Context: an optimization exercise on an open-source flow, tuned for small area, a short achievable clock period and few clock cycles. The choices shown serve that exercise and are no tape-out recipe.
At most, simulation tests tie the RTL to the original design; equivalence was not proved.
The series may have gaps, and a smaller design here may also do less where the tests do not look.
Function not checked in run 5: the RTL went through the layout flow alone.

Figure 1. Metal 2 (run 1).
Drawn at 1 px/um.
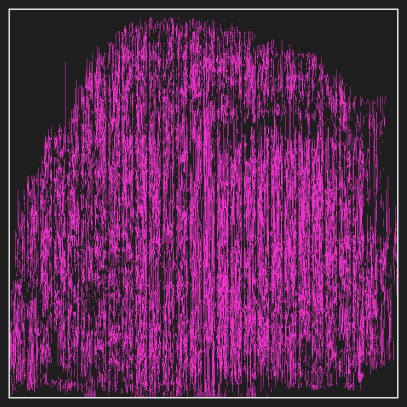
Figure 2. Port wiring (run 1).
Drawn at 1 px/um.
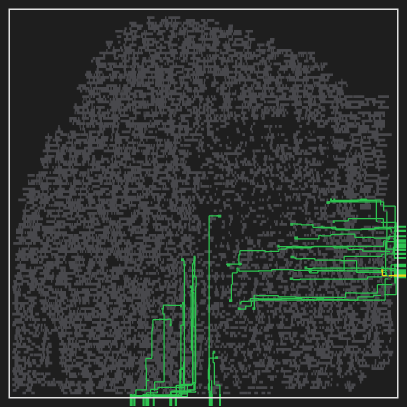
Figure 3. Final layout (run 1).
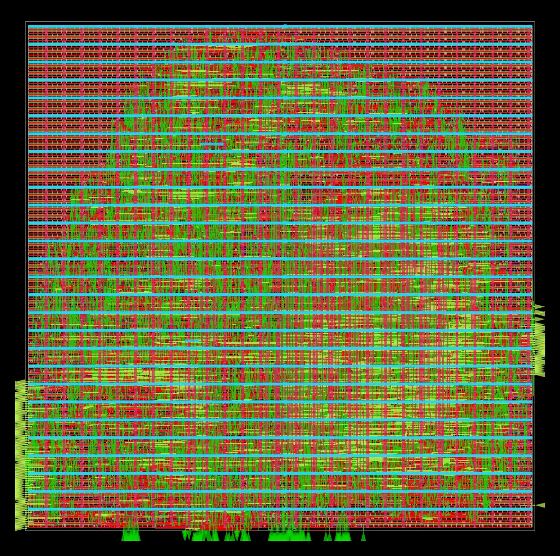
File: design/flow/design.v
parameter int unsigned SCR1_MTVEC_BASE_WR_BITS = 26;     
parameter int unsigned SCR1_TDU_TRIG_NUM = 2;    
parameter bit [32-1:0]          SCR1_ARCH_RST_VECTOR        = 'h200;             
parameter bit [32-1:0]          SCR1_ARCH_MTVEC_BASE        = 'h1C0;             
parameter bit [32-1:0]   SCR1_TCM_ADDR_MASK          = 'hFFFF0000;        
parameter bit [32-1:0]   SCR1_TCM_ADDR_PATTERN       = 'h00480000;        
parameter bit [32-1:0]   SCR1_TIMER_ADDR_MASK        = 'hFFFFFFE0;        
parameter bit [32-1:0]   SCR1_TIMER_ADDR_PATTERN     = 'h00490000;        
localparam [32-1:0]      SCR1_SIM_EXIT_ADDR      = 32'h0000_00F8;
localparam [32-1:0]      SCR1_SIM_PRINT_ADDR     = 32'hF000_0000;
localparam [32-1:0]      SCR1_SIM_EXT_IRQ_ADDR   = 32'hF000_0100;
localparam [32-1:0]      SCR1_SIM_SOFT_IRQ_ADDR  = 32'hF000_0200;
typedef logic [32-1:0]  type_scr1_mprf_v;
typedef logic [32-1:0]  type_scr1_pc_v;
parameter int unsigned  SCR1_CSR_ADDR_WIDTH             = 12;
parameter int unsigned  SCR1_CSR_MTVEC_BASE_ZERO_BITS   = 6;
parameter int unsigned  SCR1_CSR_MTVEC_BASE_VAL_BITS    = 32-SCR1_CSR_MTVEC_BASE_ZERO_BITS;
parameter bit [32-1:SCR1_CSR_MTVEC_BASE_ZERO_BITS]  SCR1_CSR_MTVEC_BASE_WR_RST_VAL    =
                                      SCR1_CSR_MTVEC_BASE_VAL_BITS'(SCR1_ARCH_MTVEC_BASE >> SCR1_CSR_MTVEC_BASE_ZERO_BITS);
parameter int unsigned  SCR1_CSR_MTVEC_BASE_RO_BITS = (32-(SCR1_CSR_MTVEC_BASE_ZERO_BITS+SCR1_MTVEC_BASE_WR_BITS));
parameter int unsigned SCR1_EXC_CODE_WIDTH_E    = 4;
typedef enum logic [SCR1_EXC_CODE_WIDTH_E-1:0] {
    SCR1_EXC_CODE_INSTR_MISALIGN        = 4'd0,      
    SCR1_EXC_CODE_INSTR_ACCESS_FAULT    = 4'd1,      
    SCR1_EXC_CODE_ILLEGAL_INSTR         = 4'd2,      
    SCR1_EXC_CODE_BREAKPOINT            = 4'd3,      
    SCR1_EXC_CODE_LD_ADDR_MISALIGN      = 4'd4,      
    SCR1_EXC_CODE_LD_ACCESS_FAULT       = 4'd5,      
    SCR1_EXC_CODE_ST_ADDR_MISALIGN      = 4'd6,      
    SCR1_EXC_CODE_ST_ACCESS_FAULT       = 4'd7,      
    SCR1_EXC_CODE_ECALL_M               = 4'd11      
} type_scr1_exc_code_e;
parameter bit [SCR1_EXC_CODE_WIDTH_E-1:0] SCR1_EXC_CODE_IRQ_M_SOFTWARE      = 4'd3;
parameter bit [SCR1_EXC_CODE_WIDTH_E-1:0] SCR1_EXC_CODE_IRQ_M_TIMER         = 4'd7;
parameter bit [SCR1_EXC_CODE_WIDTH_E-1:0] SCR1_EXC_CODE_IRQ_M_EXTERNAL      = 4'd11;
parameter bit [SCR1_EXC_CODE_WIDTH_E-1:0] SCR1_EXC_CODE_RESET               = 4'd0;
typedef enum logic [1:0] {
    SCR1_OP_WIDTH_BYTE  = 2'b00,
    SCR1_OP_WIDTH_HALF  = 2'b01,
    SCR1_OP_WIDTH_WORD  = 2'b10
} type_scr1_op_width_e;
typedef enum logic [1:0] {
    SCR1_INSTR_RVC0     = 2'b00,
    SCR1_INSTR_RVC1     = 2'b01,
    SCR1_INSTR_RVC2     = 2'b10,
    SCR1_INSTR_RVI      = 2'b11
} type_scr1_instr_type_e;
typedef enum logic [6:2] {
    SCR1_OPCODE_LOAD        = 5'b00000,
    SCR1_OPCODE_MISC_MEM    = 5'b00011,
    SCR1_OPCODE_OP_IMM      = 5'b00100,
    SCR1_OPCODE_AUIPC       = 5'b00101,
    SCR1_OPCODE_STORE       = 5'b01000,
    SCR1_OPCODE_OP          = 5'b01100,
    SCR1_OPCODE_LUI         = 5'b01101,
    SCR1_OPCODE_BRANCH      = 5'b11000,
    SCR1_OPCODE_JALR        = 5'b11001,
    SCR1_OPCODE_JAL         = 5'b11011,
    SCR1_OPCODE_SYSTEM      = 5'b11100
} type_scr1_rvi_opcode_e;
localparam SCR1_IALU_OP_ALL_NUM_E = 2;
localparam SCR1_IALU_OP_WIDTH_E   = $clog2(SCR1_IALU_OP_ALL_NUM_E);
typedef enum logic [SCR1_IALU_OP_WIDTH_E-1:0] {
    SCR1_IALU_OP_REG_IMM,           
    SCR1_IALU_OP_REG_REG            
} type_scr1_ialu_op_sel_e;
localparam SCR1_IALU_CMD_ALL_NUM_E    = 23;
localparam SCR1_IALU_CMD_WIDTH_E      = $clog2(SCR1_IALU_CMD_ALL_NUM_E);
typedef enum logic [SCR1_IALU_CMD_WIDTH_E-1:0] {
    SCR1_IALU_CMD_NONE  = '0,    
    SCR1_IALU_CMD_AND,           
    SCR1_IALU_CMD_OR,            
    SCR1_IALU_CMD_XOR,           
    SCR1_IALU_CMD_ADD,           
    SCR1_IALU_CMD_SUB,           
    SCR1_IALU_CMD_SUB_LT,        
    SCR1_IALU_CMD_SUB_LTU,       
    SCR1_IALU_CMD_SUB_EQ,        
    SCR1_IALU_CMD_SUB_NE,        
    SCR1_IALU_CMD_SUB_GE,        
    SCR1_IALU_CMD_SUB_GEU,       
    SCR1_IALU_CMD_SLL,           
    SCR1_IALU_CMD_SRL,           
    SCR1_IALU_CMD_SRA            
    ,
    SCR1_IALU_CMD_MUL,           
    SCR1_IALU_CMD_MULHU,         
    SCR1_IALU_CMD_MULHSU,        
    SCR1_IALU_CMD_MULH,          
    SCR1_IALU_CMD_DIV,           
    SCR1_IALU_CMD_DIVU,          
    SCR1_IALU_CMD_REM,           
    SCR1_IALU_CMD_REMU           
} type_scr1_ialu_cmd_sel_e;
localparam SCR1_SUM2_OP_ALL_NUM_E    = 2;
localparam SCR1_SUM2_OP_WIDTH_E      = $clog2(SCR1_SUM2_OP_ALL_NUM_E);
typedef enum logic [SCR1_SUM2_OP_WIDTH_E-1:0] {
    SCR1_SUM2_OP_PC_IMM,         
    SCR1_SUM2_OP_REG_IMM         
} type_scr1_ialu_sum2_op_sel_e;
localparam SCR1_LSU_CMD_ALL_NUM_E   = 9;
localparam SCR1_LSU_CMD_WIDTH_E     = $clog2(SCR1_LSU_CMD_ALL_NUM_E);
typedef enum logic [SCR1_LSU_CMD_WIDTH_E-1:0] {
    SCR1_LSU_CMD_NONE = '0,
    SCR1_LSU_CMD_LB,
    SCR1_LSU_CMD_LH,
    SCR1_LSU_CMD_LW,
    SCR1_LSU_CMD_LBU,
    SCR1_LSU_CMD_LHU,
    SCR1_LSU_CMD_SB,
    SCR1_LSU_CMD_SH,
    SCR1_LSU_CMD_SW
} type_scr1_lsu_cmd_sel_e;
localparam SCR1_CSR_OP_ALL_NUM_E   = 2;
localparam SCR1_CSR_OP_WIDTH_E     = $clog2(SCR1_CSR_OP_ALL_NUM_E);
typedef enum logic [SCR1_CSR_OP_WIDTH_E-1:0] {
    SCR1_CSR_OP_IMM,
    SCR1_CSR_OP_REG
} type_scr1_csr_op_sel_e;
localparam SCR1_CSR_CMD_ALL_NUM_E   = 4;
localparam SCR1_CSR_CMD_WIDTH_E     = $clog2(SCR1_CSR_CMD_ALL_NUM_E);
typedef enum logic [SCR1_CSR_CMD_WIDTH_E-1:0] {
    SCR1_CSR_CMD_NONE = '0,
    SCR1_CSR_CMD_WRITE,
    SCR1_CSR_CMD_SET,
    SCR1_CSR_CMD_CLEAR
} type_scr1_csr_cmd_sel_e;
localparam SCR1_RD_WB_ALL_NUM_E = 7;
localparam SCR1_RD_WB_WIDTH_E   = $clog2(SCR1_RD_WB_ALL_NUM_E);
typedef enum logic [SCR1_RD_WB_WIDTH_E-1:0] {
    SCR1_RD_WB_NONE = '0,
    SCR1_RD_WB_IALU,             
    SCR1_RD_WB_SUM2,             
    SCR1_RD_WB_IMM,              
    SCR1_RD_WB_INC_PC,           
    SCR1_RD_WB_LSU,              
    SCR1_RD_WB_CSR               
} type_scr1_rd_wb_sel_e;
localparam SCR1_GPR_FIELD_WIDTH = 5;
typedef struct packed {
    logic                               instr_rvc;       
    type_scr1_ialu_op_sel_e             ialu_op;
    type_scr1_ialu_cmd_sel_e            ialu_cmd;
    type_scr1_ialu_sum2_op_sel_e        sum2_op;
    type_scr1_lsu_cmd_sel_e             lsu_cmd;
    type_scr1_csr_op_sel_e              csr_op;
    type_scr1_csr_cmd_sel_e             csr_cmd;
    type_scr1_rd_wb_sel_e               rd_wb_sel;
    logic                               jump_req;
    logic                               branch_req;
    logic                               mret_req;
    logic                               fencei_req;
    logic                               wfi_req;
    logic [SCR1_GPR_FIELD_WIDTH-1:0]    rs1_addr;        
    logic [SCR1_GPR_FIELD_WIDTH-1:0]    rs2_addr;
    logic [SCR1_GPR_FIELD_WIDTH-1:0]    rd_addr;
    logic [32-1:0]              imm;             
    logic                               exc_req;
    type_scr1_exc_code_e                exc_code;
} type_scr1_exu_cmd_s;
module scr1_pipe_ialu (
    input   logic                           clk,                         
    input   logic                           rst_n,                       
    input   logic                           exu2ialu_rvm_cmd_vd_i,       
    output  logic                           ialu2exu_rvm_res_rdy_o,      
    input   logic [32-1:0]          exu2ialu_main_op1_i,         
    input   logic [32-1:0]          exu2ialu_main_op2_i,         
    input   logic [SCR1_IALU_CMD_WIDTH_E-1:0] exu2ialu_cmd_i,             
    output  logic [32-1:0]          ialu2exu_main_res_o,         
    output  logic                           ialu2exu_cmp_res_o,          
    input   logic [32-1:0]          exu2ialu_addr_op1_i,         
    input   logic [32-1:0]          exu2ialu_addr_op2_i,         
    output  logic [32-1:0]          ialu2exu_addr_res_o          
);
localparam SCR1_MUL_WIDTH     = 32;
localparam SCR1_MUL_RES_WIDTH = 2 * 32;
localparam SCR1_MDU_SUM_WIDTH = 32 + 1;
localparam SCR1_DIV_WIDTH     = 1;
localparam SCR1_DIV_CNT_INIT  = 32'b1 << (32/SCR1_DIV_WIDTH - 2);
typedef struct packed {
    logic       z;       
    logic       s;       
    logic       o;       
    logic       c;       
} type_scr1_ialu_flags_s;
typedef enum logic [1:0] {
    SCR1_IALU_MDU_FSM_IDLE,
    SCR1_IALU_MDU_FSM_ITER,
    SCR1_IALU_MDU_FSM_CORR
} type_scr1_ialu_fsm_state;
typedef enum logic [1:0] {
   SCR1_IALU_MDU_NONE,
   SCR1_IALU_MDU_MUL,
   SCR1_IALU_MDU_DIV
} type_scr1_ialu_mdu_cmd;
logic        [32:0]                 main_sum_res;        
type_scr1_ialu_flags_s                      main_sum_flags;      
logic                                       main_sum_pos_ovflw;  
logic                                       main_sum_neg_ovflw;  
logic                                       main_ops_diff_sgn;   
logic                                       main_ops_non_zero;   
logic                                       ialu_cmd_shft;       
logic signed [32-1:0]               shft_op1;            
logic        [4:0]                          shft_op2;            
logic        [1:0]                          shft_cmd;            
logic        [32-1:0]               shft_res;            
logic                                       mdu_cmd_is_iter;     
logic                                       mdu_iter_req;        
logic                                       mdu_iter_rdy;        
logic                                       mdu_corr_req;        
logic                                       div_corr_req;        
logic                                       rem_corr_req;        
type_scr1_ialu_fsm_state                    mdu_fsm_ff;          
type_scr1_ialu_fsm_state                    mdu_fsm_next;        
logic                                       mdu_fsm_idle;        
logic                                       mdu_fsm_corr;        
type_scr1_ialu_mdu_cmd                      mdu_cmd;             
logic                                       mdu_cmd_mul;         
logic                                       mdu_cmd_div;         
logic        [1:0]                          mul_cmd;             
logic                                       mul_cmd_hi;          
logic        [1:0]                          div_cmd;             
logic                                       div_cmd_div;         
logic                                       div_cmd_rem;         
logic                                       mul_op1_is_sgn;      
logic                                       mul_op2_is_sgn;      
logic                                       mul_op1_sgn;         
logic                                       mul_op2_sgn;         
logic signed [32:0]                 mul_op1;             
logic signed [SCR1_MUL_WIDTH:0]             mul_op2;             
logic signed [SCR1_MUL_RES_WIDTH-1:0]       mul_res;             
logic                                       div_ops_are_sgn;
logic                                       div_op1_is_neg;
logic                                       div_op2_is_neg;
logic                                       div_res_rem_c;
logic        [32-1:0]               div_res_rem;
logic        [32-1:0]               div_res_quo;
logic                                       div_quo_bit;
logic                                       div_dvdnd_lo_upd;
logic        [32-1:0]               div_dvdnd_lo_ff;
logic        [32-1:0]               div_dvdnd_lo_next;
logic                                       mdu_sum_sub;         
logic signed [SCR1_MDU_SUM_WIDTH-1:0]       mdu_sum_op1;         
logic signed [SCR1_MDU_SUM_WIDTH-1:0]       mdu_sum_op2;         
logic signed [SCR1_MDU_SUM_WIDTH-1:0]       mdu_sum_res;         
logic                                       mdu_iter_cnt_en;
logic        [32-1:0]               mdu_iter_cnt;
logic        [32-1:0]               mdu_iter_cnt_next;
logic                                       mdu_res_upd;
logic                                       mdu_res_c_ff;
logic                                       mdu_res_c_next;
logic        [32-1:0]               mdu_res_hi_ff;
logic        [32-1:0]               mdu_res_hi_next;
logic        [32-1:0]               mdu_res_lo_ff;
logic        [32-1:0]               mdu_res_lo_next;
always_comb begin
    main_sum_res = (exu2ialu_cmd_i != SCR1_IALU_CMD_ADD)
                 ? ({1'b0, exu2ialu_main_op1_i} - {1'b0, exu2ialu_main_op2_i})    
                 : ({1'b0, exu2ialu_main_op1_i} + {1'b0, exu2ialu_main_op2_i});   
    main_sum_pos_ovflw = ~exu2ialu_main_op1_i[32-1]
                       &  exu2ialu_main_op2_i[32-1]
                       &  main_sum_res[32-1];
    main_sum_neg_ovflw =  exu2ialu_main_op1_i[32-1]
                       & ~exu2ialu_main_op2_i[32-1]
                       & ~main_sum_res[32-1];
    main_sum_flags.c = main_sum_res[32];
    main_sum_flags.z = ~|main_sum_res[32-1:0];
    main_sum_flags.s = main_sum_res[32-1];
    main_sum_flags.o = main_sum_pos_ovflw | main_sum_neg_ovflw;
end
assign ialu2exu_addr_res_o = exu2ialu_addr_op1_i + exu2ialu_addr_op2_i;
assign ialu_cmd_shft = (exu2ialu_cmd_i == SCR1_IALU_CMD_SLL)
                     | (exu2ialu_cmd_i == SCR1_IALU_CMD_SRL)
                     | (exu2ialu_cmd_i == SCR1_IALU_CMD_SRA);
assign shft_cmd      = ialu_cmd_shft
                     ? {(exu2ialu_cmd_i != SCR1_IALU_CMD_SLL),
                        (exu2ialu_cmd_i == SCR1_IALU_CMD_SRA)}
                     : 2'b00;
always_comb begin
    shft_op1 = exu2ialu_main_op1_i;
    shft_op2 = exu2ialu_main_op2_i[4:0];
    case (shft_cmd)
        2'b10   : shft_res = shft_op1  >> shft_op2;
        2'b11   : shft_res = shft_op1 >>> shft_op2;
        default : shft_res = shft_op1  << shft_op2;
    endcase
end
assign mdu_cmd_div = (exu2ialu_cmd_i == SCR1_IALU_CMD_DIV)
                   | (exu2ialu_cmd_i == SCR1_IALU_CMD_DIVU)
                   | (exu2ialu_cmd_i == SCR1_IALU_CMD_REM)
                   | (exu2ialu_cmd_i == SCR1_IALU_CMD_REMU);
assign mdu_cmd_mul = (exu2ialu_cmd_i == SCR1_IALU_CMD_MUL)
                   | (exu2ialu_cmd_i == SCR1_IALU_CMD_MULH)
                   | (exu2ialu_cmd_i == SCR1_IALU_CMD_MULHU)
                   | (exu2ialu_cmd_i == SCR1_IALU_CMD_MULHSU);
assign mdu_cmd     = mdu_cmd_div ? SCR1_IALU_MDU_DIV
                   : mdu_cmd_mul ? SCR1_IALU_MDU_MUL
                                 : SCR1_IALU_MDU_NONE;
assign main_ops_non_zero = |exu2ialu_main_op1_i & |exu2ialu_main_op2_i;
assign main_ops_diff_sgn = exu2ialu_main_op1_i[32-1]
                         ^ exu2ialu_main_op2_i[32-1];
    assign mdu_cmd_is_iter = mdu_cmd_div;
assign mdu_iter_req = mdu_cmd_is_iter ? (main_ops_non_zero & mdu_fsm_idle) : 1'b0;
assign mdu_iter_rdy = mdu_iter_cnt[0];
assign div_cmd_div = (div_cmd == 2'b00);
assign div_cmd_rem = div_cmd[1];
assign div_corr_req = div_cmd_div & main_ops_diff_sgn;
assign rem_corr_req = div_cmd_rem & |div_res_rem & (div_op1_is_neg ^ div_res_rem_c);
assign mdu_corr_req = mdu_cmd_div & (div_corr_req | rem_corr_req);
assign mdu_iter_cnt_en = exu2ialu_rvm_cmd_vd_i & ~ialu2exu_rvm_res_rdy_o;
always_ff @(posedge clk) begin
    if (mdu_iter_cnt_en) begin
        mdu_iter_cnt <= mdu_iter_cnt_next;
    end
end
assign mdu_iter_cnt_next = ~mdu_fsm_idle ? mdu_iter_cnt >> 1
                         : mdu_cmd_div   ? SCR1_DIV_CNT_INIT
                                         : mdu_iter_cnt;
always_ff @(posedge clk, negedge rst_n) begin
    if (~rst_n) begin
        mdu_fsm_ff <= SCR1_IALU_MDU_FSM_IDLE;
    end else begin
        mdu_fsm_ff <= mdu_fsm_next;
    end
end
always_comb begin
    mdu_fsm_next = SCR1_IALU_MDU_FSM_IDLE;
    if (exu2ialu_rvm_cmd_vd_i) begin
        case (mdu_fsm_ff)
            SCR1_IALU_MDU_FSM_IDLE : begin
                mdu_fsm_next = mdu_iter_req  ? SCR1_IALU_MDU_FSM_ITER
                                             : SCR1_IALU_MDU_FSM_IDLE;
            end
            SCR1_IALU_MDU_FSM_ITER : begin
                mdu_fsm_next = ~mdu_iter_rdy ? SCR1_IALU_MDU_FSM_ITER
                             : mdu_corr_req  ? SCR1_IALU_MDU_FSM_CORR
                                             : SCR1_IALU_MDU_FSM_IDLE;
            end
            SCR1_IALU_MDU_FSM_CORR : begin
                mdu_fsm_next = SCR1_IALU_MDU_FSM_IDLE;
            end
        endcase
    end
end
assign mdu_fsm_idle = (mdu_fsm_ff == SCR1_IALU_MDU_FSM_IDLE);
assign mdu_fsm_corr = (mdu_fsm_ff == SCR1_IALU_MDU_FSM_CORR);
assign mul_cmd  = {((exu2ialu_cmd_i == SCR1_IALU_CMD_MULHU) | (exu2ialu_cmd_i == SCR1_IALU_CMD_MULHSU)),
                   ((exu2ialu_cmd_i == SCR1_IALU_CMD_MULHU) | (exu2ialu_cmd_i == SCR1_IALU_CMD_MULH))};
assign mul_cmd_hi     = |mul_cmd;
assign mul_op1_is_sgn = ~&mul_cmd;
assign mul_op2_is_sgn = ~mul_cmd[1];
assign mul_op1_sgn    = mul_op1_is_sgn & exu2ialu_main_op1_i[32-1];
assign mul_op2_sgn    = mul_op2_is_sgn & exu2ialu_main_op2_i[32-1];
assign mul_op1 = mdu_cmd_mul ? $signed({mul_op1_sgn, exu2ialu_main_op1_i}) : '0;
assign mul_op2 = mdu_cmd_mul ? $signed({mul_op2_sgn, exu2ialu_main_op2_i}) : '0;
assign mul_res = mdu_cmd_mul ? mul_op1 * mul_op2                           : $signed('0);
assign div_cmd  = {((exu2ialu_cmd_i == SCR1_IALU_CMD_REM)   | (exu2ialu_cmd_i == SCR1_IALU_CMD_REMU)),
                   ((exu2ialu_cmd_i == SCR1_IALU_CMD_REMU)  | (exu2ialu_cmd_i == SCR1_IALU_CMD_DIVU))};
assign div_ops_are_sgn = ~div_cmd[0];
assign div_op1_is_neg  = div_ops_are_sgn & exu2ialu_main_op1_i[32-1];
assign div_op2_is_neg  = div_ops_are_sgn & exu2ialu_main_op2_i[32-1];
always_comb begin
    div_res_rem_c = '0;
    div_res_rem   = '0;
    div_res_quo   = '0;
    div_quo_bit   = 1'b0;
    if (mdu_cmd_div & ~mdu_fsm_corr) begin
        div_res_rem_c = mdu_sum_res[SCR1_MDU_SUM_WIDTH-1];
        div_res_rem   = mdu_sum_res[SCR1_MDU_SUM_WIDTH-2:0];
        div_quo_bit   = ~(div_op1_is_neg ^ div_res_rem_c)
                      | (div_op1_is_neg & ({mdu_sum_res, div_dvdnd_lo_next} == '0));
        div_res_quo   = mdu_fsm_idle
                      ? {'0, div_quo_bit}
                      : {mdu_res_lo_ff[32-2:0], div_quo_bit};
    end
end
assign div_dvdnd_lo_upd = exu2ialu_rvm_cmd_vd_i & ~ialu2exu_rvm_res_rdy_o;
always_ff @(posedge clk) begin
    if (div_dvdnd_lo_upd) begin
        div_dvdnd_lo_ff <= div_dvdnd_lo_next;
    end
end
assign div_dvdnd_lo_next = (~mdu_cmd_div | mdu_fsm_corr) ? '0
                         : mdu_fsm_idle                  ? exu2ialu_main_op1_i << 1
                                                         : div_dvdnd_lo_ff     << 1;
always_comb begin
    mdu_sum_sub    = 1'b0;
    mdu_sum_op1    = '0;
    mdu_sum_op2    = '0;
    case (mdu_cmd)
        SCR1_IALU_MDU_DIV : begin
            logic           sgn;
            logic           inv;
            sgn         = mdu_fsm_corr ? div_op1_is_neg ^ mdu_res_c_ff
                        : mdu_fsm_idle ? 1'b0
                                       : ~mdu_res_lo_ff[0];
            inv         = div_ops_are_sgn & main_ops_diff_sgn;
            mdu_sum_sub = ~inv ^ sgn;
            mdu_sum_op1 = mdu_fsm_corr ? $signed({1'b0, mdu_res_hi_ff})
                        : mdu_fsm_idle ? $signed({div_op1_is_neg, exu2ialu_main_op1_i[32-1]})
                                       : $signed({mdu_res_hi_ff, div_dvdnd_lo_ff[32-1]});
            mdu_sum_op2 = $signed({div_op2_is_neg, exu2ialu_main_op2_i});
        end
        default : begin end
    endcase
    mdu_sum_res = mdu_sum_sub
                ? (mdu_sum_op1 - mdu_sum_op2)
                : (mdu_sum_op1 + mdu_sum_op2);
end
assign mdu_res_upd = exu2ialu_rvm_cmd_vd_i & ~ialu2exu_rvm_res_rdy_o;
always_ff @(posedge clk) begin
    if (mdu_res_upd) begin
        mdu_res_c_ff  <= mdu_res_c_next;
        mdu_res_hi_ff <= mdu_res_hi_next;
        mdu_res_lo_ff <= mdu_res_lo_next;
    end
end
assign mdu_res_c_next  = mdu_cmd_div ? div_res_rem_c : mdu_res_c_ff;
assign mdu_res_hi_next = mdu_cmd_div ? div_res_rem
                                     : mdu_res_hi_ff;
assign mdu_res_lo_next = mdu_cmd_div ? div_res_quo
                                     : mdu_res_lo_ff;
always_comb begin
    ialu2exu_main_res_o    = '0;
    ialu2exu_cmp_res_o     = 1'b0;
    ialu2exu_rvm_res_rdy_o = 1'b1;
    case (exu2ialu_cmd_i)
        SCR1_IALU_CMD_AND : begin
            ialu2exu_main_res_o = exu2ialu_main_op1_i & exu2ialu_main_op2_i;
        end
        SCR1_IALU_CMD_OR : begin
            ialu2exu_main_res_o = exu2ialu_main_op1_i | exu2ialu_main_op2_i;
        end
        SCR1_IALU_CMD_XOR : begin
            ialu2exu_main_res_o = exu2ialu_main_op1_i ^ exu2ialu_main_op2_i;
        end
        SCR1_IALU_CMD_ADD : begin
            ialu2exu_main_res_o = main_sum_res[32-1:0];
        end
        SCR1_IALU_CMD_SUB : begin
            ialu2exu_main_res_o = main_sum_res[32-1:0];
        end
        SCR1_IALU_CMD_SUB_LT : begin
            ialu2exu_main_res_o = {31'd0, main_sum_flags.s ^ main_sum_flags.o};
            ialu2exu_cmp_res_o  = main_sum_flags.s ^ main_sum_flags.o;
        end
        SCR1_IALU_CMD_SUB_LTU : begin
            ialu2exu_main_res_o = {31'd0, main_sum_flags.c};
            ialu2exu_cmp_res_o  = main_sum_flags.c;
        end
        SCR1_IALU_CMD_SUB_EQ : begin
            ialu2exu_main_res_o = {31'd0, main_sum_flags.z};
            ialu2exu_cmp_res_o  = main_sum_flags.z;
        end
        SCR1_IALU_CMD_SUB_NE : begin
            ialu2exu_main_res_o = {31'd0, ~main_sum_flags.z};
            ialu2exu_cmp_res_o  = ~main_sum_flags.z;
        end
        SCR1_IALU_CMD_SUB_GE : begin
            ialu2exu_main_res_o = {31'd0, ~(main_sum_flags.s ^ main_sum_flags.o)};
            ialu2exu_cmp_res_o  = ~(main_sum_flags.s ^ main_sum_flags.o);
        end
        SCR1_IALU_CMD_SUB_GEU : begin
            ialu2exu_main_res_o = {31'd0, ~main_sum_flags.c};
            ialu2exu_cmp_res_o  = ~main_sum_flags.c;
        end
        SCR1_IALU_CMD_SLL,
        SCR1_IALU_CMD_SRL,
        SCR1_IALU_CMD_SRA: begin
            ialu2exu_main_res_o = shft_res;
        end
        SCR1_IALU_CMD_MUL,
        SCR1_IALU_CMD_MULHU,
        SCR1_IALU_CMD_MULHSU,
        SCR1_IALU_CMD_MULH : begin
            ialu2exu_main_res_o = mul_cmd_hi
                                ? mul_res[SCR1_MUL_RES_WIDTH-1:32]
                                : mul_res[32-1:0];
        end
        SCR1_IALU_CMD_DIV,
        SCR1_IALU_CMD_DIVU,
        SCR1_IALU_CMD_REM,
        SCR1_IALU_CMD_REMU : begin
            case (mdu_fsm_ff)
                SCR1_IALU_MDU_FSM_IDLE : begin
                    ialu2exu_main_res_o    = (|exu2ialu_main_op2_i | div_cmd_rem)
                                           ? exu2ialu_main_op1_i
                                           : '1;
                    ialu2exu_rvm_res_rdy_o = ~mdu_iter_req;
                end
                SCR1_IALU_MDU_FSM_ITER : begin
                    ialu2exu_main_res_o    = div_cmd_rem ? div_res_rem : div_res_quo;
                    ialu2exu_rvm_res_rdy_o = mdu_iter_rdy & ~mdu_corr_req;
                end
                SCR1_IALU_MDU_FSM_CORR : begin
                    ialu2exu_main_res_o    = div_cmd_rem
                                           ? mdu_sum_res[32-1:0]
                                           : -mdu_res_lo_ff[32-1:0];
                    ialu2exu_rvm_res_rdy_o = 1'b1;
                end
            endcase
        end
        default : begin end
    endcase
end
endmodule
File: design/flow/run.sh
#!/bin/bash
# synth_recipe.tcl (not shown) runs the flow's synth.tcl, then flattens the netlist and writes it again
# the make line also repeats each setting of config.mk as NAME=value (left out here)
make -C /OpenROAD-flow-scripts/flow DESIGN_CONFIG=/design/flow/config.mk WORK_HOME=/design/flow/orfs CLKGATE_MAP_FILE= SYNTH_SCRIPT=/design/flow/synth_recipe.tcl finish
File: design/flow/config.mk
export PLATFORM = sky130hd
export DESIGN_NAME = scr1_pipe_ialu
export DESIGN_NICKNAME = scr1_pipe_ialu
export VERILOG_FILES = /design/flow/design.v
export SDC_FILE = /design/flow/constraint.sdc
export NUM_CORES = 4
export LEC_CHECK = 0
export CAP_MARGIN = 20
export CORE_MARGIN = 2
export CORE_UTILIZATION = 40
export SLEW_MARGIN = 20
File: design/flow/constraint.sdc
create_clock -name core_clock -period 16.5 [get_ports {clk}]
set_input_delay 3.3000 -clock core_clock [delete_from_list [all_inputs] [get_ports {clk}]]
set_output_delay 3.3000 -clock core_clock [all_outputs]
set_load 0.01 [all_outputs]
==> results.sh, run 1 <==
export IMPL_yosysTopAreaCellShare=0.385
export IMPL_synth_compound_area_share=0.121
export IMPL_cp_slowest_cell="clkdlybuf4s50_1"
export IMPL_synthAdderAreaFrac=0.465
export IMPL_wl_met2_mm=109
export IMPL_grt_pass1_vias=54900
export IMPL_setup_ws_ns=0.227
export IMPL_worstHoldPathCells=1
export IMPL_tns_ns=0
export IMPL_r2r_cells=22
export IMPL_cap_violations=0
export IMPL_r2r_start="mdu_fsm_ff[1]"
export IMPL_regToRegSetupSlack_ns=7.77
export IMPL_min_period_over_period=0.986
export IMPL_seqCellArea_um2=3870
export IMPL_post_drt_wl_per_cell_um=26.5
export IMPL_ys_flop_type="edfxtp_1"
export IMPL_final_common_cell="inv_1"
export IMPL_htree_levels=4
export IMPL_n_sequential_cell=129
export IMPL_dpl_cell_area_um2=65200
export IMPL_cp_end_kind="output port"
export IMPL_fmax_ghz=0.0615
export IMPL_crit_start="exu2ialu_cmd_i[4]"
export IMPL_nonClockInverterCount=1248
export IMPL_final_cell_area_um2=66200
export IMPL_critPathTopFamily="adder cells"
export IMPL_gp_congestion=1.03
export IMPL_ys_seq_area_frac=0.0658
export IMPL_multiInputGateArea_um2=49000
export IMPL_io_buffer_count=201
export IMPL_clock_buffer_count=20
export IMPL_post_route_drc_count=0
export IMPL_dpl_cell_count=9130
export IMPL_layout_common_cells="inv_1 (1243), fa_1 (1123), nand2_1 (824), and2_1 (519), nor2_1 (392)"
export IMPL_multi_input_area_share=0.739
export IMPL_synth_most_common_cell="inv_1"
export IMPL_syn_inst=7034
export IMPL_rsz0062_at_grt="yes"
export IMPL_path_max_fanout=18
export IMPL_synth_avg_cell_area_um2=8.35
export IMPL_largest_class="multi-input gates"
export IMPL_critical_path_arrival_ns=12.97
export IMPL_clockRootBuffer="clkbuf_16"
export IMPL_cp_endpoint="ialu2exu_main_res_o[17]"
export IMPL_synth_simple_gate_area_frac=0.187
export IMPL_rows=140
export IMPL_cts_setup_buffers=0
export IMPL_synthMuxAreaShare=0.0208
export IMPL_cts_sinks=129
export IMPL_max_stage_delay_ns=0.61
export IMPL_m1WireLength_mm=96.2
export IMPL_synth_top_family_by_area="adder cells"
export IMPL_drt_vias_per_instance=5.73
export IMPL_drt_iter0_markers=5184
export IMPL_clock_skew_ns=0.0107
export IMPL_grt_util_all_layers=0.324
export IMPL_status="no timing/DRC/antenna violations"
export IMPL_nonClockBufferCount=636
export IMPL_core_um2=146000
export IMPL_routed_via_count=52700
export IMPL_ys_async_sr_fraction=0.0155
export IMPL_n_tap_cell=1917
export IMPL_hold_viol=0
Testbench counts for the RTL of run 1, summed over its fixed seeds: cycles 158,901.
-- Figure 1 (at the start) --
nets with wire on the layer: 7515
wire length on this layer: 109 mm

-- Figure 2 (at the start) --
[green] `ialu2exu_main_res_o` | bits: 32 | direction: output | end cells: 32 | buffers: 46 | wire: 3970 um
[yellow] `ialu2exu_cmp_res_o` | bits: 1 | direction: output | end cells: 1 | buffers: 1 | wire: 15.9 um

-- Figure 3 (at the start) --
Die Ht: 387 um
IO Count: 202
die area: 150000 um^2
Finished Core Util: 0.454
final WL: 244 mm

==> run 2: a larger rewrite; changed files in full <==
==> design/flow/design.v <==
parameter int unsigned SCR1_MTVEC_BASE_WR_BITS = 26;     
parameter int unsigned SCR1_TDU_TRIG_NUM = 2;    
parameter bit [32-1:0]          SCR1_ARCH_RST_VECTOR        = 'h200;             
parameter bit [32-1:0]          SCR1_ARCH_MTVEC_BASE        = 'h1C0;             
parameter bit [32-1:0]   SCR1_TCM_ADDR_MASK          = 'hFFFF0000;        
parameter bit [32-1:0]   SCR1_TCM_ADDR_PATTERN       = 'h00480000;        
parameter bit [32-1:0]   SCR1_TIMER_ADDR_MASK        = 'hFFFFFFE0;        
parameter bit [32-1:0]   SCR1_TIMER_ADDR_PATTERN     = 'h00490000;        
localparam [32-1:0]      SCR1_SIM_EXIT_ADDR      = 32'h0000_00F8;
localparam [32-1:0]      SCR1_SIM_PRINT_ADDR     = 32'hF000_0000;
localparam [32-1:0]      SCR1_SIM_EXT_IRQ_ADDR   = 32'hF000_0100;
localparam [32-1:0]      SCR1_SIM_SOFT_IRQ_ADDR  = 32'hF000_0200;
typedef logic [32-1:0]  type_scr1_mprf_v;
typedef logic [32-1:0]  type_scr1_pc_v;
parameter int unsigned  SCR1_CSR_ADDR_WIDTH             = 12;
parameter int unsigned  SCR1_CSR_MTVEC_BASE_ZERO_BITS   = 6;
parameter int unsigned  SCR1_CSR_MTVEC_BASE_VAL_BITS    = 32-SCR1_CSR_MTVEC_BASE_ZERO_BITS;
parameter bit [32-1:SCR1_CSR_MTVEC_BASE_ZERO_BITS]  SCR1_CSR_MTVEC_BASE_WR_RST_VAL    =
                                      SCR1_CSR_MTVEC_BASE_VAL_BITS'(SCR1_ARCH_MTVEC_BASE >> SCR1_CSR_MTVEC_BASE_ZERO_BITS);
parameter int unsigned  SCR1_CSR_MTVEC_BASE_RO_BITS = (32-(SCR1_CSR_MTVEC_BASE_ZERO_BITS+SCR1_MTVEC_BASE_WR_BITS));
parameter int unsigned SCR1_EXC_CODE_WIDTH_E    = 4;
typedef enum logic [SCR1_EXC_CODE_WIDTH_E-1:0] {
    SCR1_EXC_CODE_INSTR_MISALIGN        = 4'd0,      
    SCR1_EXC_CODE_INSTR_ACCESS_FAULT    = 4'd1,      
    SCR1_EXC_CODE_ILLEGAL_INSTR         = 4'd2,      
    SCR1_EXC_CODE_BREAKPOINT            = 4'd3,      
    SCR1_EXC_CODE_LD_ADDR_MISALIGN      = 4'd4,      
    SCR1_EXC_CODE_LD_ACCESS_FAULT       = 4'd5,      
    SCR1_EXC_CODE_ST_ADDR_MISALIGN      = 4'd6,      
    SCR1_EXC_CODE_ST_ACCESS_FAULT       = 4'd7,      
    SCR1_EXC_CODE_ECALL_M               = 4'd11      
} type_scr1_exc_code_e;
parameter bit [SCR1_EXC_CODE_WIDTH_E-1:0] SCR1_EXC_CODE_IRQ_M_SOFTWARE      = 4'd3;
parameter bit [SCR1_EXC_CODE_WIDTH_E-1:0] SCR1_EXC_CODE_IRQ_M_TIMER         = 4'd7;
parameter bit [SCR1_EXC_CODE_WIDTH_E-1:0] SCR1_EXC_CODE_IRQ_M_EXTERNAL      = 4'd11;
parameter bit [SCR1_EXC_CODE_WIDTH_E-1:0] SCR1_EXC_CODE_RESET               = 4'd0;
typedef enum logic [1:0] {
    SCR1_OP_WIDTH_BYTE  = 2'b00,
    SCR1_OP_WIDTH_HALF  = 2'b01,
    SCR1_OP_WIDTH_WORD  = 2'b10
} type_scr1_op_width_e;
typedef enum logic [1:0] {
    SCR1_INSTR_RVC0     = 2'b00,
    SCR1_INSTR_RVC1     = 2'b01,
    SCR1_INSTR_RVC2     = 2'b10,
    SCR1_INSTR_RVI      = 2'b11
} type_scr1_instr_type_e;
typedef enum logic [6:2] {
    SCR1_OPCODE_LOAD        = 5'b00000,
    SCR1_OPCODE_MISC_MEM    = 5'b00011,
    SCR1_OPCODE_OP_IMM      = 5'b00100,
    SCR1_OPCODE_AUIPC       = 5'b00101,
    SCR1_OPCODE_STORE       = 5'b01000,
    SCR1_OPCODE_OP          = 5'b01100,
    SCR1_OPCODE_LUI         = 5'b01101,
    SCR1_OPCODE_BRANCH      = 5'b11000,
    SCR1_OPCODE_JALR        = 5'b11001,
    SCR1_OPCODE_JAL         = 5'b11011,
    SCR1_OPCODE_SYSTEM      = 5'b11100
} type_scr1_rvi_opcode_e;
localparam SCR1_IALU_OP_ALL_NUM_E = 2;
localparam SCR1_IALU_OP_WIDTH_E   = $clog2(SCR1_IALU_OP_ALL_NUM_E);
typedef enum logic [SCR1_IALU_OP_WIDTH_E-1:0] {
    SCR1_IALU_OP_REG_IMM,           
    SCR1_IALU_OP_REG_REG            
} type_scr1_ialu_op_sel_e;
localparam SCR1_IALU_CMD_ALL_NUM_E    = 23;
localparam SCR1_IALU_CMD_WIDTH_E      = $clog2(SCR1_IALU_CMD_ALL_NUM_E);
typedef enum logic [SCR1_IALU_CMD_WIDTH_E-1:0] {
    SCR1_IALU_CMD_NONE  = '0,    
    SCR1_IALU_CMD_AND,           
    SCR1_IALU_CMD_OR,            
    SCR1_IALU_CMD_XOR,           
    SCR1_IALU_CMD_ADD,           
    SCR1_IALU_CMD_SUB,           
    SCR1_IALU_CMD_SUB_LT,        
    SCR1_IALU_CMD_SUB_LTU,       
    SCR1_IALU_CMD_SUB_EQ,        
    SCR1_IALU_CMD_SUB_NE,        
    SCR1_IALU_CMD_SUB_GE,        
    SCR1_IALU_CMD_SUB_GEU,       
    SCR1_IALU_CMD_SLL,           
    SCR1_IALU_CMD_SRL,           
    SCR1_IALU_CMD_SRA            
    ,
    SCR1_IALU_CMD_MUL,           
    SCR1_IALU_CMD_MULHU,         
    SCR1_IALU_CMD_MULHSU,        
    SCR1_IALU_CMD_MULH,          
    SCR1_IALU_CMD_DIV,           
    SCR1_IALU_CMD_DIVU,          
    SCR1_IALU_CMD_REM,           
    SCR1_IALU_CMD_REMU           
} type_scr1_ialu_cmd_sel_e;
localparam SCR1_SUM2_OP_ALL_NUM_E    = 2;
localparam SCR1_SUM2_OP_WIDTH_E      = $clog2(SCR1_SUM2_OP_ALL_NUM_E);
typedef enum logic [SCR1_SUM2_OP_WIDTH_E-1:0] {
    SCR1_SUM2_OP_PC_IMM,         
    SCR1_SUM2_OP_REG_IMM         
} type_scr1_ialu_sum2_op_sel_e;
localparam SCR1_LSU_CMD_ALL_NUM_E   = 9;
localparam SCR1_LSU_CMD_WIDTH_E     = $clog2(SCR1_LSU_CMD_ALL_NUM_E);
typedef enum logic [SCR1_LSU_CMD_WIDTH_E-1:0] {
    SCR1_LSU_CMD_NONE = '0,
    SCR1_LSU_CMD_LB,
    SCR1_LSU_CMD_LH,
    SCR1_LSU_CMD_LW,
    SCR1_LSU_CMD_LBU,
    SCR1_LSU_CMD_LHU,
    SCR1_LSU_CMD_SB,
    SCR1_LSU_CMD_SH,
    SCR1_LSU_CMD_SW
} type_scr1_lsu_cmd_sel_e;
localparam SCR1_CSR_OP_ALL_NUM_E   = 2;
localparam SCR1_CSR_OP_WIDTH_E     = $clog2(SCR1_CSR_OP_ALL_NUM_E);
typedef enum logic [SCR1_CSR_OP_WIDTH_E-1:0] {
    SCR1_CSR_OP_IMM,
    SCR1_CSR_OP_REG
} type_scr1_csr_op_sel_e;
localparam SCR1_CSR_CMD_ALL_NUM_E   = 4;
localparam SCR1_CSR_CMD_WIDTH_E     = $clog2(SCR1_CSR_CMD_ALL_NUM_E);
typedef enum logic [SCR1_CSR_CMD_WIDTH_E-1:0] {
    SCR1_CSR_CMD_NONE = '0,
    SCR1_CSR_CMD_WRITE,
    SCR1_CSR_CMD_SET,
    SCR1_CSR_CMD_CLEAR
} type_scr1_csr_cmd_sel_e;
localparam SCR1_RD_WB_ALL_NUM_E = 7;
localparam SCR1_RD_WB_WIDTH_E   = $clog2(SCR1_RD_WB_ALL_NUM_E);
typedef enum logic [SCR1_RD_WB_WIDTH_E-1:0] {
    SCR1_RD_WB_NONE = '0,
    SCR1_RD_WB_IALU,             
    SCR1_RD_WB_SUM2,             
    SCR1_RD_WB_IMM,              
    SCR1_RD_WB_INC_PC,           
    SCR1_RD_WB_LSU,              
    SCR1_RD_WB_CSR               
} type_scr1_rd_wb_sel_e;
localparam SCR1_GPR_FIELD_WIDTH = 5;
typedef struct packed {
    logic                               instr_rvc;       
    type_scr1_ialu_op_sel_e             ialu_op;
    type_scr1_ialu_cmd_sel_e            ialu_cmd;
    type_scr1_ialu_sum2_op_sel_e        sum2_op;
    type_scr1_lsu_cmd_sel_e             lsu_cmd;
    type_scr1_csr_op_sel_e              csr_op;
    type_scr1_csr_cmd_sel_e             csr_cmd;
    type_scr1_rd_wb_sel_e               rd_wb_sel;
    logic                               jump_req;
    logic                               branch_req;
    logic                               mret_req;
    logic                               fencei_req;
    logic                               wfi_req;
    logic [SCR1_GPR_FIELD_WIDTH-1:0]    rs1_addr;        
    logic [SCR1_GPR_FIELD_WIDTH-1:0]    rs2_addr;
    logic [SCR1_GPR_FIELD_WIDTH-1:0]    rd_addr;
    logic [32-1:0]              imm;             
    logic                               exc_req;
    type_scr1_exc_code_e                exc_code;
} type_scr1_exu_cmd_s;
module scr1_pipe_ialu (
    input   logic                           clk,
    input   logic                           rst_n,
    input   logic                           exu2ialu_rvm_cmd_vd_i,
    output  logic                           ialu2exu_rvm_res_rdy_o,
    input   logic [32-1:0]          exu2ialu_main_op1_i,
    input   logic [32-1:0]          exu2ialu_main_op2_i,
    input   logic [SCR1_IALU_CMD_WIDTH_E-1:0] exu2ialu_cmd_i,
    output  logic [32-1:0]          ialu2exu_main_res_o,
    output  logic                           ialu2exu_cmp_res_o,
    input   logic [32-1:0]          exu2ialu_addr_op1_i,
    input   logic [32-1:0]          exu2ialu_addr_op2_i,
    output  logic [32-1:0]          ialu2exu_addr_res_o
);
logic [31:0] a, b;
logic [4:0]  cmd;
assign a   = exu2ialu_main_op1_i;
assign b   = exu2ialu_main_op2_i;
assign cmd = exu2ialu_cmd_i;
logic cmd_sll, cmd_sra, cmd_shr;
logic cmd_mul, cmd_div, cmd_mdu;
logic mul_hi, mul_a_sgn, mul_b_sgn;
logic div_sgn, div_rem;
assign cmd_sll   = (cmd == SCR1_IALU_CMD_SLL);
assign cmd_sra   = (cmd == SCR1_IALU_CMD_SRA);
assign cmd_shr   = (cmd == SCR1_IALU_CMD_SRL) | cmd_sra;
assign cmd_mul   = (cmd >= SCR1_IALU_CMD_MUL) & (cmd <= SCR1_IALU_CMD_MULH);
assign cmd_div   = (cmd >= SCR1_IALU_CMD_DIV) & (cmd <= SCR1_IALU_CMD_REMU);
assign cmd_mdu   = cmd_mul | cmd_div;
assign mul_hi    = (cmd != SCR1_IALU_CMD_MUL);
assign mul_a_sgn = (cmd == SCR1_IALU_CMD_MULH) | (cmd == SCR1_IALU_CMD_MULHSU);
assign mul_b_sgn = (cmd == SCR1_IALU_CMD_MULH);
assign div_sgn   = (cmd == SCR1_IALU_CMD_DIV) | (cmd == SCR1_IALU_CMD_REM);
assign div_rem   = (cmd == SCR1_IALU_CMD_REM) | (cmd == SCR1_IALU_CMD_REMU);
assign ialu2exu_addr_res_o = exu2ialu_addr_op1_i + exu2ialu_addr_op2_i;
logic        sum_sub;
logic [32:0] sum_res;
logic        cmp_lt, cmp_ltu, cmp_eq;
assign sum_sub = (cmd != SCR1_IALU_CMD_ADD);
assign sum_res = {1'b0, a} + {1'b0, b ^ {32{sum_sub}}} + {32'd0, sum_sub};
assign cmp_ltu = ~sum_res[32];
assign cmp_lt  = (a[31] ^ b[31]) ? a[31] : sum_res[31];
assign cmp_eq  = (a == b);
logic        busy_ff;            
logic [3:0]  cnt_ff, cnt_next;   
logic [31:0] hi_ff, hi_next;     
logic [31:0] lo_ff, lo_next;     
logic [31:0] dvs_ff;             
logic        dvs_ci_ff;          
logic        cnt_zero;
logic        mdu_rdy;
logic [31:0] mdu_res;
assign cnt_zero = (cnt_ff == 4'd0);
logic        div_a_neg, div_b_neg;
logic [31:0] div_a_abs;
logic [4:0]  lz_a, lz_b;
logic        z_a, z_b;
logic        div_b_zero;
logic [6:0]  div_q_est;          
logic        div_imm;            
logic [5:0]  div_qq;             
function automatic logic [5:0] lzc32(input logic [31:0] x);    
    logic [15:0] y16;
    logic [7:0]  y8;
    logic [3:0]  y4;
    logic [1:0]  y2;
    logic [4:0]  n;
    n[4] = ~|x[31:16];
    y16  = n[4] ? x[15:0] : x[31:16];
    n[3] = ~|y16[15:8];
    y8   = n[3] ? y16[7:0] : y16[15:8];
    n[2] = ~|y8[7:4];
    y4   = n[2] ? y8[3:0] : y8[7:4];
    n[1] = ~|y4[3:2];
    y2   = n[1] ? y4[1:0] : y4[3:2];
    n[0] = ~y2[1];
    lzc32 = {~|x, n};
endfunction
assign div_a_neg  = div_sgn & a[31];
assign div_b_neg  = div_sgn & b[31];
logic [31:0] neg_in, neg_out;
logic        neg_en;
assign neg_out   = (neg_in ^ {32{neg_en}}) + {31'd0, neg_en};
assign div_a_abs = neg_out;
assign {z_a, lz_a} = lzc32(a ^ {32{div_a_neg}});
assign {z_b, lz_b} = lzc32(b ^ {32{div_b_neg}});
assign div_b_zero = (b == 32'd0);
always_comb begin
    logic [6:0] nb_a, nb_b;
    nb_a = (z_a ? 7'd0 : 7'd32 - {2'd0, lz_a}) + {6'd0, div_a_neg};
    nb_b =  z_b ? 7'd0 : 7'd32 - {2'd0, lz_b};
    div_q_est = nb_a - nb_b + 7'd1;
end
always_comb begin
    logic [32:0] x, m;
    x = div_a_neg ? {~a, 1'b1} : {1'b0, a};
    m = x;
    for (int i = 1; i < 33; i = i * 2) m = m | (m >> i);
    div_imm = div_b_zero | |({1'b0, b ^ {32{div_b_neg}}} & ~m);
end
always_comb begin
    logic [6:0] q;
    q = (~div_q_est[6] & (div_q_est > 7'd32)) ? 7'd32 : div_q_est;
    div_qq = {q[5:1] + {4'd0, q[0]}, 1'b0};
end
logic [31:0] sh_in, sh_out, shft_res;
always_comb for (int i = 0; i < 32; i++) sh_in[i] = cmd_sll ? a[31-i] : a[i];
assign sh_out = 32'($signed({cmd_sra & a[31], sh_in}) >>> b[4:0]);
always_comb for (int i = 0; i < 32; i++) shft_res[i] = cmd_sll ? sh_out[31-i] : sh_out[i];
logic [31:0] nrm_hi, nrm_lo;
always_comb begin
    logic [63:0] v;
    v = {div_a_abs, 32'd0};
    if (div_qq[1]) v = {2'd0,  v[63:2]};
    if (div_qq[2]) v = {4'd0,  v[63:4]};
    if (div_qq[3]) v = {8'd0,  v[63:8]};
    if (div_qq[4]) v = {16'd0, v[63:16]};
    if (div_qq[5]) v = {32'd0, v[63:32]};
    nrm_hi = v[63:32];
    nrm_lo = v[31:0];
end
logic [31:0] div_r_next, div_q_next;
logic [31:0] div_res;
always_comb begin
    logic [32:0] t;
    logic [33:0] d;
    logic [31:0] r, q;
    r = hi_ff[31:0];
    q = lo_ff;
    for (int i = 0; i < 2; i++) begin
        t = {r, q[31]};
        d = {1'b0, t} + {2'b11, dvs_ff} + {33'd0, dvs_ci_ff};
        r = d[33] ? t[31:0] : d[31:0];
        q = {q[30:0], ~d[33]};
    end
    div_r_next = r;
    div_q_next = q;
end
assign neg_in = ~busy_ff ? a : div_rem ? div_r_next : div_q_next;
assign neg_en = ~busy_ff ? div_a_neg : div_rem ? div_a_neg : (div_a_neg ^ div_b_neg);
assign div_res = busy_ff ? neg_out : div_rem ? a : {32{div_b_zero}};
logic [31:0] mul_res;
logic [63:0] mul_acc_next;
logic [1:0]  mul_ny;             
function automatic logic [1:0] sig_bytes(input logic [31:0] y, input logic sgn);
    logic s;
    logic [3:0] ext;             
    s = sgn & y[31];
    for (int i = 1; i < 4; i++)
        ext[i] = (y[8*i +: 8] == {8{s}}) & (~sgn | (y[8*i-1] == s));
    ext[0] = 1'b0;
    if      (~ext[3])           sig_bytes = 2'd3;
    else if (~ext[2])           sig_bytes = 2'd2;
    else if (~ext[1])           sig_bytes = 2'd1;
    else                        sig_bytes = 2'd0;
endfunction
always_comb begin
    logic [1:0]  ny_a, ny_b, idx;
    logic        swap, first, sx, sy, cy;
    logic [31:0] x, y;
    logic [7:0]  c;
    logic [63:0] accrow, sxrow;
    ny_a  = sig_bytes(a, mul_a_sgn);
    ny_b  = sig_bytes(b, mul_b_sgn);
    swap  = (ny_a < ny_b);
    x     = swap ? b : a;
    y     = swap ? a : b;
    sx    = swap ? (mul_b_sgn & b[31]) : (mul_a_sgn & a[31]);
    sy    = swap ? mul_a_sgn : mul_b_sgn;
    mul_ny = swap ? ny_a : ny_b;
    first = ~busy_ff;
    idx   = first ? mul_ny : 2'(cnt_ff - 4'd1);
    c     = y[8*idx +: 8];
    cy    = first & sy & c[7];                   
    accrow = first ? {24'hFF_FFFF, ~(x & {32{cy}}), 8'd0} + 64'h100
                   : {hi_ff[23:0], lo_ff, 8'd0};
    sxrow  = {24'hFF_FFFF, ~(c & {8{sx}}), 32'd0} + 64'h1_0000_0000
           + {23'd0, sx & cy, 40'd0};
    mul_acc_next = accrow + sxrow + {32'd0, x} * {56'd0, c};
end
assign mul_res = mul_hi ? hi_ff[31:0] : lo_ff;
assign mdu_rdy = busy_ff ? cnt_zero : (cmd_div & div_imm);
assign mdu_res = cmd_mul ? mul_res : div_res;
always_comb begin
    if (busy_ff)      cnt_next = cnt_ff - 4'd1;
    else if (cmd_mul) cnt_next = {2'd0, mul_ny};
    else              cnt_next = 4'(div_qq[5:1] - 5'd1);
end
assign hi_next = ~cmd_mul ? (busy_ff ? div_r_next : nrm_hi)
                          : mul_acc_next[63:32];
assign lo_next = ~cmd_mul ? (busy_ff ? div_q_next : nrm_lo)
                          : mul_acc_next[31:0];
always_ff @(posedge clk, negedge rst_n) begin
    if (~rst_n) busy_ff <= 1'b0;
    else        busy_ff <= exu2ialu_rvm_cmd_vd_i & cmd_mdu & ~mdu_rdy;
end
always_ff @(posedge clk) begin
    cnt_ff    <= cnt_next;
    hi_ff     <= hi_next;
    lo_ff     <= lo_next;
    dvs_ff    <= b ^ {32{~div_b_neg}};
    dvs_ci_ff <= ~div_b_neg;
end
always_comb begin
    ialu2exu_main_res_o    = '0;
    ialu2exu_cmp_res_o     = 1'b0;
    ialu2exu_rvm_res_rdy_o = 1'b1;
    case (cmd)
        SCR1_IALU_CMD_AND     : ialu2exu_main_res_o = a & b;
        SCR1_IALU_CMD_OR      : ialu2exu_main_res_o = a | b;
        SCR1_IALU_CMD_XOR     : ialu2exu_main_res_o = a ^ b;
        SCR1_IALU_CMD_ADD,
        SCR1_IALU_CMD_SUB     : ialu2exu_main_res_o = sum_res[31:0];
        SCR1_IALU_CMD_SUB_LT  : ialu2exu_cmp_res_o  = cmp_lt;
        SCR1_IALU_CMD_SUB_LTU : ialu2exu_cmp_res_o  = cmp_ltu;
        SCR1_IALU_CMD_SUB_EQ  : ialu2exu_cmp_res_o  = cmp_eq;
        SCR1_IALU_CMD_SUB_NE  : ialu2exu_cmp_res_o  = ~cmp_eq;
        SCR1_IALU_CMD_SUB_GE  : ialu2exu_cmp_res_o  = ~cmp_lt;
        SCR1_IALU_CMD_SUB_GEU : ialu2exu_cmp_res_o  = ~cmp_ltu;
        SCR1_IALU_CMD_SLL,
        SCR1_IALU_CMD_SRL,
        SCR1_IALU_CMD_SRA     : ialu2exu_main_res_o = shft_res;
        SCR1_IALU_CMD_MUL,
        SCR1_IALU_CMD_MULHU,
        SCR1_IALU_CMD_MULHSU,
        SCR1_IALU_CMD_MULH,
        SCR1_IALU_CMD_DIV,
        SCR1_IALU_CMD_DIVU,
        SCR1_IALU_CMD_REM,
        SCR1_IALU_CMD_REMU    : begin
            ialu2exu_main_res_o    = mdu_res;
            ialu2exu_rvm_res_rdy_o = mdu_rdy;
        end
        default : begin end
    endcase
    if ((cmd >= SCR1_IALU_CMD_SUB_LT) & (cmd <= SCR1_IALU_CMD_SUB_GEU))
        ialu2exu_main_res_o = {31'd0, ialu2exu_cmp_res_o};
end
endmodule
==> design/flow/config.mk <==
export PLATFORM = sky130hd
export DESIGN_NAME = scr1_pipe_ialu
export DESIGN_NICKNAME = scr1_pipe_ialu
export VERILOG_FILES = /design/flow/design.v
export SDC_FILE = /design/flow/constraint.sdc
export NUM_CORES = 4
export LEC_CHECK = 0
export CAP_MARGIN = 0
export CORE_MARGIN = 2
export CORE_UTILIZATION = 65
export SETUP_SLACK_MARGIN = 5
export SLEW_MARGIN = 0
==> run 2 against run 1 <==
Synthesized cell count down 29%. The flow now stops in 5_1_grt. Synthesized area down 38%.
==> results.sh, run 2 <==
export IMPL_ys_async_sr_fraction=0.00980
export IMPL_grt_busiest_layer="met2"
export IMPL_cts_sinks=102
export IMPL_synth_compound_area_share=0.266
export IMPL_io_buffer_count=201
export IMPL_rows=86
export IMPL_gp_congestion=1.17
export IMPL_dpl_cell_area_um2=39700
export IMPL_failing_step="5_1_grt"
export IMPL_synth_area_top_cells="fa_1 (13%), ha_1 (12%), xnor2_1 (5.8%), dfxtp_1 (5.5%), mux2i_1 (5.3%)"
export IMPL_synth_avg_cell_area_um2=7.28
export IMPL_synth_most_common_cell="nand2_1"
export IMPL_cts_setup_buffers=305
export IMPL_synth_xor_area_frac=0.0745
export IMPL_grt_max_degree=76
export IMPL_syn_inst=5019
export IMPL_clockBufferDepth=2
export IMPL_yosysTopAreaCellShare=0.125
export IMPL_ys_warnings_count=1
export IMPL_start_util=0.661
export IMPL_grt_util_all_layers=0.806
export IMPL_met3_usage=0.689
export IMPL_dp_slack_ns=1.25
export IMPL_status="did not finish"
export IMPL_yosysTopAreaCell="fa_1"
export IMPL_gr_usage_met1=0.814
export IMPL_grt_overflow_total=131
export IMPL_error="[ERROR GRT-0116] Global routing finished with congestion. Check the congestion regions in the DRC Viewer."
export IMPL_synthMuxAreaShare=0.0812
export IMPL_cts_resized=821
export IMPL_grt_pass1_vias=51800
export IMPL_io_pin_count=202
export IMPL_ys_flop_type="dfxtp_1"
export IMPL_fp_dieW_um=241
export IMPL_syn_nets=5730
export IMPL_synth_area_um2=36500
export IMPL_netlist_top_cells_count="nand2_1 (508), nor2_1 (484), inv_1 (453)"
export IMPL_met2_usage=0.939
export IMPL_dpl_cell_count=5778
export IMPL_cts_hold_buf=0
export IMPL_clockRootBuffer="clkbuf_16"
export IMPL_die_h_um=241
export IMPL_synthAdderAreaFrac=0.244
export IMPL_synth_seq_cells=102
export IMPL_dp_final_hpwl_mm=142
export IMPL_synth_simple_gate_area_frac=0.198
export IMPL_synth_edf_count=0
export IMPL_htree_levels=3
export IMPL_grt_pass1_wl_mm=348
export IMPL_cts_buffers=9
export IMPL_ys_seq_area_frac=0.0560
export IMPL_ys_types=114
export IMPL_synth_top_family_by_area="compound AO/OA/AOI/OAI gates"
Testbench counts for the RTL of run 2, summed over its fixed seeds: cycles 43,040.
--- run 3 (diff from run 2) ---
==> design/flow/config.mk (replaced) <==
export PLATFORM = sky130hd
export DESIGN_NAME = scr1_pipe_ialu
export DESIGN_NICKNAME = scr1_pipe_ialu
export VERILOG_FILES = /design/flow/design.v
export SDC_FILE = /design/flow/constraint.sdc
export NUM_CORES = 4
export LEC_CHECK = 0
export ABC_AREA = 1
export CAP_MARGIN = 20
export CORE_MARGIN = 2
export CORE_UTILIZATION = 50
export SETUP_SLACK_MARGIN = 5
export SLEW_MARGIN = 20
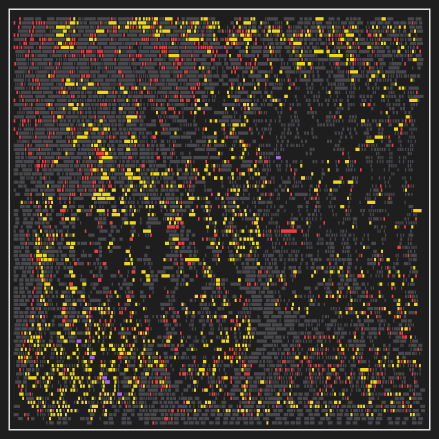
Figure 4: run 3, logic cells by family.
Drawn at 1.5 px/um.
[red] inv cells | cells: 943 | where: all over the die
[purple] mux cells | cells: 6 | where: lower left
[yellow] aoi and oai cells | cells: 1058 | where: all over the die

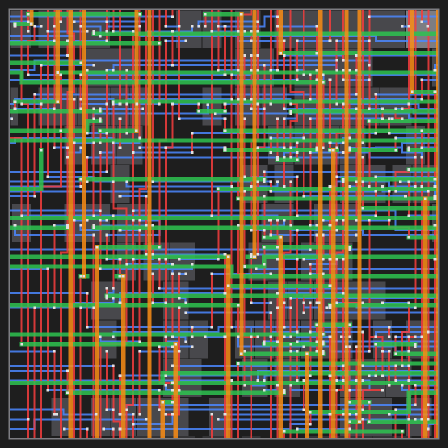
Figure 5: run 3, layout detail.
Window x 125 to 155, y 125 to 155 um. Cells in grey, sequential cells in the stronger grey; small squares are vias.
[green] M3
[orange] M4
[blue] M1
[red] M2
most frequent: nand3_1 (16), o21ai_0 (15), nor2_1 (14)
sequential cells in the window: 0
cells with their middle in the window: 79

==> run 3 against run 2 <==
Synthesized area grew 3.7%. The run now finishes clean. Synthesized cell count grew 28%.
==> results.sh, run 3 <==
export IMPL_ys_seq_area_frac=0.0540
export IMPL_worstHoldPathCells=4
export IMPL_cp_end_kind="flip-flop"
export IMPL_max_stage_delay_ns=0.73
export IMPL_post_drt_wl_per_cell_um=26.8
export IMPL_n_tap_cell=969
export IMPL_final_cell_area_um2=46100
export IMPL_dpl_cell_area_um2=40500
export IMPL_synth_top_family_by_area="simple AND/OR/NAND/NOR gates"
export IMPL_ys_warnings_count=1
export IMPL_cts_resized=400
export IMPL_utilization=0.617
export IMPL_gp_congestion=1.11
export IMPL_io_buffer_count=201
export IMPL_syn_nets=7133
export IMPL_layout_common_cells="nand2_1 (1695), inv_1 (816), nand3_1 (549), nor2_1 (529), o21ai_0 (357)"
export IMPL_clockBufferDepth=2
export IMPL_ys_types=78
export IMPL_critical_path_arrival_ns=12.36
export IMPL_cap_violations=0
export IMPL_met3_usage=0.161
export IMPL_clock_skew_ns=0.0180
export IMPL_yosysTopAreaCell="nand2_1"
export IMPL_wl_met2_mm=81.6
export IMPL_r2r_start="busy_ff"
export IMPL_crit_start="exu2ialu_main_op1_i[24]"
export IMPL_core_um2=74700
export IMPL_drt_vias_per_instance=6.38
export IMPL_synth_xor_area_frac=0.0494
export IMPL_cp_endpoint="hi_ff[17]"
export IMPL_grt_busiest_layer="met2"
export IMPL_m1WireLength_mm=72.7
export IMPL_met2_usage=0.712
export IMPL_synth_simple_gate_area_frac=0.366
export IMPL_final_common_cell="nand2_1"
export IMPL_grt_pass1_vias=44600
export IMPL_io_pin_count=202
export IMPL_rsz0062_at_grt="yes"
export IMPL_clockRootBuffer="clkbuf_16"
export IMPL_grt_util_all_layers=0.491
export IMPL_netlist_top_cells_count="nand2_1 (1744), inv_1 (890), nand3_1 (573)"
export IMPL_synthMuxAreaShare=0.00159
export IMPL_yosysTopAreaCellShare=0.173
export IMPL_status="no timing/DRC/antenna violations"
export IMPL_r2r_cells=42
export IMPL_regToRegSetupSlack_ns=7.49
export IMPL_synth_compound_area_share=0.169
export IMPL_nonClockBufferCount=548
export IMPL_min_period_over_period=0.732
export IMPL_cts_setup_buffers=141
export IMPL_nonClockInverterCount=943
export IMPL_post_route_drc_count=0
export IMPL_rows=100
export IMPL_start_util=0.507
export IMPL_synth_area_um2=37900
export IMPL_synthAdderAreaFrac=0.235
export IMPL_clock_buffer_count=9
export IMPL_ys_async_sr_fraction=0.00980
export IMPL_cts_hold_buf=0
export IMPL_grt_pass1_wl_mm=285
export IMPL_hold_viol=0
export IMPL_dp_final_hpwl_mm=155
export IMPL_syn_inst=6422
export IMPL_critPathTopFamily="adder cells"
export IMPL_tns_ns=0
export IMPL_synth_seq_cells=102
export IMPL_grt_overflow_total=0
export IMPL_drt_iter0_markers=7699
export IMPL_dp_slack_ns=1.90
export IMPL_synth_most_common_cell="nand2_1"
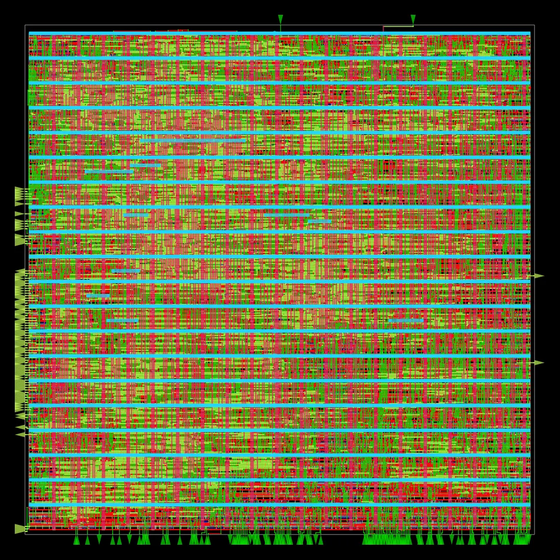
Figure 6: run 3, final layout.
final WL: 207 mm
die area: 78000 um^2
Die X: 279 um

Figure 7. Port wiring (run 3).
Drawn at 1.5 px/um.
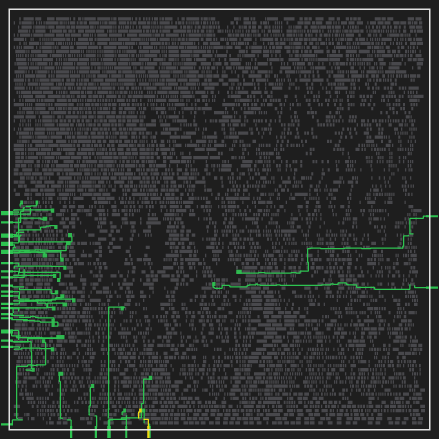

--- run 4 (diff from run 3) ---
--- a/design/flow/config.mk
+++ b/design/flow/config.mk
@@ -5,7 +5,6 @@
 export SDC_FILE = /design/flow/constraint.sdc
 export NUM_CORES = 4
 export LEC_CHECK = 0
-export ABC_AREA = 1
 export CAP_MARGIN = 20
 export CORE_MARGIN = 2
 export CORE_UTILIZATION = 50
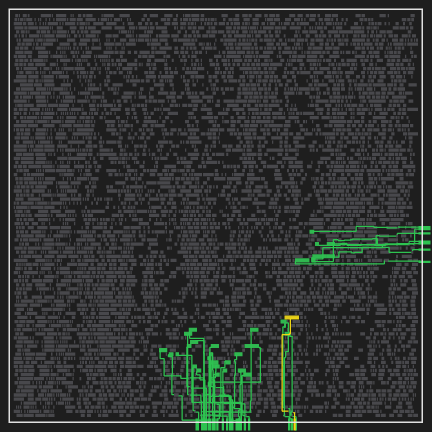
Figure 8: run 4, port wiring.
Drawn at 1.5 px/um.
[green] `ialu2exu_main_res_o` | bits: 32 | direction: output | end cells: 32 | buffers: 32 | wire: 2050 um
[yellow] `ialu2exu_cmp_res_o` | bits: 1 | direction: output | end cells: 1 | buffers: 1 | wire: 83.6 um

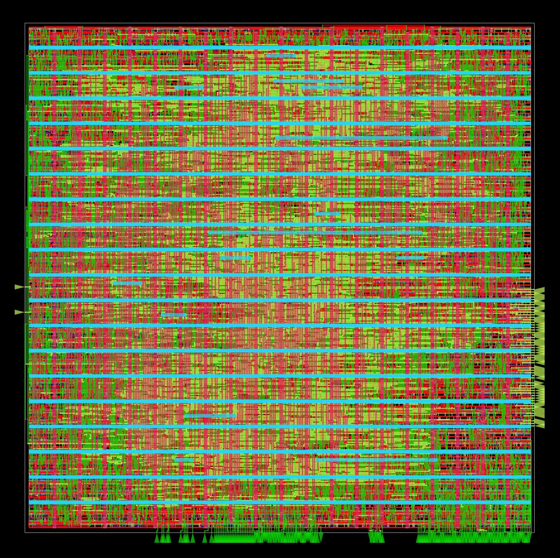
Figure 9: run 4, final layout.
final cell count without fillers: 6539
Die X: 274 um
die area: 75300 um^2

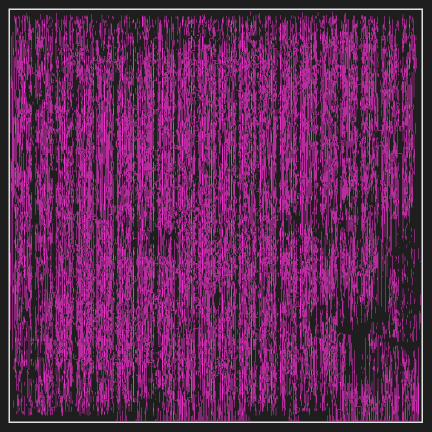
Figure 10: run 4, metal 2.
Drawn at 1.5 px/um.
main direction: vertical
longest straight run: 179 um
nets with wire on the layer: 5452
wire length on this layer: 82.0 mm

==> run 4 against run 3 <==
Still clean on timing, DRC and antenna. Synthesized cell count fell by 22%. Setup slack got worse by 0.89 ns. Design area grew 6.6%. Global-route usage rose by 4.3 points. Sequential share of layout area is 0.23 points lower. Final cell count down 15%. Utilization is 5.9 points higher. Maximum frequency down 6.9%. Critical endpoint is now hi_ff[30].
==> results.sh, run 4 <==
export IMPL_status="no timing/DRC/antenna violations"
export IMPL_n_sequential_cell=102
export IMPL_final_cell_area_um2=49100
export IMPL_io_pin_count=202
export IMPL_dp_slack_ns=1.14
export IMPL_crit_start="exu2ialu_main_op2_i[27]"
export IMPL_synth_xor_area_frac=0.0745
export IMPL_layout_common_cells="nand2_1 (481), buf_4 (470), nor2_1 (455), inv_1 (429), a21oi_1 (285)"
export IMPL_seq_area_frac=0.0427
export IMPL_clockRootBuffer="clkbuf_16"
export IMPL_setup_ws_ns=3.54
export IMPL_gp_congestion=1.11
export IMPL_nonClockBufferCount=829
export IMPL_synth_area_um2=36500
export IMPL_grt_busiest_layer="met2"
export IMPL_cap_violations=0
export IMPL_htree_levels=3
export IMPL_io_buffer_count=201
export IMPL_clock_skew_ns=0.0209
export IMPL_cp_endpoint="hi_ff[30]"
export IMPL_cts_resized=836
export IMPL_ys_async_sr_fraction=0.00980
export IMPL_grt_pass1_wl_mm=292
export IMPL_core_um2=72700
export IMPL_synthMuxAreaShare=0.0812
export IMPL_multiInputGateArea_um2=35900
export IMPL_cts_sinks=102
export IMPL_synth_edf_count=0
export IMPL_final_common_cell="nand2_1"
export IMPL_clock_buffer_count=11
export IMPL_hold_viol=0
export IMPL_netlist_top_cells_count="nand2_1 (508), nor2_1 (484), inv_1 (453)"
export IMPL_ys_seq_area_frac=0.0560
export IMPL_synth_avg_cell_area_um2=7.28
export IMPL_cts_hold_buf=0
export IMPL_synth_compound_area_share=0.266
export IMPL_critPathTopFamily="compound AO/OA/AOI/OAI gates"
export IMPL_min_period_over_period=0.786
export IMPL_synth_area_top_cells="fa_1 (13%), ha_1 (12%), xnor2_1 (5.8%), dfxtp_1 (5.5%), mux2i_1 (5.3%)"
export IMPL_max_stage_delay_ns=0.70
export IMPL_drt_wl_total_mm=213
export IMPL_n_tap_cell=959
export IMPL_seqCellArea_um2=2100
export IMPL_critical_path_arrival_ns=13.28
export IMPL_yosysTopAreaCell="fa_1"
export IMPL_tns_ns=0
export IMPL_start_util=0.503
export IMPL_synth_seq_cells=102
export IMPL_grt_max_degree=71
export IMPL_synth_simple_gate_area_frac=0.198
export IMPL_drt_iter0_markers=7672
export IMPL_rows=99
export IMPL_fmax_ghz=0.0771
export IMPL_clockBufferDepth=2
export IMPL_grt_overflow_total=0
export IMPL_cp_end_kind="flip-flop"
export IMPL_dpl_cell_count=6012
export IMPL_ys_warnings_count=1
export IMPL_syn_inst=5019
export IMPL_gr_usage_met1=0.623
export IMPL_post_drt_wl_per_cell_um=32.6
export IMPL_dpl_cell_area_um2=40100
export IMPL_dp_final_hpwl_mm=152
export IMPL_synth_most_common_cell="nand2_1"
export IMPL_post_route_drc_count=0
export IMPL_synthAdderAreaFrac=0.244
export IMPL_largest_class="multi-input gates"
export IMPL_cts_buffers=9
export IMPL_yosysTopAreaCellShare=0.125
export IMPL_r2r_cells=43
export IMPL_multi_input_area_share=0.731
export IMPL_wl_met2_mm=82.0
export IMPL_r2r_start="busy_ff"
export IMPL_met3_usage=0.256
Figure 11. Layout detail (run 4).
Window x 122 to 152, y 122 to 152 um. Cells in grey, sequential cells in the stronger grey; small squares are vias.
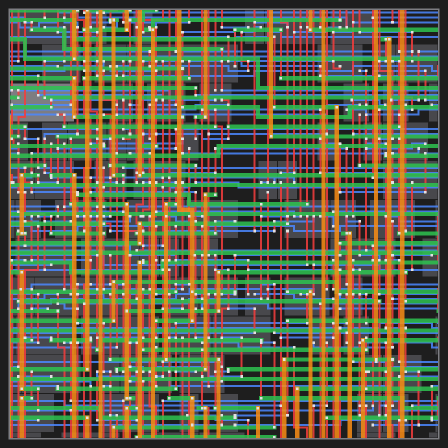

--- run 5 (diff from run 4) ---
--- a/design/flow/design.v
+++ b/design/flow/design.v
@@ -204,9 +204,10 @@
 logic        busy_ff;            
 logic [3:0]  cnt_ff, cnt_next;   
 logic [31:0] hi_ff, hi_next;     
-logic [31:0] lo_ff, lo_next;     
+logic [32:0] lo_ff, lo_next;     
 logic [31:0] dvs_ff;             
 logic        dvs_ci_ff;          
+logic        neg_q_ff, neg_r_ff;  
 logic        cnt_zero;
 logic        mdu_rdy;
 logic [31:0] mdu_res;
@@ -218,7 +219,7 @@
 logic        div_b_zero;
 logic [6:0]  div_q_est;          
 logic        div_imm;            
-logic [5:0]  div_qq;             
+logic [3:0]  div_m;              
 function automatic logic [5:0] lzc32(input logic [31:0] x);    
     logic [15:0] y16;
     logic [7:0]  y8;
@@ -261,47 +262,55 @@
 always_comb begin
     logic [6:0] q;
     q = (~div_q_est[6] & (div_q_est > 7'd32)) ? 7'd32 : div_q_est;
-    div_qq = {q[5:1] + {4'd0, q[0]}, 1'b0};
+    div_m = 4'd1;
+    for (int i = 1; i <= 11; i++)
+        if (q > 7'(3 * i - 3) && q <= 7'(3 * i)) div_m = 4'(i);
 end
 logic [31:0] sh_in, sh_out, shft_res;
 always_comb for (int i = 0; i < 32; i++) sh_in[i] = cmd_sll ? a[31-i] : a[i];
 assign sh_out = 32'($signed({cmd_sra & a[31], sh_in}) >>> b[4:0]);
 always_comb for (int i = 0; i < 32; i++) shft_res[i] = cmd_sll ? sh_out[31-i] : sh_out[i];
-logic [31:0] nrm_hi, nrm_lo;
+logic [31:0] nrm_hi;
+logic [32:0] nrm_lo;
 always_comb begin
-    logic [63:0] v;
-    v = {div_a_abs, 32'd0};
-    if (div_qq[1]) v = {2'd0,  v[63:2]};
-    if (div_qq[2]) v = {4'd0,  v[63:4]};
-    if (div_qq[3]) v = {8'd0,  v[63:8]};
-    if (div_qq[4]) v = {16'd0, v[63:16]};
-    if (div_qq[5]) v = {32'd0, v[63:32]};
-    nrm_hi = v[63:32];
-    nrm_lo = v[31:0];
+    logic [64:0] v;
+    v = {div_a_abs, 33'd0};
+    if (div_m[0]) v = {3'd0,  v[64:3]};
+    if (div_m[1]) v = {6'd0,  v[64:6]};
+    if (div_m[2]) v = {12'd0, v[64:12]};
+    if (div_m[3]) v = {24'd0, v[64:24]};
+    nrm_hi = v[64:33];
+    nrm_lo = v[32:0];
 end
-logic [31:0] div_r_next, div_q_next;
+logic [31:0] div_r_next;
+logic [32:0] div_q_next;
 logic [31:0] div_res;
 always_comb begin
     logic [32:0] t;
     logic [33:0] d;
-    logic [31:0] r, q;
+    logic [31:0] r;
+    logic [32:0] q;
     r = hi_ff[31:0];
     q = lo_ff;
-    for (int i = 0; i < 2; i++) begin
-        t = {r, q[31]};
+    for (int i = 0; i < 3; i++) begin
+        t = {r, q[32]};
         d = {1'b0, t} + {2'b11, dvs_ff} + {33'd0, dvs_ci_ff};
         r = d[33] ? t[31:0] : d[31:0];
-        q = {q[30:0], ~d[33]};
+        q = {q[31:0], ~d[33]};
     end
     div_r_next = r;
     div_q_next = q;
 end
-assign neg_in = ~busy_ff ? a : div_rem ? div_r_next : div_q_next;
-assign neg_en = ~busy_ff ? div_a_neg : div_rem ? div_a_neg : (div_a_neg ^ div_b_neg);
+assign neg_in = ~busy_ff ? a : div_rem ? div_r_next : div_q_next[31:0];
+assign neg_en = ~busy_ff ? div_a_neg : div_rem ? neg_r_ff : neg_q_ff;
 assign div_res = busy_ff ? neg_out : div_rem ? a : {32{div_b_zero}};
 logic [31:0] mul_res;
 logic [63:0] mul_acc_next;
 logic [1:0]  mul_ny;             
+logic        mul_swap;
+logic [31:0] mul_x, mul_y;
+logic [31:0] mul_y_ff;
+logic        mul_sx_ff, mul_sy_ff, mul_first_ff;
 function automatic logic [1:0] sig_bytes(input logic [31:0] y, input logic sgn);
     logic s;
     logic [3:0] ext;             
@@ -315,41 +324,38 @@
     else                        sig_bytes = 2'd0;
 endfunction
 always_comb begin
-    logic [1:0]  ny_a, ny_b, idx;
-    logic        swap, first, sx, sy, cy;
-    logic [31:0] x, y;
+    logic [1:0] ny_a, ny_b;
+    ny_a     = sig_bytes(a, mul_a_sgn);
+    ny_b     = sig_bytes(b, mul_b_sgn);
+    mul_swap = (ny_a < ny_b);
+    mul_x    = mul_swap ? b : a;
+    mul_y    = mul_swap ? a : b;
+    mul_ny   = mul_swap ? ny_a : ny_b;
+end
+always_comb begin
+    logic        cy;
     logic [7:0]  c;
     logic [63:0] accrow, sxrow;
-    ny_a  = sig_bytes(a, mul_a_sgn);
-    ny_b  = sig_bytes(b, mul_b_sgn);
-    swap  = (ny_a < ny_b);
-    x     = swap ? b : a;
-    y     = swap ? a : b;
-    sx    = swap ? (mul_b_sgn & b[31]) : (mul_a_sgn & a[31]);
-    sy    = swap ? mul_a_sgn : mul_b_sgn;
-    mul_ny = swap ? ny_a : ny_b;
-    first = ~busy_ff;
-    idx   = first ? mul_ny : 2'(cnt_ff - 4'd1);
-    c     = y[8*idx +: 8];
-    cy    = first & sy & c[7];                   
-    accrow = first ? {24'hFF_FFFF, ~(x & {32{cy}}), 8'd0} + 64'h100
-                   : {hi_ff[23:0], lo_ff, 8'd0};
-    sxrow  = {24'hFF_FFFF, ~(c & {8{sx}}), 32'd0} + 64'h1_0000_0000
-           + {23'd0, sx & cy, 40'd0};
-    mul_acc_next = accrow + sxrow + {32'd0, x} * {56'd0, c};
+    c  = mul_y_ff[8*cnt_ff[1:0] +: 8];
+    cy = mul_first_ff & mul_sy_ff & c[7];         
+    accrow = mul_first_ff ? {24'hFF_FFFF, ~(dvs_ff & {32{cy}}), 8'd0} + 64'h100
+                          : {hi_ff[23:0], lo_ff[31:0], 8'd0};
+    sxrow  = {24'hFF_FFFF, ~(c & {8{mul_sx_ff}}), 32'd0} + 64'h1_0000_0000
+           + {23'd0, mul_sx_ff & cy, 40'd0};
+    mul_acc_next = accrow + sxrow + {32'd0, dvs_ff} * {56'd0, c};
 end
-assign mul_res = mul_hi ? hi_ff[31:0] : lo_ff;
+assign mul_res = mul_hi ? mul_acc_next[63:32] : mul_acc_next[31:0];
 assign mdu_rdy = busy_ff ? cnt_zero : (cmd_div & div_imm);
 assign mdu_res = cmd_mul ? mul_res : div_res;
 always_comb begin
     if (busy_ff)      cnt_next = cnt_ff - 4'd1;
     else if (cmd_mul) cnt_next = {2'd0, mul_ny};
-    else              cnt_next = 4'(div_qq[5:1] - 5'd1);
+    else              cnt_next = div_m - 4'd1;
 end
 assign hi_next = ~cmd_mul ? (busy_ff ? div_r_next : nrm_hi)
                           : mul_acc_next[63:32];
 assign lo_next = ~cmd_mul ? (busy_ff ? div_q_next : nrm_lo)
-                          : mul_acc_next[31:0];
+                          : {1'b0, mul_acc_next[31:0]};
 always_ff @(posedge clk, negedge rst_n) begin
     if (~rst_n) busy_ff <= 1'b0;
     else        busy_ff <= exu2ialu_rvm_cmd_vd_i & cmd_mdu & ~mdu_rdy;
@@ -358,8 +364,14 @@
     cnt_ff    <= cnt_next;
     hi_ff     <= hi_next;
     lo_ff     <= lo_next;
-    dvs_ff    <= b ^ {32{~div_b_neg}};
+    dvs_ff    <= cmd_mul ? mul_x : (b ^ {32{~div_b_neg}});
     dvs_ci_ff <= ~div_b_neg;
+    mul_y_ff  <= mul_y;
+    mul_sx_ff <= mul_swap ? (mul_b_sgn & b[31]) : (mul_a_sgn & a[31]);
+    mul_sy_ff <= mul_swap ? mul_a_sgn : mul_b_sgn;
+    mul_first_ff <= ~busy_ff;
+    neg_q_ff  <= div_a_neg ^ div_b_neg;
+    neg_r_ff  <= div_a_neg;
 end
 always_comb begin
     ialu2exu_main_res_o    = '0;
--- a/design/flow/config.mk
+++ b/design/flow/config.mk
@@ -5,8 +5,9 @@
 export SDC_FILE = /design/flow/constraint.sdc
 export NUM_CORES = 4
 export LEC_CHECK = 0
+export ABC_AREA = 1
 export CAP_MARGIN = 20
 export CORE_MARGIN = 2
-export CORE_UTILIZATION = 50
+export CORE_UTILIZATION = 40
 export SETUP_SLACK_MARGIN = 5
 export SLEW_MARGIN = 20
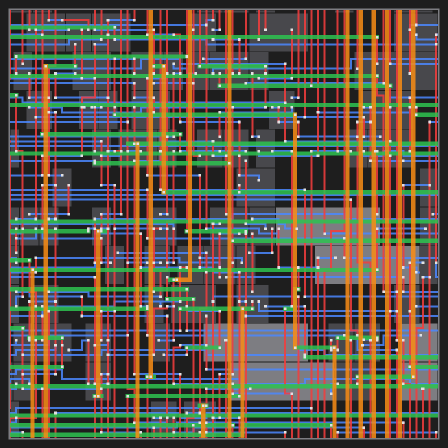
Figure 12: run 5, layout detail.
Window x 147 to 177, y 147 to 177 um. Cells in grey, sequential cells in the stronger grey; small squares are vias.
[green] M3
[blue] M1
[red] M2
[orange] M4
sequential cells in the window: 4
netlist names of flops here include: `dvs_ff` (2), `lo_ff` (2)
most frequent: nand2_1 (10), nand3_1 (10)
cells with their middle in the window: 63

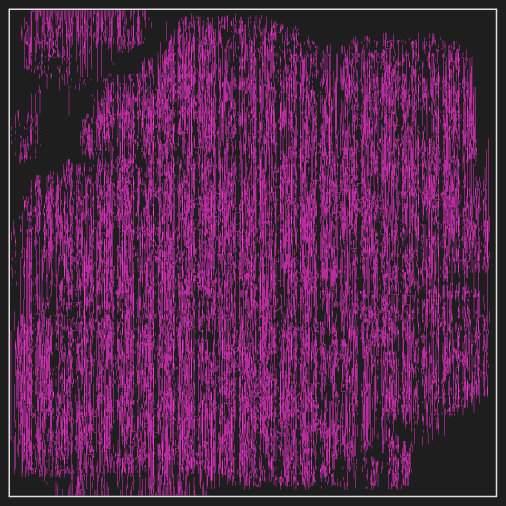
Figure 13: run 5, metal 2.
Drawn at 1.5 px/um.
main direction: vertical
longest straight run: 92.2 um
share of all routed wire: 40%
wire length on this layer: 91.2 mm
nets with wire on the layer: 6613

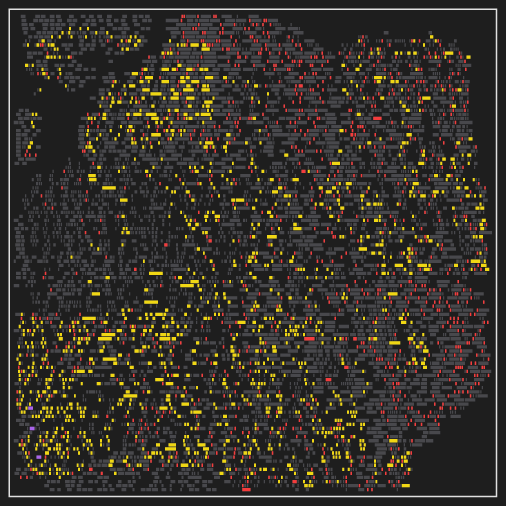
Figure 14: run 5, logic cells by family.
Drawn at 1.5 px/um.
[red] inv cells | cells: 989 | where: all over the die
[yellow] aoi and oai cells | cells: 1195 | where: all over the die
[purple] mux cells | cells: 3

==> run 5 against run 4 <==
Sequential share of layout area rose by 1.2 points. Synthesized area up 12%. Critical path depth shrank 2. Non-clock buffer count fell by 252. Critical path type is now flip-flop to output port. Highest routed layer unchanged.
==> results.sh, run 5 <==
export IMPL_critical_path_arrival_ns=8.80
export IMPL_clockRootBuffer="clkbuf_16"
export IMPL_min_period_over_period=0.733
export IMPL_dpl_cell_area_um2=44500
export IMPL_nonClockBufferCount=577
export IMPL_met3_usage=0.124
export IMPL_grt_util_all_layers=0.411
export IMPL_io_pin_count=202
export IMPL_synth_most_common_cell="nand2_1"
export IMPL_status="no timing/DRC/antenna violations"
export IMPL_dpl_cell_count=8327
export IMPL_cts_setup_buffers=124
export IMPL_cp_slowest_cell="fa_1"
export IMPL_rows=117
export IMPL_final_cell_area_um2=52100
export IMPL_cts_hold_buf=0
export IMPL_ys_flop_type="dfxtp_1"
export IMPL_gp_congestion=1.09
export IMPL_setup_ws_ns=4.40
export IMPL_yosysTopAreaCellShare=0.176
export IMPL_post_drt_wl_per_cell_um=26.2
export IMPL_instances_no_fill=8627
export IMPL_crit_start="cnt_ff[0]"
export IMPL_ant_nets=0
export IMPL_period_needed_ns=12.10
export IMPL_final_common_cell="nand2_1"
export IMPL_io_buffer_count=201
export IMPL_clock_skew_ns=0.0240
export IMPL_core_um2=102000
export IMPL_r2r_start="cnt_ff[0]"
export IMPL_worstHoldPathCells=2
export IMPL_cts_resized=668
export IMPL_dp_slack_ns=2.44
export IMPL_nets=7983
export IMPL_cp_end_kind="output port"
export IMPL_syn_nets=7621
export IMPL_n_tap_cell=1368
export IMPL_utilization=0.513
export IMPL_synth_xor_area_frac=0.0580
export IMPL_multiInputGateArea_um2=37800
export IMPL_synth_area_um2=40900
export IMPL_drt_iter0_markers=6865
export IMPL_nonClockInverterCount=989
export IMPL_netlist_top_cells_count="nand2_1 (1915), inv_1 (922), nor2_1 (596)"
export IMPL_ys_types=71
export IMPL_critPathTopFamily="adder cells"
export IMPL_holdWs_ns=0.513
export IMPL_tns_ns=0
export IMPL_clockBufferDepth=2
export IMPL_synth_simple_gate_area_frac=0.355
export IMPL_path_max_fanout=4
export IMPL_dp_final_hpwl_mm=177
export IMPL_drt_vias_per_instance=5.97
export IMPL_met2_usage=0.592
export IMPL_wl_met2_mm=91.2
export IMPL_start_util=0.403
export IMPL_synthMuxAreaShare=0.000734
export IMPL_synth_compound_area_share=0.171
export IMPL_post_route_drc_count=0
export IMPL_fp_dieW_um=324
export IMPL_syn_inst=6879
export IMPL_die_area_um2=105000
export IMPL_htree_levels=4
export IMPL_grt_overflow_total=0
export IMPL_grt_pass1_vias=46700
export IMPL_cts_sinks=140
export IMPL_gr_usage_met1=0.551
export IMPL_grt_max_degree=134
export IMPL_max_stage_delay_ns=0.53
export IMPL_multi_input_area_share=0.725
export IMPL_hold_viol=0
export IMPL_grt_busiest_layer="met2"
export IMPL_n_sequential_cell=140
export IMPL_largest_class="multi-input gates"
export IMPL_cp_endpoint="ialu2exu_main_res_o[23]"
export IMPL_die_h_um=324
export IMPL_synth_seq_cells=140
export IMPL_synth_area_top_cells="nand2_1 (18%), ha_1 (11%), fa_1 (11%), inv_1 (8.5%), dfxtp_1 (6.8%)"
export IMPL_cap_violations=0
export IMPL_cts_buffers=17
export IMPL_synth_avg_cell_area_um2=5.95
export IMPL_synth_edf_count=0
export IMPL_drt_wl_total_mm=226
export IMPL_regToRegSetupSlack_ns=7.71
export IMPL_synth_top_family_by_area="simple AND/OR/NAND/NOR gates"
export IMPL_seq_area_frac=0.0544
Figure 15. Port wiring (run 5).
Drawn at 1.5 px/um.
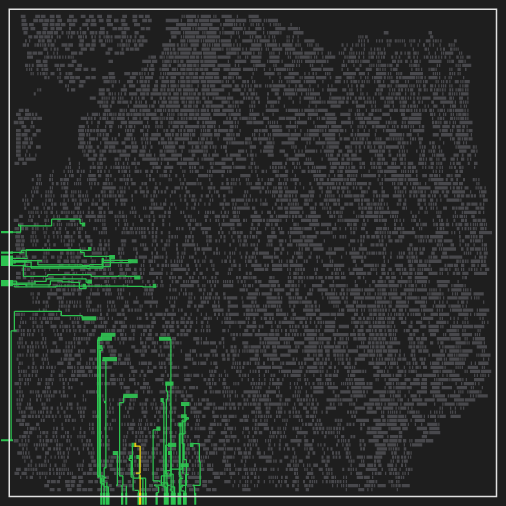

--- run 6 (diff from run 5) ---
--- a/design/flow/design.v
+++ b/design/flow/design.v
@@ -197,7 +197,7 @@
 logic [32:0] sum_res;
 logic        cmp_lt, cmp_ltu, cmp_eq;
 assign sum_sub = (cmd != SCR1_IALU_CMD_ADD);
-assign sum_res = {1'b0, a} + {1'b0, b ^ {32{sum_sub}}} + {32'd0, sum_sub};
+assign sum_res = 33'(({1'b0, a, 1'b1} + {1'b0, b ^ {32{sum_sub}}, sum_sub}) >> 1);
 assign cmp_ltu = ~sum_res[32];
 assign cmp_lt  = (a[31] ^ b[31]) ? a[31] : sum_res[31];
 assign cmp_eq  = (a == b);
@@ -285,6 +285,24 @@
 logic [31:0] div_r_next;
 logic [32:0] div_q_next;
 logic [31:0] div_res;
+function automatic logic [34:0] bk_add34(input logic [33:0] x, input logic [33:0] y, input logic ci);
+    logic [33:0] g, p, h;
+    g = x & y;
+    h = x ^ y;
+    p = h;
+    g[0] = g[0] | (p[0] & ci);
+    for (int d = 1; d < 34; d = d * 2)
+        for (int i = 2 * d - 1; i < 34; i = i + 2 * d) begin
+            g[i] = g[i] | (p[i] & g[i - d]);
+            p[i] = p[i] & p[i - d];
+        end
+    for (int d = 16; d >= 1; d = d / 2)
+        for (int i = 3 * d - 1; i < 34; i = i + 2 * d) begin
+            g[i] = g[i] | (p[i] & g[i - d]);
+            p[i] = p[i] & p[i - d];
+        end
+    bk_add34 = {g[33], h ^ {g[32:0], ci}};
+endfunction
 always_comb begin
     logic [32:0] t;
     logic [33:0] d;
@@ -294,7 +312,7 @@
     q = lo_ff;
     for (int i = 0; i < 3; i++) begin
         t = {r, q[32]};
-        d = {1'b0, t} + {2'b11, dvs_ff} + {33'd0, dvs_ci_ff};
+        d = 34'(bk_add34({1'b0, t}, {2'b11, dvs_ff}, dvs_ci_ff));
         r = d[33] ? t[31:0] : d[31:0];
         q = {q[31:0], ~d[33]};
     end
@@ -309,7 +327,8 @@
 logic [1:0]  mul_ny;             
 logic        mul_swap;
 logic [31:0] mul_x, mul_y;
-logic [31:0] mul_y_ff;
+logic [8:0]  mul_c_next;
+logic [8:0]  mul_c_ff;           
 logic        mul_sx_ff, mul_sy_ff, mul_first_ff;
 function automatic logic [1:0] sig_bytes(input logic [31:0] y, input logic sgn);
     logic s;
@@ -324,6 +343,11 @@
     else                        sig_bytes = 2'd0;
 endfunction
 always_comb begin
+    logic [1:0] idx;
+    idx = busy_ff ? 2'(cnt_ff - 4'd1) : mul_ny;
+    mul_c_next = {mul_y[8*idx +: 8], (idx == 2'd0) ? 1'b0 : mul_y[8*idx - 1]};
+end
+always_comb begin
     logic [1:0] ny_a, ny_b;
     ny_a     = sig_bytes(a, mul_a_sgn);
     ny_b     = sig_bytes(b, mul_b_sgn);
@@ -333,16 +357,31 @@
     mul_ny   = mul_swap ? ny_a : ny_b;
 end
 always_comb begin
-    logic        cy;
-    logic [7:0]  c;
-    logic [63:0] accrow, sxrow;
-    c  = mul_y_ff[8*cnt_ff[1:0] +: 8];
-    cy = mul_first_ff & mul_sy_ff & c[7];         
-    accrow = mul_first_ff ? {24'hFF_FFFF, ~(dvs_ff & {32{cy}}), 8'd0} + 64'h100
+    logic [32:0] xs;             
+    logic [8:0]  ce;             
+    logic        u;
+    logic [63:0] accrow, rows, negs;
+    xs   = {mul_sx_ff, dvs_ff};
+    ce   = mul_c_ff;
+    u    = mul_first_ff & ~mul_sy_ff & ce[8];
+    rows = '0;
+    negs = '0;
+    for (int j = 0; j < 4; j++) begin
+        logic [2:0]  t;
+        logic        neg, one, two;
+        logic [33:0] m, r;
+        t   = ce[2*j +: 3];
+        neg = t[2] & ~(t[1] & t[0]);
+        one = t[1] ^ t[0];
+        two = t[2] ? (~t[1] & ~t[0]) : (t[1] & t[0]);
+        m   = ({34{one}} & {xs[32], xs}) | ({34{two}} & {xs, 1'b0});
+        r   = m ^ {34{neg}};
+        rows = rows + ({30'd0, ~r[33], r[32:0]} << (2 * j));
+        negs[2*j] = neg;
+    end
+    accrow = mul_first_ff ? ({{31{u & xs[32]}}, xs & {33{u}}} << 8)
                           : {hi_ff[23:0], lo_ff[31:0], 8'd0};
-    sxrow  = {24'hFF_FFFF, ~(c & {8{mul_sx_ff}}), 32'd0} + 64'h1_0000_0000
-           + {23'd0, mul_sx_ff & cy, 40'd0};
-    mul_acc_next = accrow + sxrow + {32'd0, dvs_ff} * {56'd0, c};
+    mul_acc_next = accrow + rows + negs + 64'hFFFF_FF56_0000_0000;
 end
 assign mul_res = mul_hi ? mul_acc_next[63:32] : mul_acc_next[31:0];
 assign mdu_rdy = busy_ff ? cnt_zero : (cmd_div & div_imm);
@@ -366,7 +405,7 @@
     lo_ff     <= lo_next;
     dvs_ff    <= cmd_mul ? mul_x : (b ^ {32{~div_b_neg}});
     dvs_ci_ff <= ~div_b_neg;
-    mul_y_ff  <= mul_y;
+    mul_c_ff  <= mul_c_next;
     mul_sx_ff <= mul_swap ? (mul_b_sgn & b[31]) : (mul_a_sgn & a[31]);
     mul_sy_ff <= mul_swap ? mul_a_sgn : mul_b_sgn;
     mul_first_ff <= ~busy_ff;
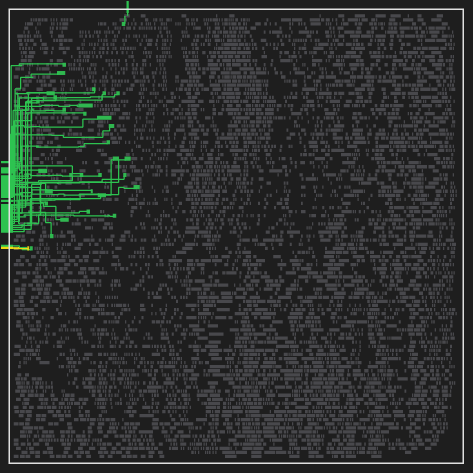
Figure 16: run 6, port wiring.
Drawn at 1.5 px/um.
[green] `ialu2exu_main_res_o` | bits: 32 | direction: output | end cells: 32 | buffers: 32 | wire: 2690 um
[yellow] `ialu2exu_cmp_res_o` | bits: 1 | direction: output | end cells: 1 | buffers: 1 | wire: 15.5 um

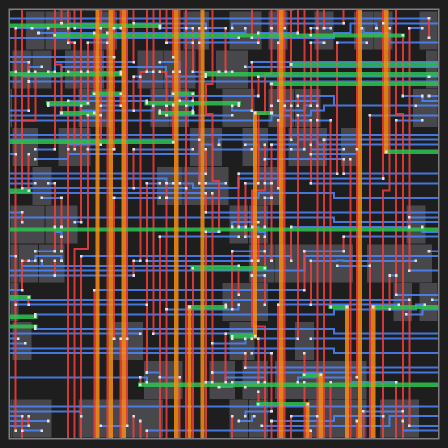
Figure 17: run 6, layout detail.
Window x 136 to 166, y 136 to 166 um. Cells in grey, sequential cells in the stronger grey; small squares are vias.
[blue] M1
[green] M3
[orange] M4
[red] M2
cells with their middle in the window: 60
sequential cells in the window: 0
most frequent: nand2_1 (14), nand2_2 (10), nand3_1 (9)

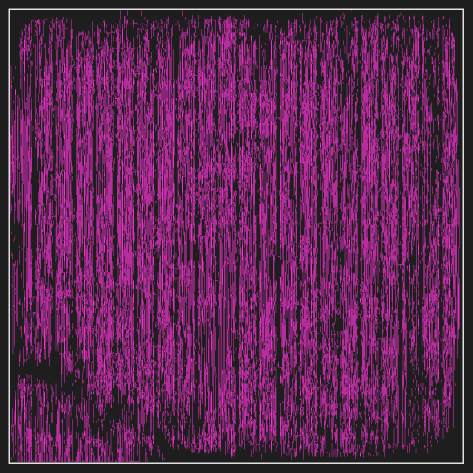
Figure 18: run 6, metal 2.
Drawn at 1.5 px/um.
nets with wire on the layer: 5523
main direction: vertical
share of all routed wire: 44%
wire length on this layer: 90.4 mm
longest straight run: 186 um

==> run 6 against run 5 <==
Still clean on timing, DRC and antenna. Register-to-register slack got worse by 2.6 ns. Final cell count shrank 16%. Non-clock buffer count shrank 35.
==> results.sh, run 6 <==
export IMPL_r2r_start="dvs_ff[0]"
export IMPL_grt_max_degree=96
export IMPL_min_period_over_period=0.724
export IMPL_cts_resized=585
export IMPL_grt_busiest_layer="met2"
export IMPL_routed_via_count=44500
export IMPL_layout_common_cells="nand2_1 (1180), inv_1 (642), o21ai_0 (401), a21oi_1 (384), ha_1 (367)"
export IMPL_cap_violations=0
export IMPL_die_h_um=302
export IMPL_synth_area_um2=35500
export IMPL_ys_warnings_count=1
export IMPL_multi_input_area_share=0.729
export IMPL_multiInputGateArea_um2=33100
export IMPL_post_route_drc_count=0
export IMPL_hold_viol=0
export IMPL_n_sequential_cell=117
export IMPL_ys_flop_type="dfxtp_1"
export IMPL_gr_usage_met1=0.539
export IMPL_gp_congestion=1.08
export IMPL_synth_area_top_cells="nand2_1 (14%), ha_1 (14%), fa_1 (8.2%), xor2_1 (7.5%), inv_1 (7.1%)"
export IMPL_dpl_cell_area_um2=38700
export IMPL_crit_start="dvs_ff[0]"
export IMPL_clockRootBuffer="clkbuf_16"
export IMPL_r2r_cells=88
export IMPL_final_cell_area_um2=45400
export IMPL_drt_vias_per_instance=6.13
export IMPL_core_um2=88100
export IMPL_synth_seq_cells=117
export IMPL_holdWs_ns=0.506
export IMPL_fmax_ghz=0.0837
export IMPL_grt_util_all_layers=0.434
export IMPL_synth_top_family_by_area="simple AND/OR/NAND/NOR gates"
export IMPL_seq_area_frac=0.0530
export IMPL_syn_inst=5765
export IMPL_tns_ns=0
export IMPL_cts_setup_buffers=131
export IMPL_seqCellArea_um2=2410
export IMPL_status="no timing/DRC/antenna violations"
export IMPL_final_common_cell="nand2_1"
export IMPL_nonClockInverterCount=725
export IMPL_synth_most_common_cell="nand2_1"
export IMPL_rsz0062_at_grt="yes"
export IMPL_m1WireLength_mm=80.1
export IMPL_met3_usage=0.0548
export IMPL_nonClockBufferCount=542
export IMPL_clock_buffer_count=17
export IMPL_synth_compound_area_share=0.222
export IMPL_nets=6761
export IMPL_dpl_cell_count=6983
export IMPL_die_area_um2=91000
export IMPL_instances_no_fill=7264
export IMPL_fp_dieW_um=302
Testbench counts for the RTL of run 6, summed over its fixed seeds: cycles 38,987.
Figure 19. Logic cells by family (run 6).
Drawn at 1.5 px/um.
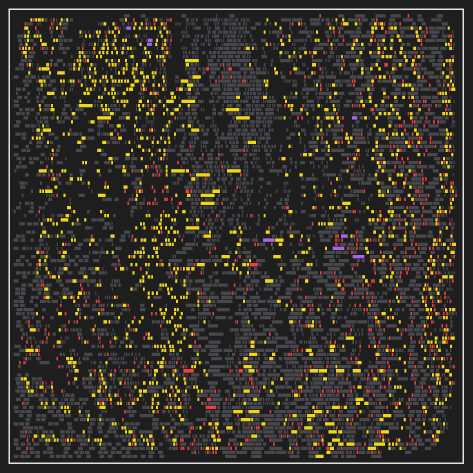

--- run 7 (diff from run 6) ---
--- a/design/flow/design.v
+++ b/design/flow/design.v
@@ -356,15 +356,36 @@
     mul_y    = mul_swap ? a : b;
     mul_ny   = mul_swap ? ny_a : ny_b;
 end
+function automatic logic [63:0] bk_add64(input logic [63:0] x, input logic [63:0] y);
+    logic [63:0] g, p, h;
+    g = x & y;
+    h = x ^ y;
+    p = h;
+    for (int d = 1; d < 64; d = d * 2)
+        for (int i = 2 * d - 1; i < 64; i = i + 2 * d) begin
+            g[i] = g[i] | (p[i] & g[i - d]);
+            p[i] = p[i] & p[i - d];
+        end
+    for (int d = 16; d >= 1; d = d / 2)
+        for (int i = 3 * d - 1; i < 64; i = i + 2 * d) begin
+            g[i] = g[i] | (p[i] & g[i - d]);
+            p[i] = p[i] & p[i - d];
+        end
+    bk_add64 = h ^ {g[62:0], 1'b0};
+endfunction
+function automatic logic [127:0] csa64(input logic [63:0] x, input logic [63:0] y, input logic [63:0] z);
+    csa64 = {x ^ y ^ z, ((x & y) | (x & z) | (y & z)) << 1};
+endfunction
 always_comb begin
     logic [32:0] xs;             
     logic [8:0]  ce;             
     logic        u;
-    logic [63:0] accrow, rows, negs;
+    logic [63:0] accrow, negs;
+    logic [63:0] br [4];
+    logic [63:0] s1, c1, s2, c2, s3, c3, s4, c4, s5, c5;
     xs   = {mul_sx_ff, dvs_ff};
     ce   = mul_c_ff;
     u    = mul_first_ff & ~mul_sy_ff & ce[8];
-    rows = '0;
     negs = '0;
     for (int j = 0; j < 4; j++) begin
         logic [2:0]  t;
@@ -376,12 +397,17 @@
         two = t[2] ? (~t[1] & ~t[0]) : (t[1] & t[0]);
         m   = ({34{one}} & {xs[32], xs}) | ({34{two}} & {xs, 1'b0});
         r   = m ^ {34{neg}};
-        rows = rows + ({30'd0, ~r[33], r[32:0]} << (2 * j));
+        br[j] = {30'd0, ~r[33], r[32:0]} << (2 * j);
         negs[2*j] = neg;
     end
     accrow = mul_first_ff ? ({{31{u & xs[32]}}, xs & {33{u}}} << 8)
                           : {hi_ff[23:0], lo_ff[31:0], 8'd0};
-    mul_acc_next = accrow + rows + negs + 64'hFFFF_FF56_0000_0000;
+    {s1, c1} = csa64(accrow, br[0], br[1]);
+    {s2, c2} = csa64(br[2], br[3], negs);
+    {s3, c3} = csa64(s1, c1, s2);
+    {s4, c4} = csa64(s3, c3, c2);
+    {s5, c5} = csa64(s4, c4, 64'hFFFF_FF56_0000_0000);
+    mul_acc_next = bk_add64(s5, c5);
 end
 assign mul_res = mul_hi ? mul_acc_next[63:32] : mul_acc_next[31:0];
 assign mdu_rdy = busy_ff ? cnt_zero : (cmd_div & div_imm);
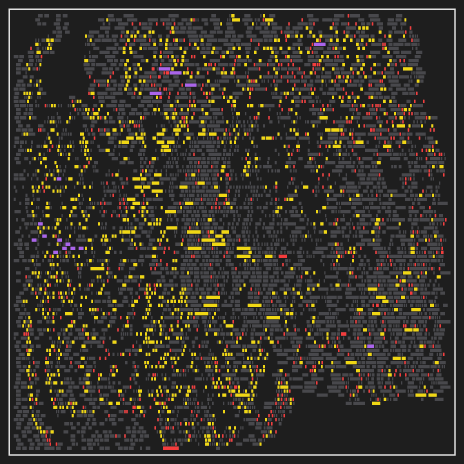
Figure 20: run 7, logic cells by family.
Drawn at 1.5 px/um.
[purple] mux cells | cells: 16
[red] inv cells | cells: 666 | where: all over the die
[yellow] aoi and oai cells | cells: 1128 | where: all over the die

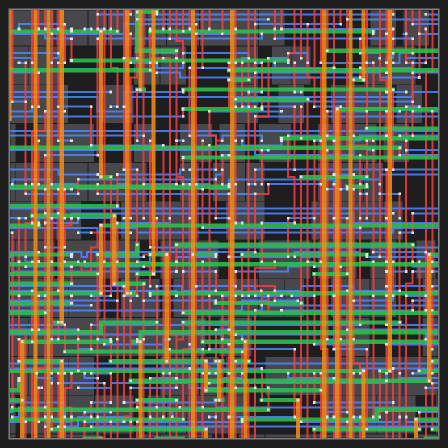
Figure 21: run 7, layout detail.
Window x 133 to 163, y 133 to 163 um. Cells in grey, sequential cells in the stronger grey; small squares are vias.
[green] M3
[red] M2
[blue] M1
[orange] M4
most frequent: nand3_1 (25), nand2_1 (17), nand2_2 (13)
cells with their middle in the window: 90
sequential cells in the window: 0

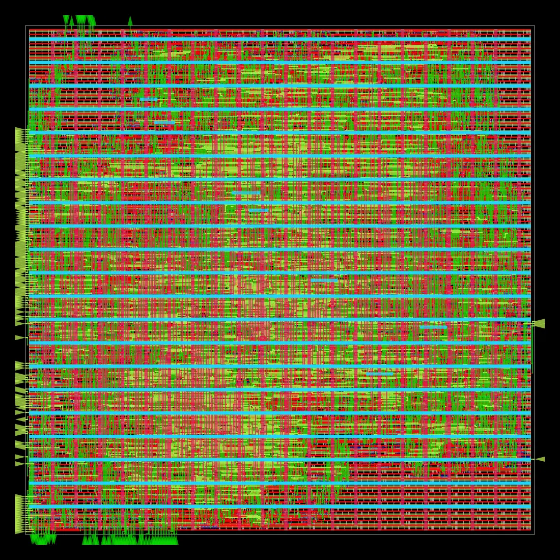
Figure 22: run 7, final layout.
Finished Core Util: 0.518
final WL: 191 mm
Die Ht: 296 um

==> run 7 against run 6 <==
Still clean on timing, DRC and antenna. Via count is 4.4% lower. Die area shrank 3.6%. Setup slack worse by 0.040 ns. Critical path depth decreased by 4. Register-to-register slack lost 0.40 ns. Routed wire length is 7.8% lower. Clock skew is 0.0060 ns lower. Synthesized area decreased by 3.6%. Largest cell class unchanged.
==> results.sh, run 7 <==
export IMPL_status="no timing/DRC/antenna violations"
export IMPL_yosysTopAreaCell="ha_1"
export IMPL_ys_async_sr_fraction=0.00855
export IMPL_netlist_top_cells_count="nand2_1 (1282), inv_1 (602), nand3_1 (472)"
export IMPL_largest_class="multi-input gates"
export IMPL_crit_start="dvs_ff[7]"
export IMPL_synth_area_um2=34200
export IMPL_ys_types=70
export IMPL_n_tap_cell=1144
export IMPL_yosysTopAreaCellShare=0.143
export IMPL_synth_edf_count=0
export IMPL_cp_slowest_cell="dfxtp_2"
export IMPL_holdWs_ns=0.503
export IMPL_drt_iter0_markers=5689
export IMPL_met2_usage=0.620
export IMPL_dpl_cell_area_um2=37300
export IMPL_synth_seq_cells=117
export IMPL_synth_area_top_cells="ha_1 (14%), nand2_1 (14%), fa_1 (10%), xor2_1 (7.1%), nand3_1 (6.9%)"
export IMPL_post_route_drc_count=0
export IMPL_seqCellArea_um2=2420
export IMPL_critical_path_arrival_ns=8.69
export IMPL_post_drt_wl_per_cell_um=27.7
export IMPL_cts_sinks=117
export IMPL_regToRegSetupSlack_ns=4.71
export IMPL_period_needed_ns=11.99
export IMPL_dp_final_hpwl_mm=144
export IMPL_rows=107
export IMPL_clock_buffer_count=23
export IMPL_grt_overflow_total=0
export IMPL_synth_simple_gate_area_frac=0.286
export IMPL_clockRootBuffer="clkbuf_16"
export IMPL_core_um2=84900
export IMPL_grt_busiest_layer="met2"
export IMPL_r2r_cells=90
export IMPL_synthAdderAreaFrac=0.246
export IMPL_instances_no_fill=6906
export IMPL_gr_usage_met1=0.515
export IMPL_r2r_start="dvs_ff[7]"
export IMPL_cts_resized=568
export IMPL_multiInputGateArea_um2=31600
export IMPL_seq_area_frac=0.0552
export IMPL_max_stage_delay_ns=0.66
export IMPL_nonClockInverterCount=666
export IMPL_dpl_cell_count=6601
export IMPL_met3_usage=0.116
export IMPL_final_cell_area_um2=43900
export IMPL_ys_seq_area_frac=0.0687
export IMPL_synth_most_common_cell="nand2_1"
export IMPL_grt_pass1_wl_mm=268
export IMPL_grt_max_degree=72
export IMPL_multi_input_area_share=0.720
export IMPL_cts_hold_buf=0
export IMPL_grt_pass1_vias=39700
export IMPL_rsz0062_at_grt="yes"
export IMPL_wl_met2_mm=78.7
export IMPL_synthMuxAreaShare=0.00440
export IMPL_grt_util_all_layers=0.417
export IMPL_syn_nets=6110
export IMPL_path_max_fanout=6
export IMPL_htree_levels=4
export IMPL_hold_viol=0
Testbench counts for the RTL of run 7, summed over its fixed seeds: cycles 38,987.
Figure 23. Port wiring (run 7).
Drawn at 1.5 px/um.
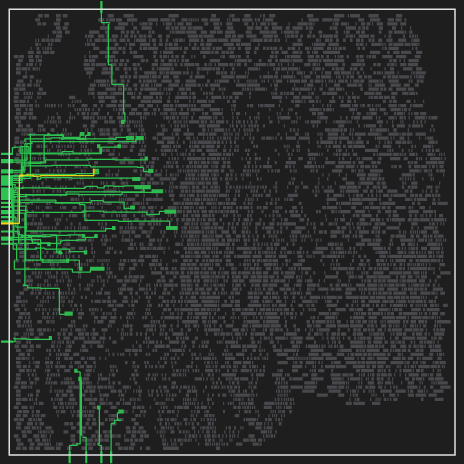

--- run 8 (diff from run 7) ---
--- a/design/flow/config.mk
+++ b/design/flow/config.mk
@@ -8,6 +8,7 @@
 export ABC_AREA = 1
 export CAP_MARGIN = 20
 export CORE_MARGIN = 2
-export CORE_UTILIZATION = 40
+export CORE_UTILIZATION = 55
 export SETUP_SLACK_MARGIN = 5
 export SLEW_MARGIN = 20
+export TNS_END_PERCENT = 0
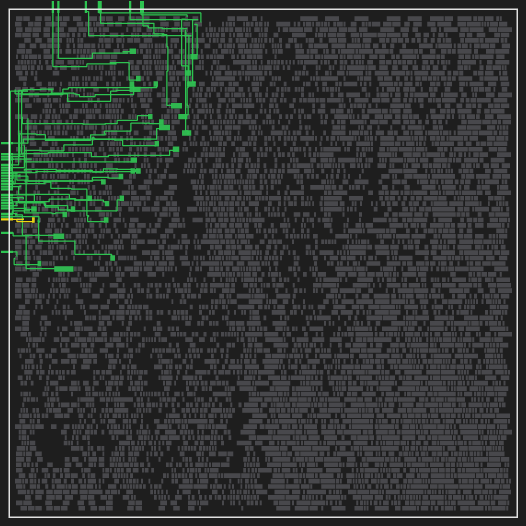
Figure 24: run 8, port wiring.
Drawn at 2 px/um.
[yellow] `ialu2exu_cmp_res_o` | bits: 1 | direction: output | end cells: 1 | buffers: 1 | wire: 15.7 um
[green] `ialu2exu_main_res_o` | bits: 32 | direction: output | end cells: 32 | buffers: 32 | wire: 2300 um

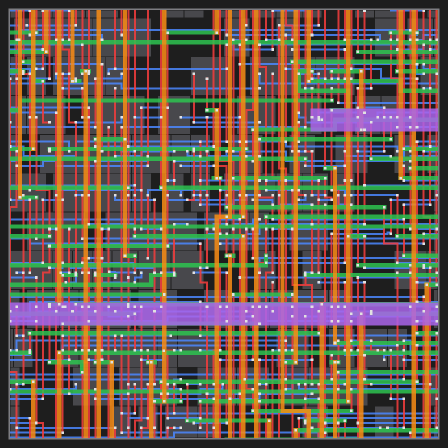
Figure 25: run 8, layout detail.
Window x 112 to 142, y 112 to 142 um. Cells in grey, sequential cells in the stronger grey; small squares are vias.
[green] M3
[blue] M1
[purple] M5
[red] M2
[orange] M4
cells with their middle in the window: 89
sequential cells in the window: 0
most frequent: nand2_1 (26), nand3_1 (12), nand2_2 (10)

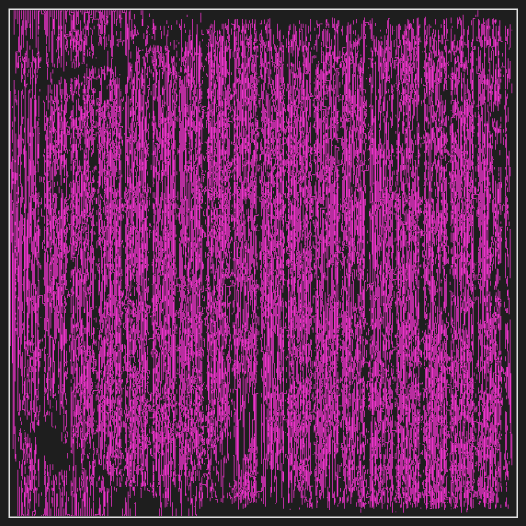
Figure 26: run 8, metal 2.
Drawn at 2 px/um.
nets with wire on the layer: 5253
wire length on this layer: 71.4 mm

==> run 8 against run 7 <==
Critical endpoint is now ialu2exu_main_res_o[19]. Routed wire length fell by 3.4%. Clock-buffer cell count down 5. Setup slack lost 0.44 ns. Still clean. Flip-flop and latch count unchanged. Synthesized area unchanged. Highest routed layer unchanged. Largest cell class unchanged.
==> results.sh, run 8 <==
export IMPL_crit_start="lo_ff[32]"
export IMPL_cts_buffers=17
export IMPL_synth_area_top_cells="ha_1 (14%), nand2_1 (14%), fa_1 (10%), xor2_1 (7.1%), nand3_1 (6.9%)"
export IMPL_io_buffer_count=201
export IMPL_clock_skew_ns=0.0150
export IMPL_dp_slack_ns=2.80
export IMPL_period_needed_ns=12.43
export IMPL_die_area_um2=64100
export IMPL_syn_inst=5408
export IMPL_holdWs_ns=0.514
export IMPL_gp_congestion=1.16
export IMPL_nonClockInverterCount=665
export IMPL_ys_warnings_count=2
export IMPL_synth_area_um2=34200
export IMPL_ys_flop_type="dfxtp_1"
export IMPL_critical_path_arrival_ns=9.13
export IMPL_hold_viol=0
export IMPL_setup_ws_ns=4.07
export IMPL_grt_pass1_wl_mm=259
export IMPL_met3_usage=0.231
export IMPL_grt_overflow_total=0
export IMPL_grt_pass1_vias=39700
export IMPL_io_pin_count=202
export IMPL_regToRegSetupSlack_ns=4.24
export IMPL_r2r_start="lo_ff[32]"
export IMPL_synth_simple_gate_area_frac=0.286
export IMPL_dp_final_hpwl_mm=134
export IMPL_die_h_um=253
export IMPL_ys_seq_area_frac=0.0687
export IMPL_dpl_cell_area_um2=36900
export IMPL_synth_avg_cell_area_um2=6.32
export IMPL_seqCellArea_um2=2400
export IMPL_cts_sinks=117
export IMPL_utilization=0.675
export IMPL_gr_usage_met1=0.632
export IMPL_n_tap_cell=837
export IMPL_tns_ns=0
export IMPL_path_max_fanout=5
export IMPL_syn_nets=6110
export IMPL_ys_types=70
export IMPL_instances_no_fill=6481
export IMPL_clockBufferDepth=2
export IMPL_max_stage_delay_ns=0.45
export IMPL_nonClockBufferCount=440
export IMPL_cp_end_kind="output port"
export IMPL_grt_util_all_layers=0.550
export IMPL_final_common_cell="nand2_1"
export IMPL_cts_hold_buf=0
export IMPL_yosysTopAreaCell="ha_1"
export IMPL_nets=6325
export IMPL_fmax_ghz=0.0804
export IMPL_drt_iter0_markers=7923
export IMPL_final_cell_area_um2=41600
export IMPL_r2r_cells=88
export IMPL_m1WireLength_mm=60.9
export IMPL_dpl_cell_count=6282
export IMPL_drt_vias_per_instance=6.78
export IMPL_synthMuxAreaShare=0.00440
export IMPL_layout_common_cells="nand2_1 (1129), inv_1 (588), nand3_1 (418), o21ai_0 (383), ha_1 (362)"
export IMPL_clock_buffer_count=18
export IMPL_n_sequential_cell=117
export IMPL_start_util=0.555
export IMPL_status="no timing/DRC/antenna violations"
export IMPL_min_period_over_period=0.754
export IMPL_wl_met2_mm=71.4
export IMPL_synth_compound_area_share=0.204
export IMPL_cp_slowest_cell="a21oi_4"
export IMPL_post_drt_wl_per_cell_um=28.5
export IMPL_routed_via_count=43900
export IMPL_core_um2=61600
export IMPL_synth_xor_area_frac=0.0843
Figure 27. Final layout (run 8).
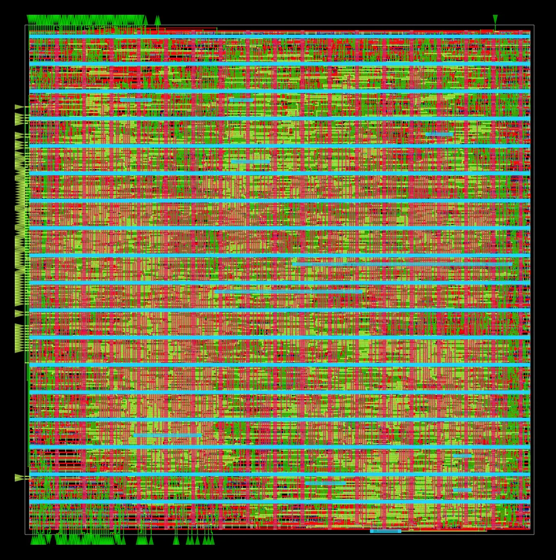

--- run 9 (diff from run 8) ---
--- a/design/flow/design.v
+++ b/design/flow/design.v
@@ -328,7 +328,9 @@
 logic        mul_swap;
 logic [31:0] mul_x, mul_y;
 logic [8:0]  mul_c_next;
-logic [8:0]  mul_c_ff;           
+logic [11:0] mul_bd_ff;          
+logic        mul_u_ff;           
+logic [11:0] mul_bd_next;
 logic        mul_sx_ff, mul_sy_ff, mul_first_ff;
 function automatic logic [1:0] sig_bytes(input logic [31:0] y, input logic sgn);
     logic s;
@@ -346,6 +348,13 @@
     logic [1:0] idx;
     idx = busy_ff ? 2'(cnt_ff - 4'd1) : mul_ny;
     mul_c_next = {mul_y[8*idx +: 8], (idx == 2'd0) ? 1'b0 : mul_y[8*idx - 1]};
+    for (int j = 0; j < 4; j++) begin
+        logic [2:0] t;
+        t = mul_c_next[2*j +: 3];
+        mul_bd_next[3*j +: 3] = {t[2] & ~(t[1] & t[0]),
+                                 t[1] ^ t[0],
+                                 t[2] ? (~t[1] & ~t[0]) : (t[1] & t[0])};
+    end
 end
 always_comb begin
     logic [1:0] ny_a, ny_b;
@@ -378,23 +387,17 @@
 endfunction
 always_comb begin
     logic [32:0] xs;             
-    logic [8:0]  ce;             
     logic        u;
     logic [63:0] accrow, negs;
     logic [63:0] br [4];
     logic [63:0] s1, c1, s2, c2, s3, c3, s4, c4, s5, c5;
     xs   = {mul_sx_ff, dvs_ff};
-    ce   = mul_c_ff;
-    u    = mul_first_ff & ~mul_sy_ff & ce[8];
+    u    = mul_u_ff;
     negs = '0;
     for (int j = 0; j < 4; j++) begin
-        logic [2:0]  t;
         logic        neg, one, two;
         logic [33:0] m, r;
-        t   = ce[2*j +: 3];
-        neg = t[2] & ~(t[1] & t[0]);
-        one = t[1] ^ t[0];
-        two = t[2] ? (~t[1] & ~t[0]) : (t[1] & t[0]);
+        {neg, one, two} = mul_bd_ff[3*j +: 3];
         m   = ({34{one}} & {xs[32], xs}) | ({34{two}} & {xs, 1'b0});
         r   = m ^ {34{neg}};
         br[j] = {30'd0, ~r[33], r[32:0]} << (2 * j);
@@ -431,7 +434,8 @@
     lo_ff     <= lo_next;
     dvs_ff    <= cmd_mul ? mul_x : (b ^ {32{~div_b_neg}});
     dvs_ci_ff <= ~div_b_neg;
-    mul_c_ff  <= mul_c_next;
+    mul_bd_ff <= mul_bd_next;
+    mul_u_ff  <= ~busy_ff & ~(mul_swap ? mul_a_sgn : mul_b_sgn) & mul_c_next[8];
     mul_sx_ff <= mul_swap ? (mul_b_sgn & b[31]) : (mul_a_sgn & a[31]);
     mul_sy_ff <= mul_swap ? mul_a_sgn : mul_b_sgn;
     mul_first_ff <= ~busy_ff;
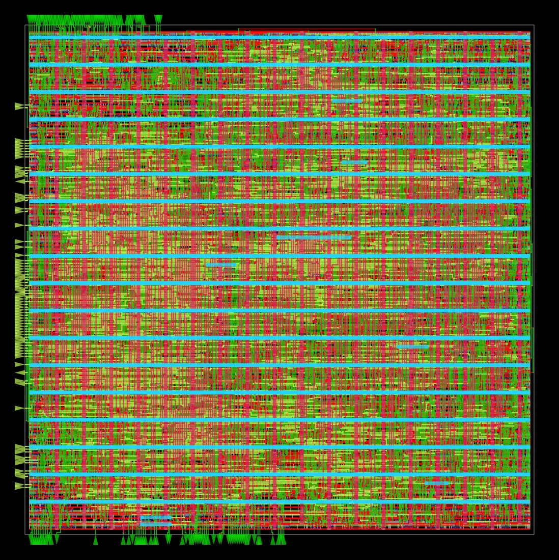
Figure 28: run 9, final layout.
die area: 64400 um^2
final WL: 178 mm
Die Ht: 254 um
number of cell rows: 91

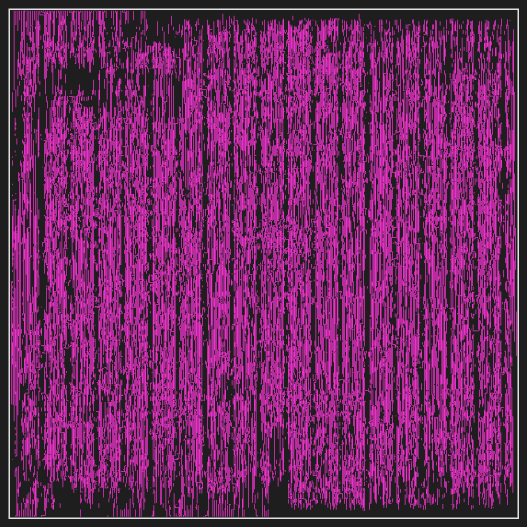
Figure 29: run 9, metal 2.
Drawn at 2 px/um.
longest straight run: 130 um
wire length on this layer: 72.9 mm
share of all routed wire: 41%

==> run 9 against run 8 <==
Critical endpoint is now ialu2exu_main_res_o[31]. Via count shrank 2.5%. Final cell count fell by 0.74%. Maximum frequency grew 0.89%. Still clean. Flip-flop and latch count rose by 3.
==> results.sh, run 9 <==
export IMPL_yosysTopAreaCell="ha_1"
export IMPL_start_util=0.556
export IMPL_m1WireLength_mm=58.9
export IMPL_seq_area_frac=0.0612
export IMPL_cts_hold_buf=0
export IMPL_nets=6281
export IMPL_cp_endpoint="ialu2exu_main_res_o[31]"
export IMPL_multiInputGateArea_um2=30200
export IMPL_rsz0062_at_grt="yes"
export IMPL_period_needed_ns=12.32
export IMPL_synth_compound_area_share=0.209
export IMPL_syn_inst=5431
export IMPL_clockRootBuffer="clkbuf_16"
export IMPL_cp_end_kind="output port"
export IMPL_r2r_start="lo_ff[32]"
export IMPL_grt_util_all_layers=0.530
export IMPL_worstHoldPathCells=2
export IMPL_drt_vias_per_instance=6.66
export IMPL_synth_most_common_cell="nand2_1"
export IMPL_cts_setup_buffers=47
export IMPL_dpl_cell_area_um2=36900
export IMPL_syn_nets=6136
export IMPL_io_buffer_count=201
export IMPL_holdWs_ns=0.504
export IMPL_critical_path_arrival_ns=9.02
export IMPL_io_pin_count=202
export IMPL_synthAdderAreaFrac=0.246
export IMPL_hold_viol=0
export IMPL_utilization=0.650
export IMPL_tns_ns=0
export IMPL_dpl_cell_count=6296
export IMPL_ant_nets=0
export IMPL_status="no timing/DRC/antenna violations"
export IMPL_post_drt_wl_per_cell_um=27.6
export IMPL_r2r_cells=49
export IMPL_synth_area_um2=34300
export IMPL_clock_buffer_count=17
export IMPL_grt_pass1_vias=39200
export IMPL_synth_area_top_cells="ha_1 (14%), nand2_1 (14%), fa_1 (10%), xor2_1 (7.4%), dfxtp_1 (6.9%)"
export IMPL_yosysTopAreaCellShare=0.144
export IMPL_max_stage_delay_ns=0.52
export IMPL_final_common_cell="nand2_1"
export IMPL_n_tap_cell=837
export IMPL_core_um2=61700
export IMPL_dp_slack_ns=2.91
export IMPL_gr_usage_met1=0.587
export IMPL_layout_common_cells="nand2_1 (1204), inv_1 (569), nand3_1 (419), o21ai_0 (379), ha_1 (375)"
export IMPL_path_max_fanout=11
export IMPL_fp_dieW_um=254
export IMPL_synth_seq_cells=120
export IMPL_ys_warnings_count=2
export IMPL_ys_types=73
export IMPL_synth_edf_count=0
export IMPL_gp_congestion=1.15
export IMPL_nonClockInverterCount=649
export IMPL_cts_resized=321
export IMPL_n_sequential_cell=120
export IMPL_met3_usage=0.197
export IMPL_regToRegSetupSlack_ns=7.46
export IMPL_largest_class="multi-input gates"
export IMPL_synth_top_family_by_area="simple AND/OR/NAND/NOR gates"
export IMPL_dp_final_hpwl_mm=133
export IMPL_clock_skew_ns=0.0249
export IMPL_post_route_drc_count=0
export IMPL_synth_simple_gate_area_frac=0.281
export IMPL_seqCellArea_um2=2460
export IMPL_drt_iter0_markers=6893
export IMPL_clockBufferDepth=2
export IMPL_multi_input_area_share=0.751
export IMPL_ys_flop_type="dfxtp_1"
export IMPL_cts_buffers=17
export IMPL_synthMuxAreaShare=0.00412
Testbench counts for the RTL of run 9, summed over its fixed seeds: cycles 38,987.
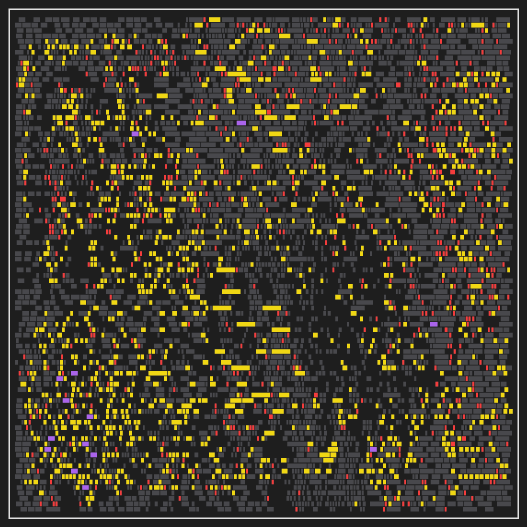
Figure 30: run 9, logic cells by family.
Drawn at 2 px/um.
[yellow] aoi and oai cells | cells: 1196 | where: all over the die
[red] inv cells | cells: 649 | where: all over the die
[purple] mux cells | cells: 14

static timing again, ports no longer ideal:
How much do the figures lean on ideal ports? The routed layouts below were timed once more, with nothing changed but the port constraints.
Step 1 assumes that a clkbuf_16 drives the clock port and a buf_2 every other input.
Step 2 adds t to the input delays and takes it off the output delays; t is the mean of the earliest and latest rising clock arrival at the registers after step 1. Input paths then give back, and output paths get back, about the clock's delay inside the block.
a / b / c = ideal ports / drivers / drivers and shift; a / b = the first two.
| run | t, ns | setup WS [ns] | worst slew at a driven data input, ns |
|---|---|---|---|
| run 1 | 0.496 | 0.227 / 0.200 / 0.200 | 0.16 |
| run 3 | 0.445 | 4.428 / 4.440 / 3.995 | 0.07 |
| run 4 | 0.472 | 3.535 / 3.566 / 3.095 | 0.12 |
| run 5 | 0.536 | 4.402 / 4.330 / 4.741 | 0.05 |
| run 6 | 0.513 | 4.546 / 4.478 / 4.663 | 0.07 |
| run 7 | 0.536 | 4.506 / 4.437 / 4.707 | 0.06 |
| run 8 | 0.521 | 4.067 / 4.000 / 4.236 | 0.07 |
| run 9 | 0.530 | 4.176 / 4.106 / 4.232 | 0.06 |
After both steps setup and hold are still met in every run listed. For run 4, which loses most, drivers alone change the setup slack by +0.031 ns; drivers and shift together by -0.440 ns.
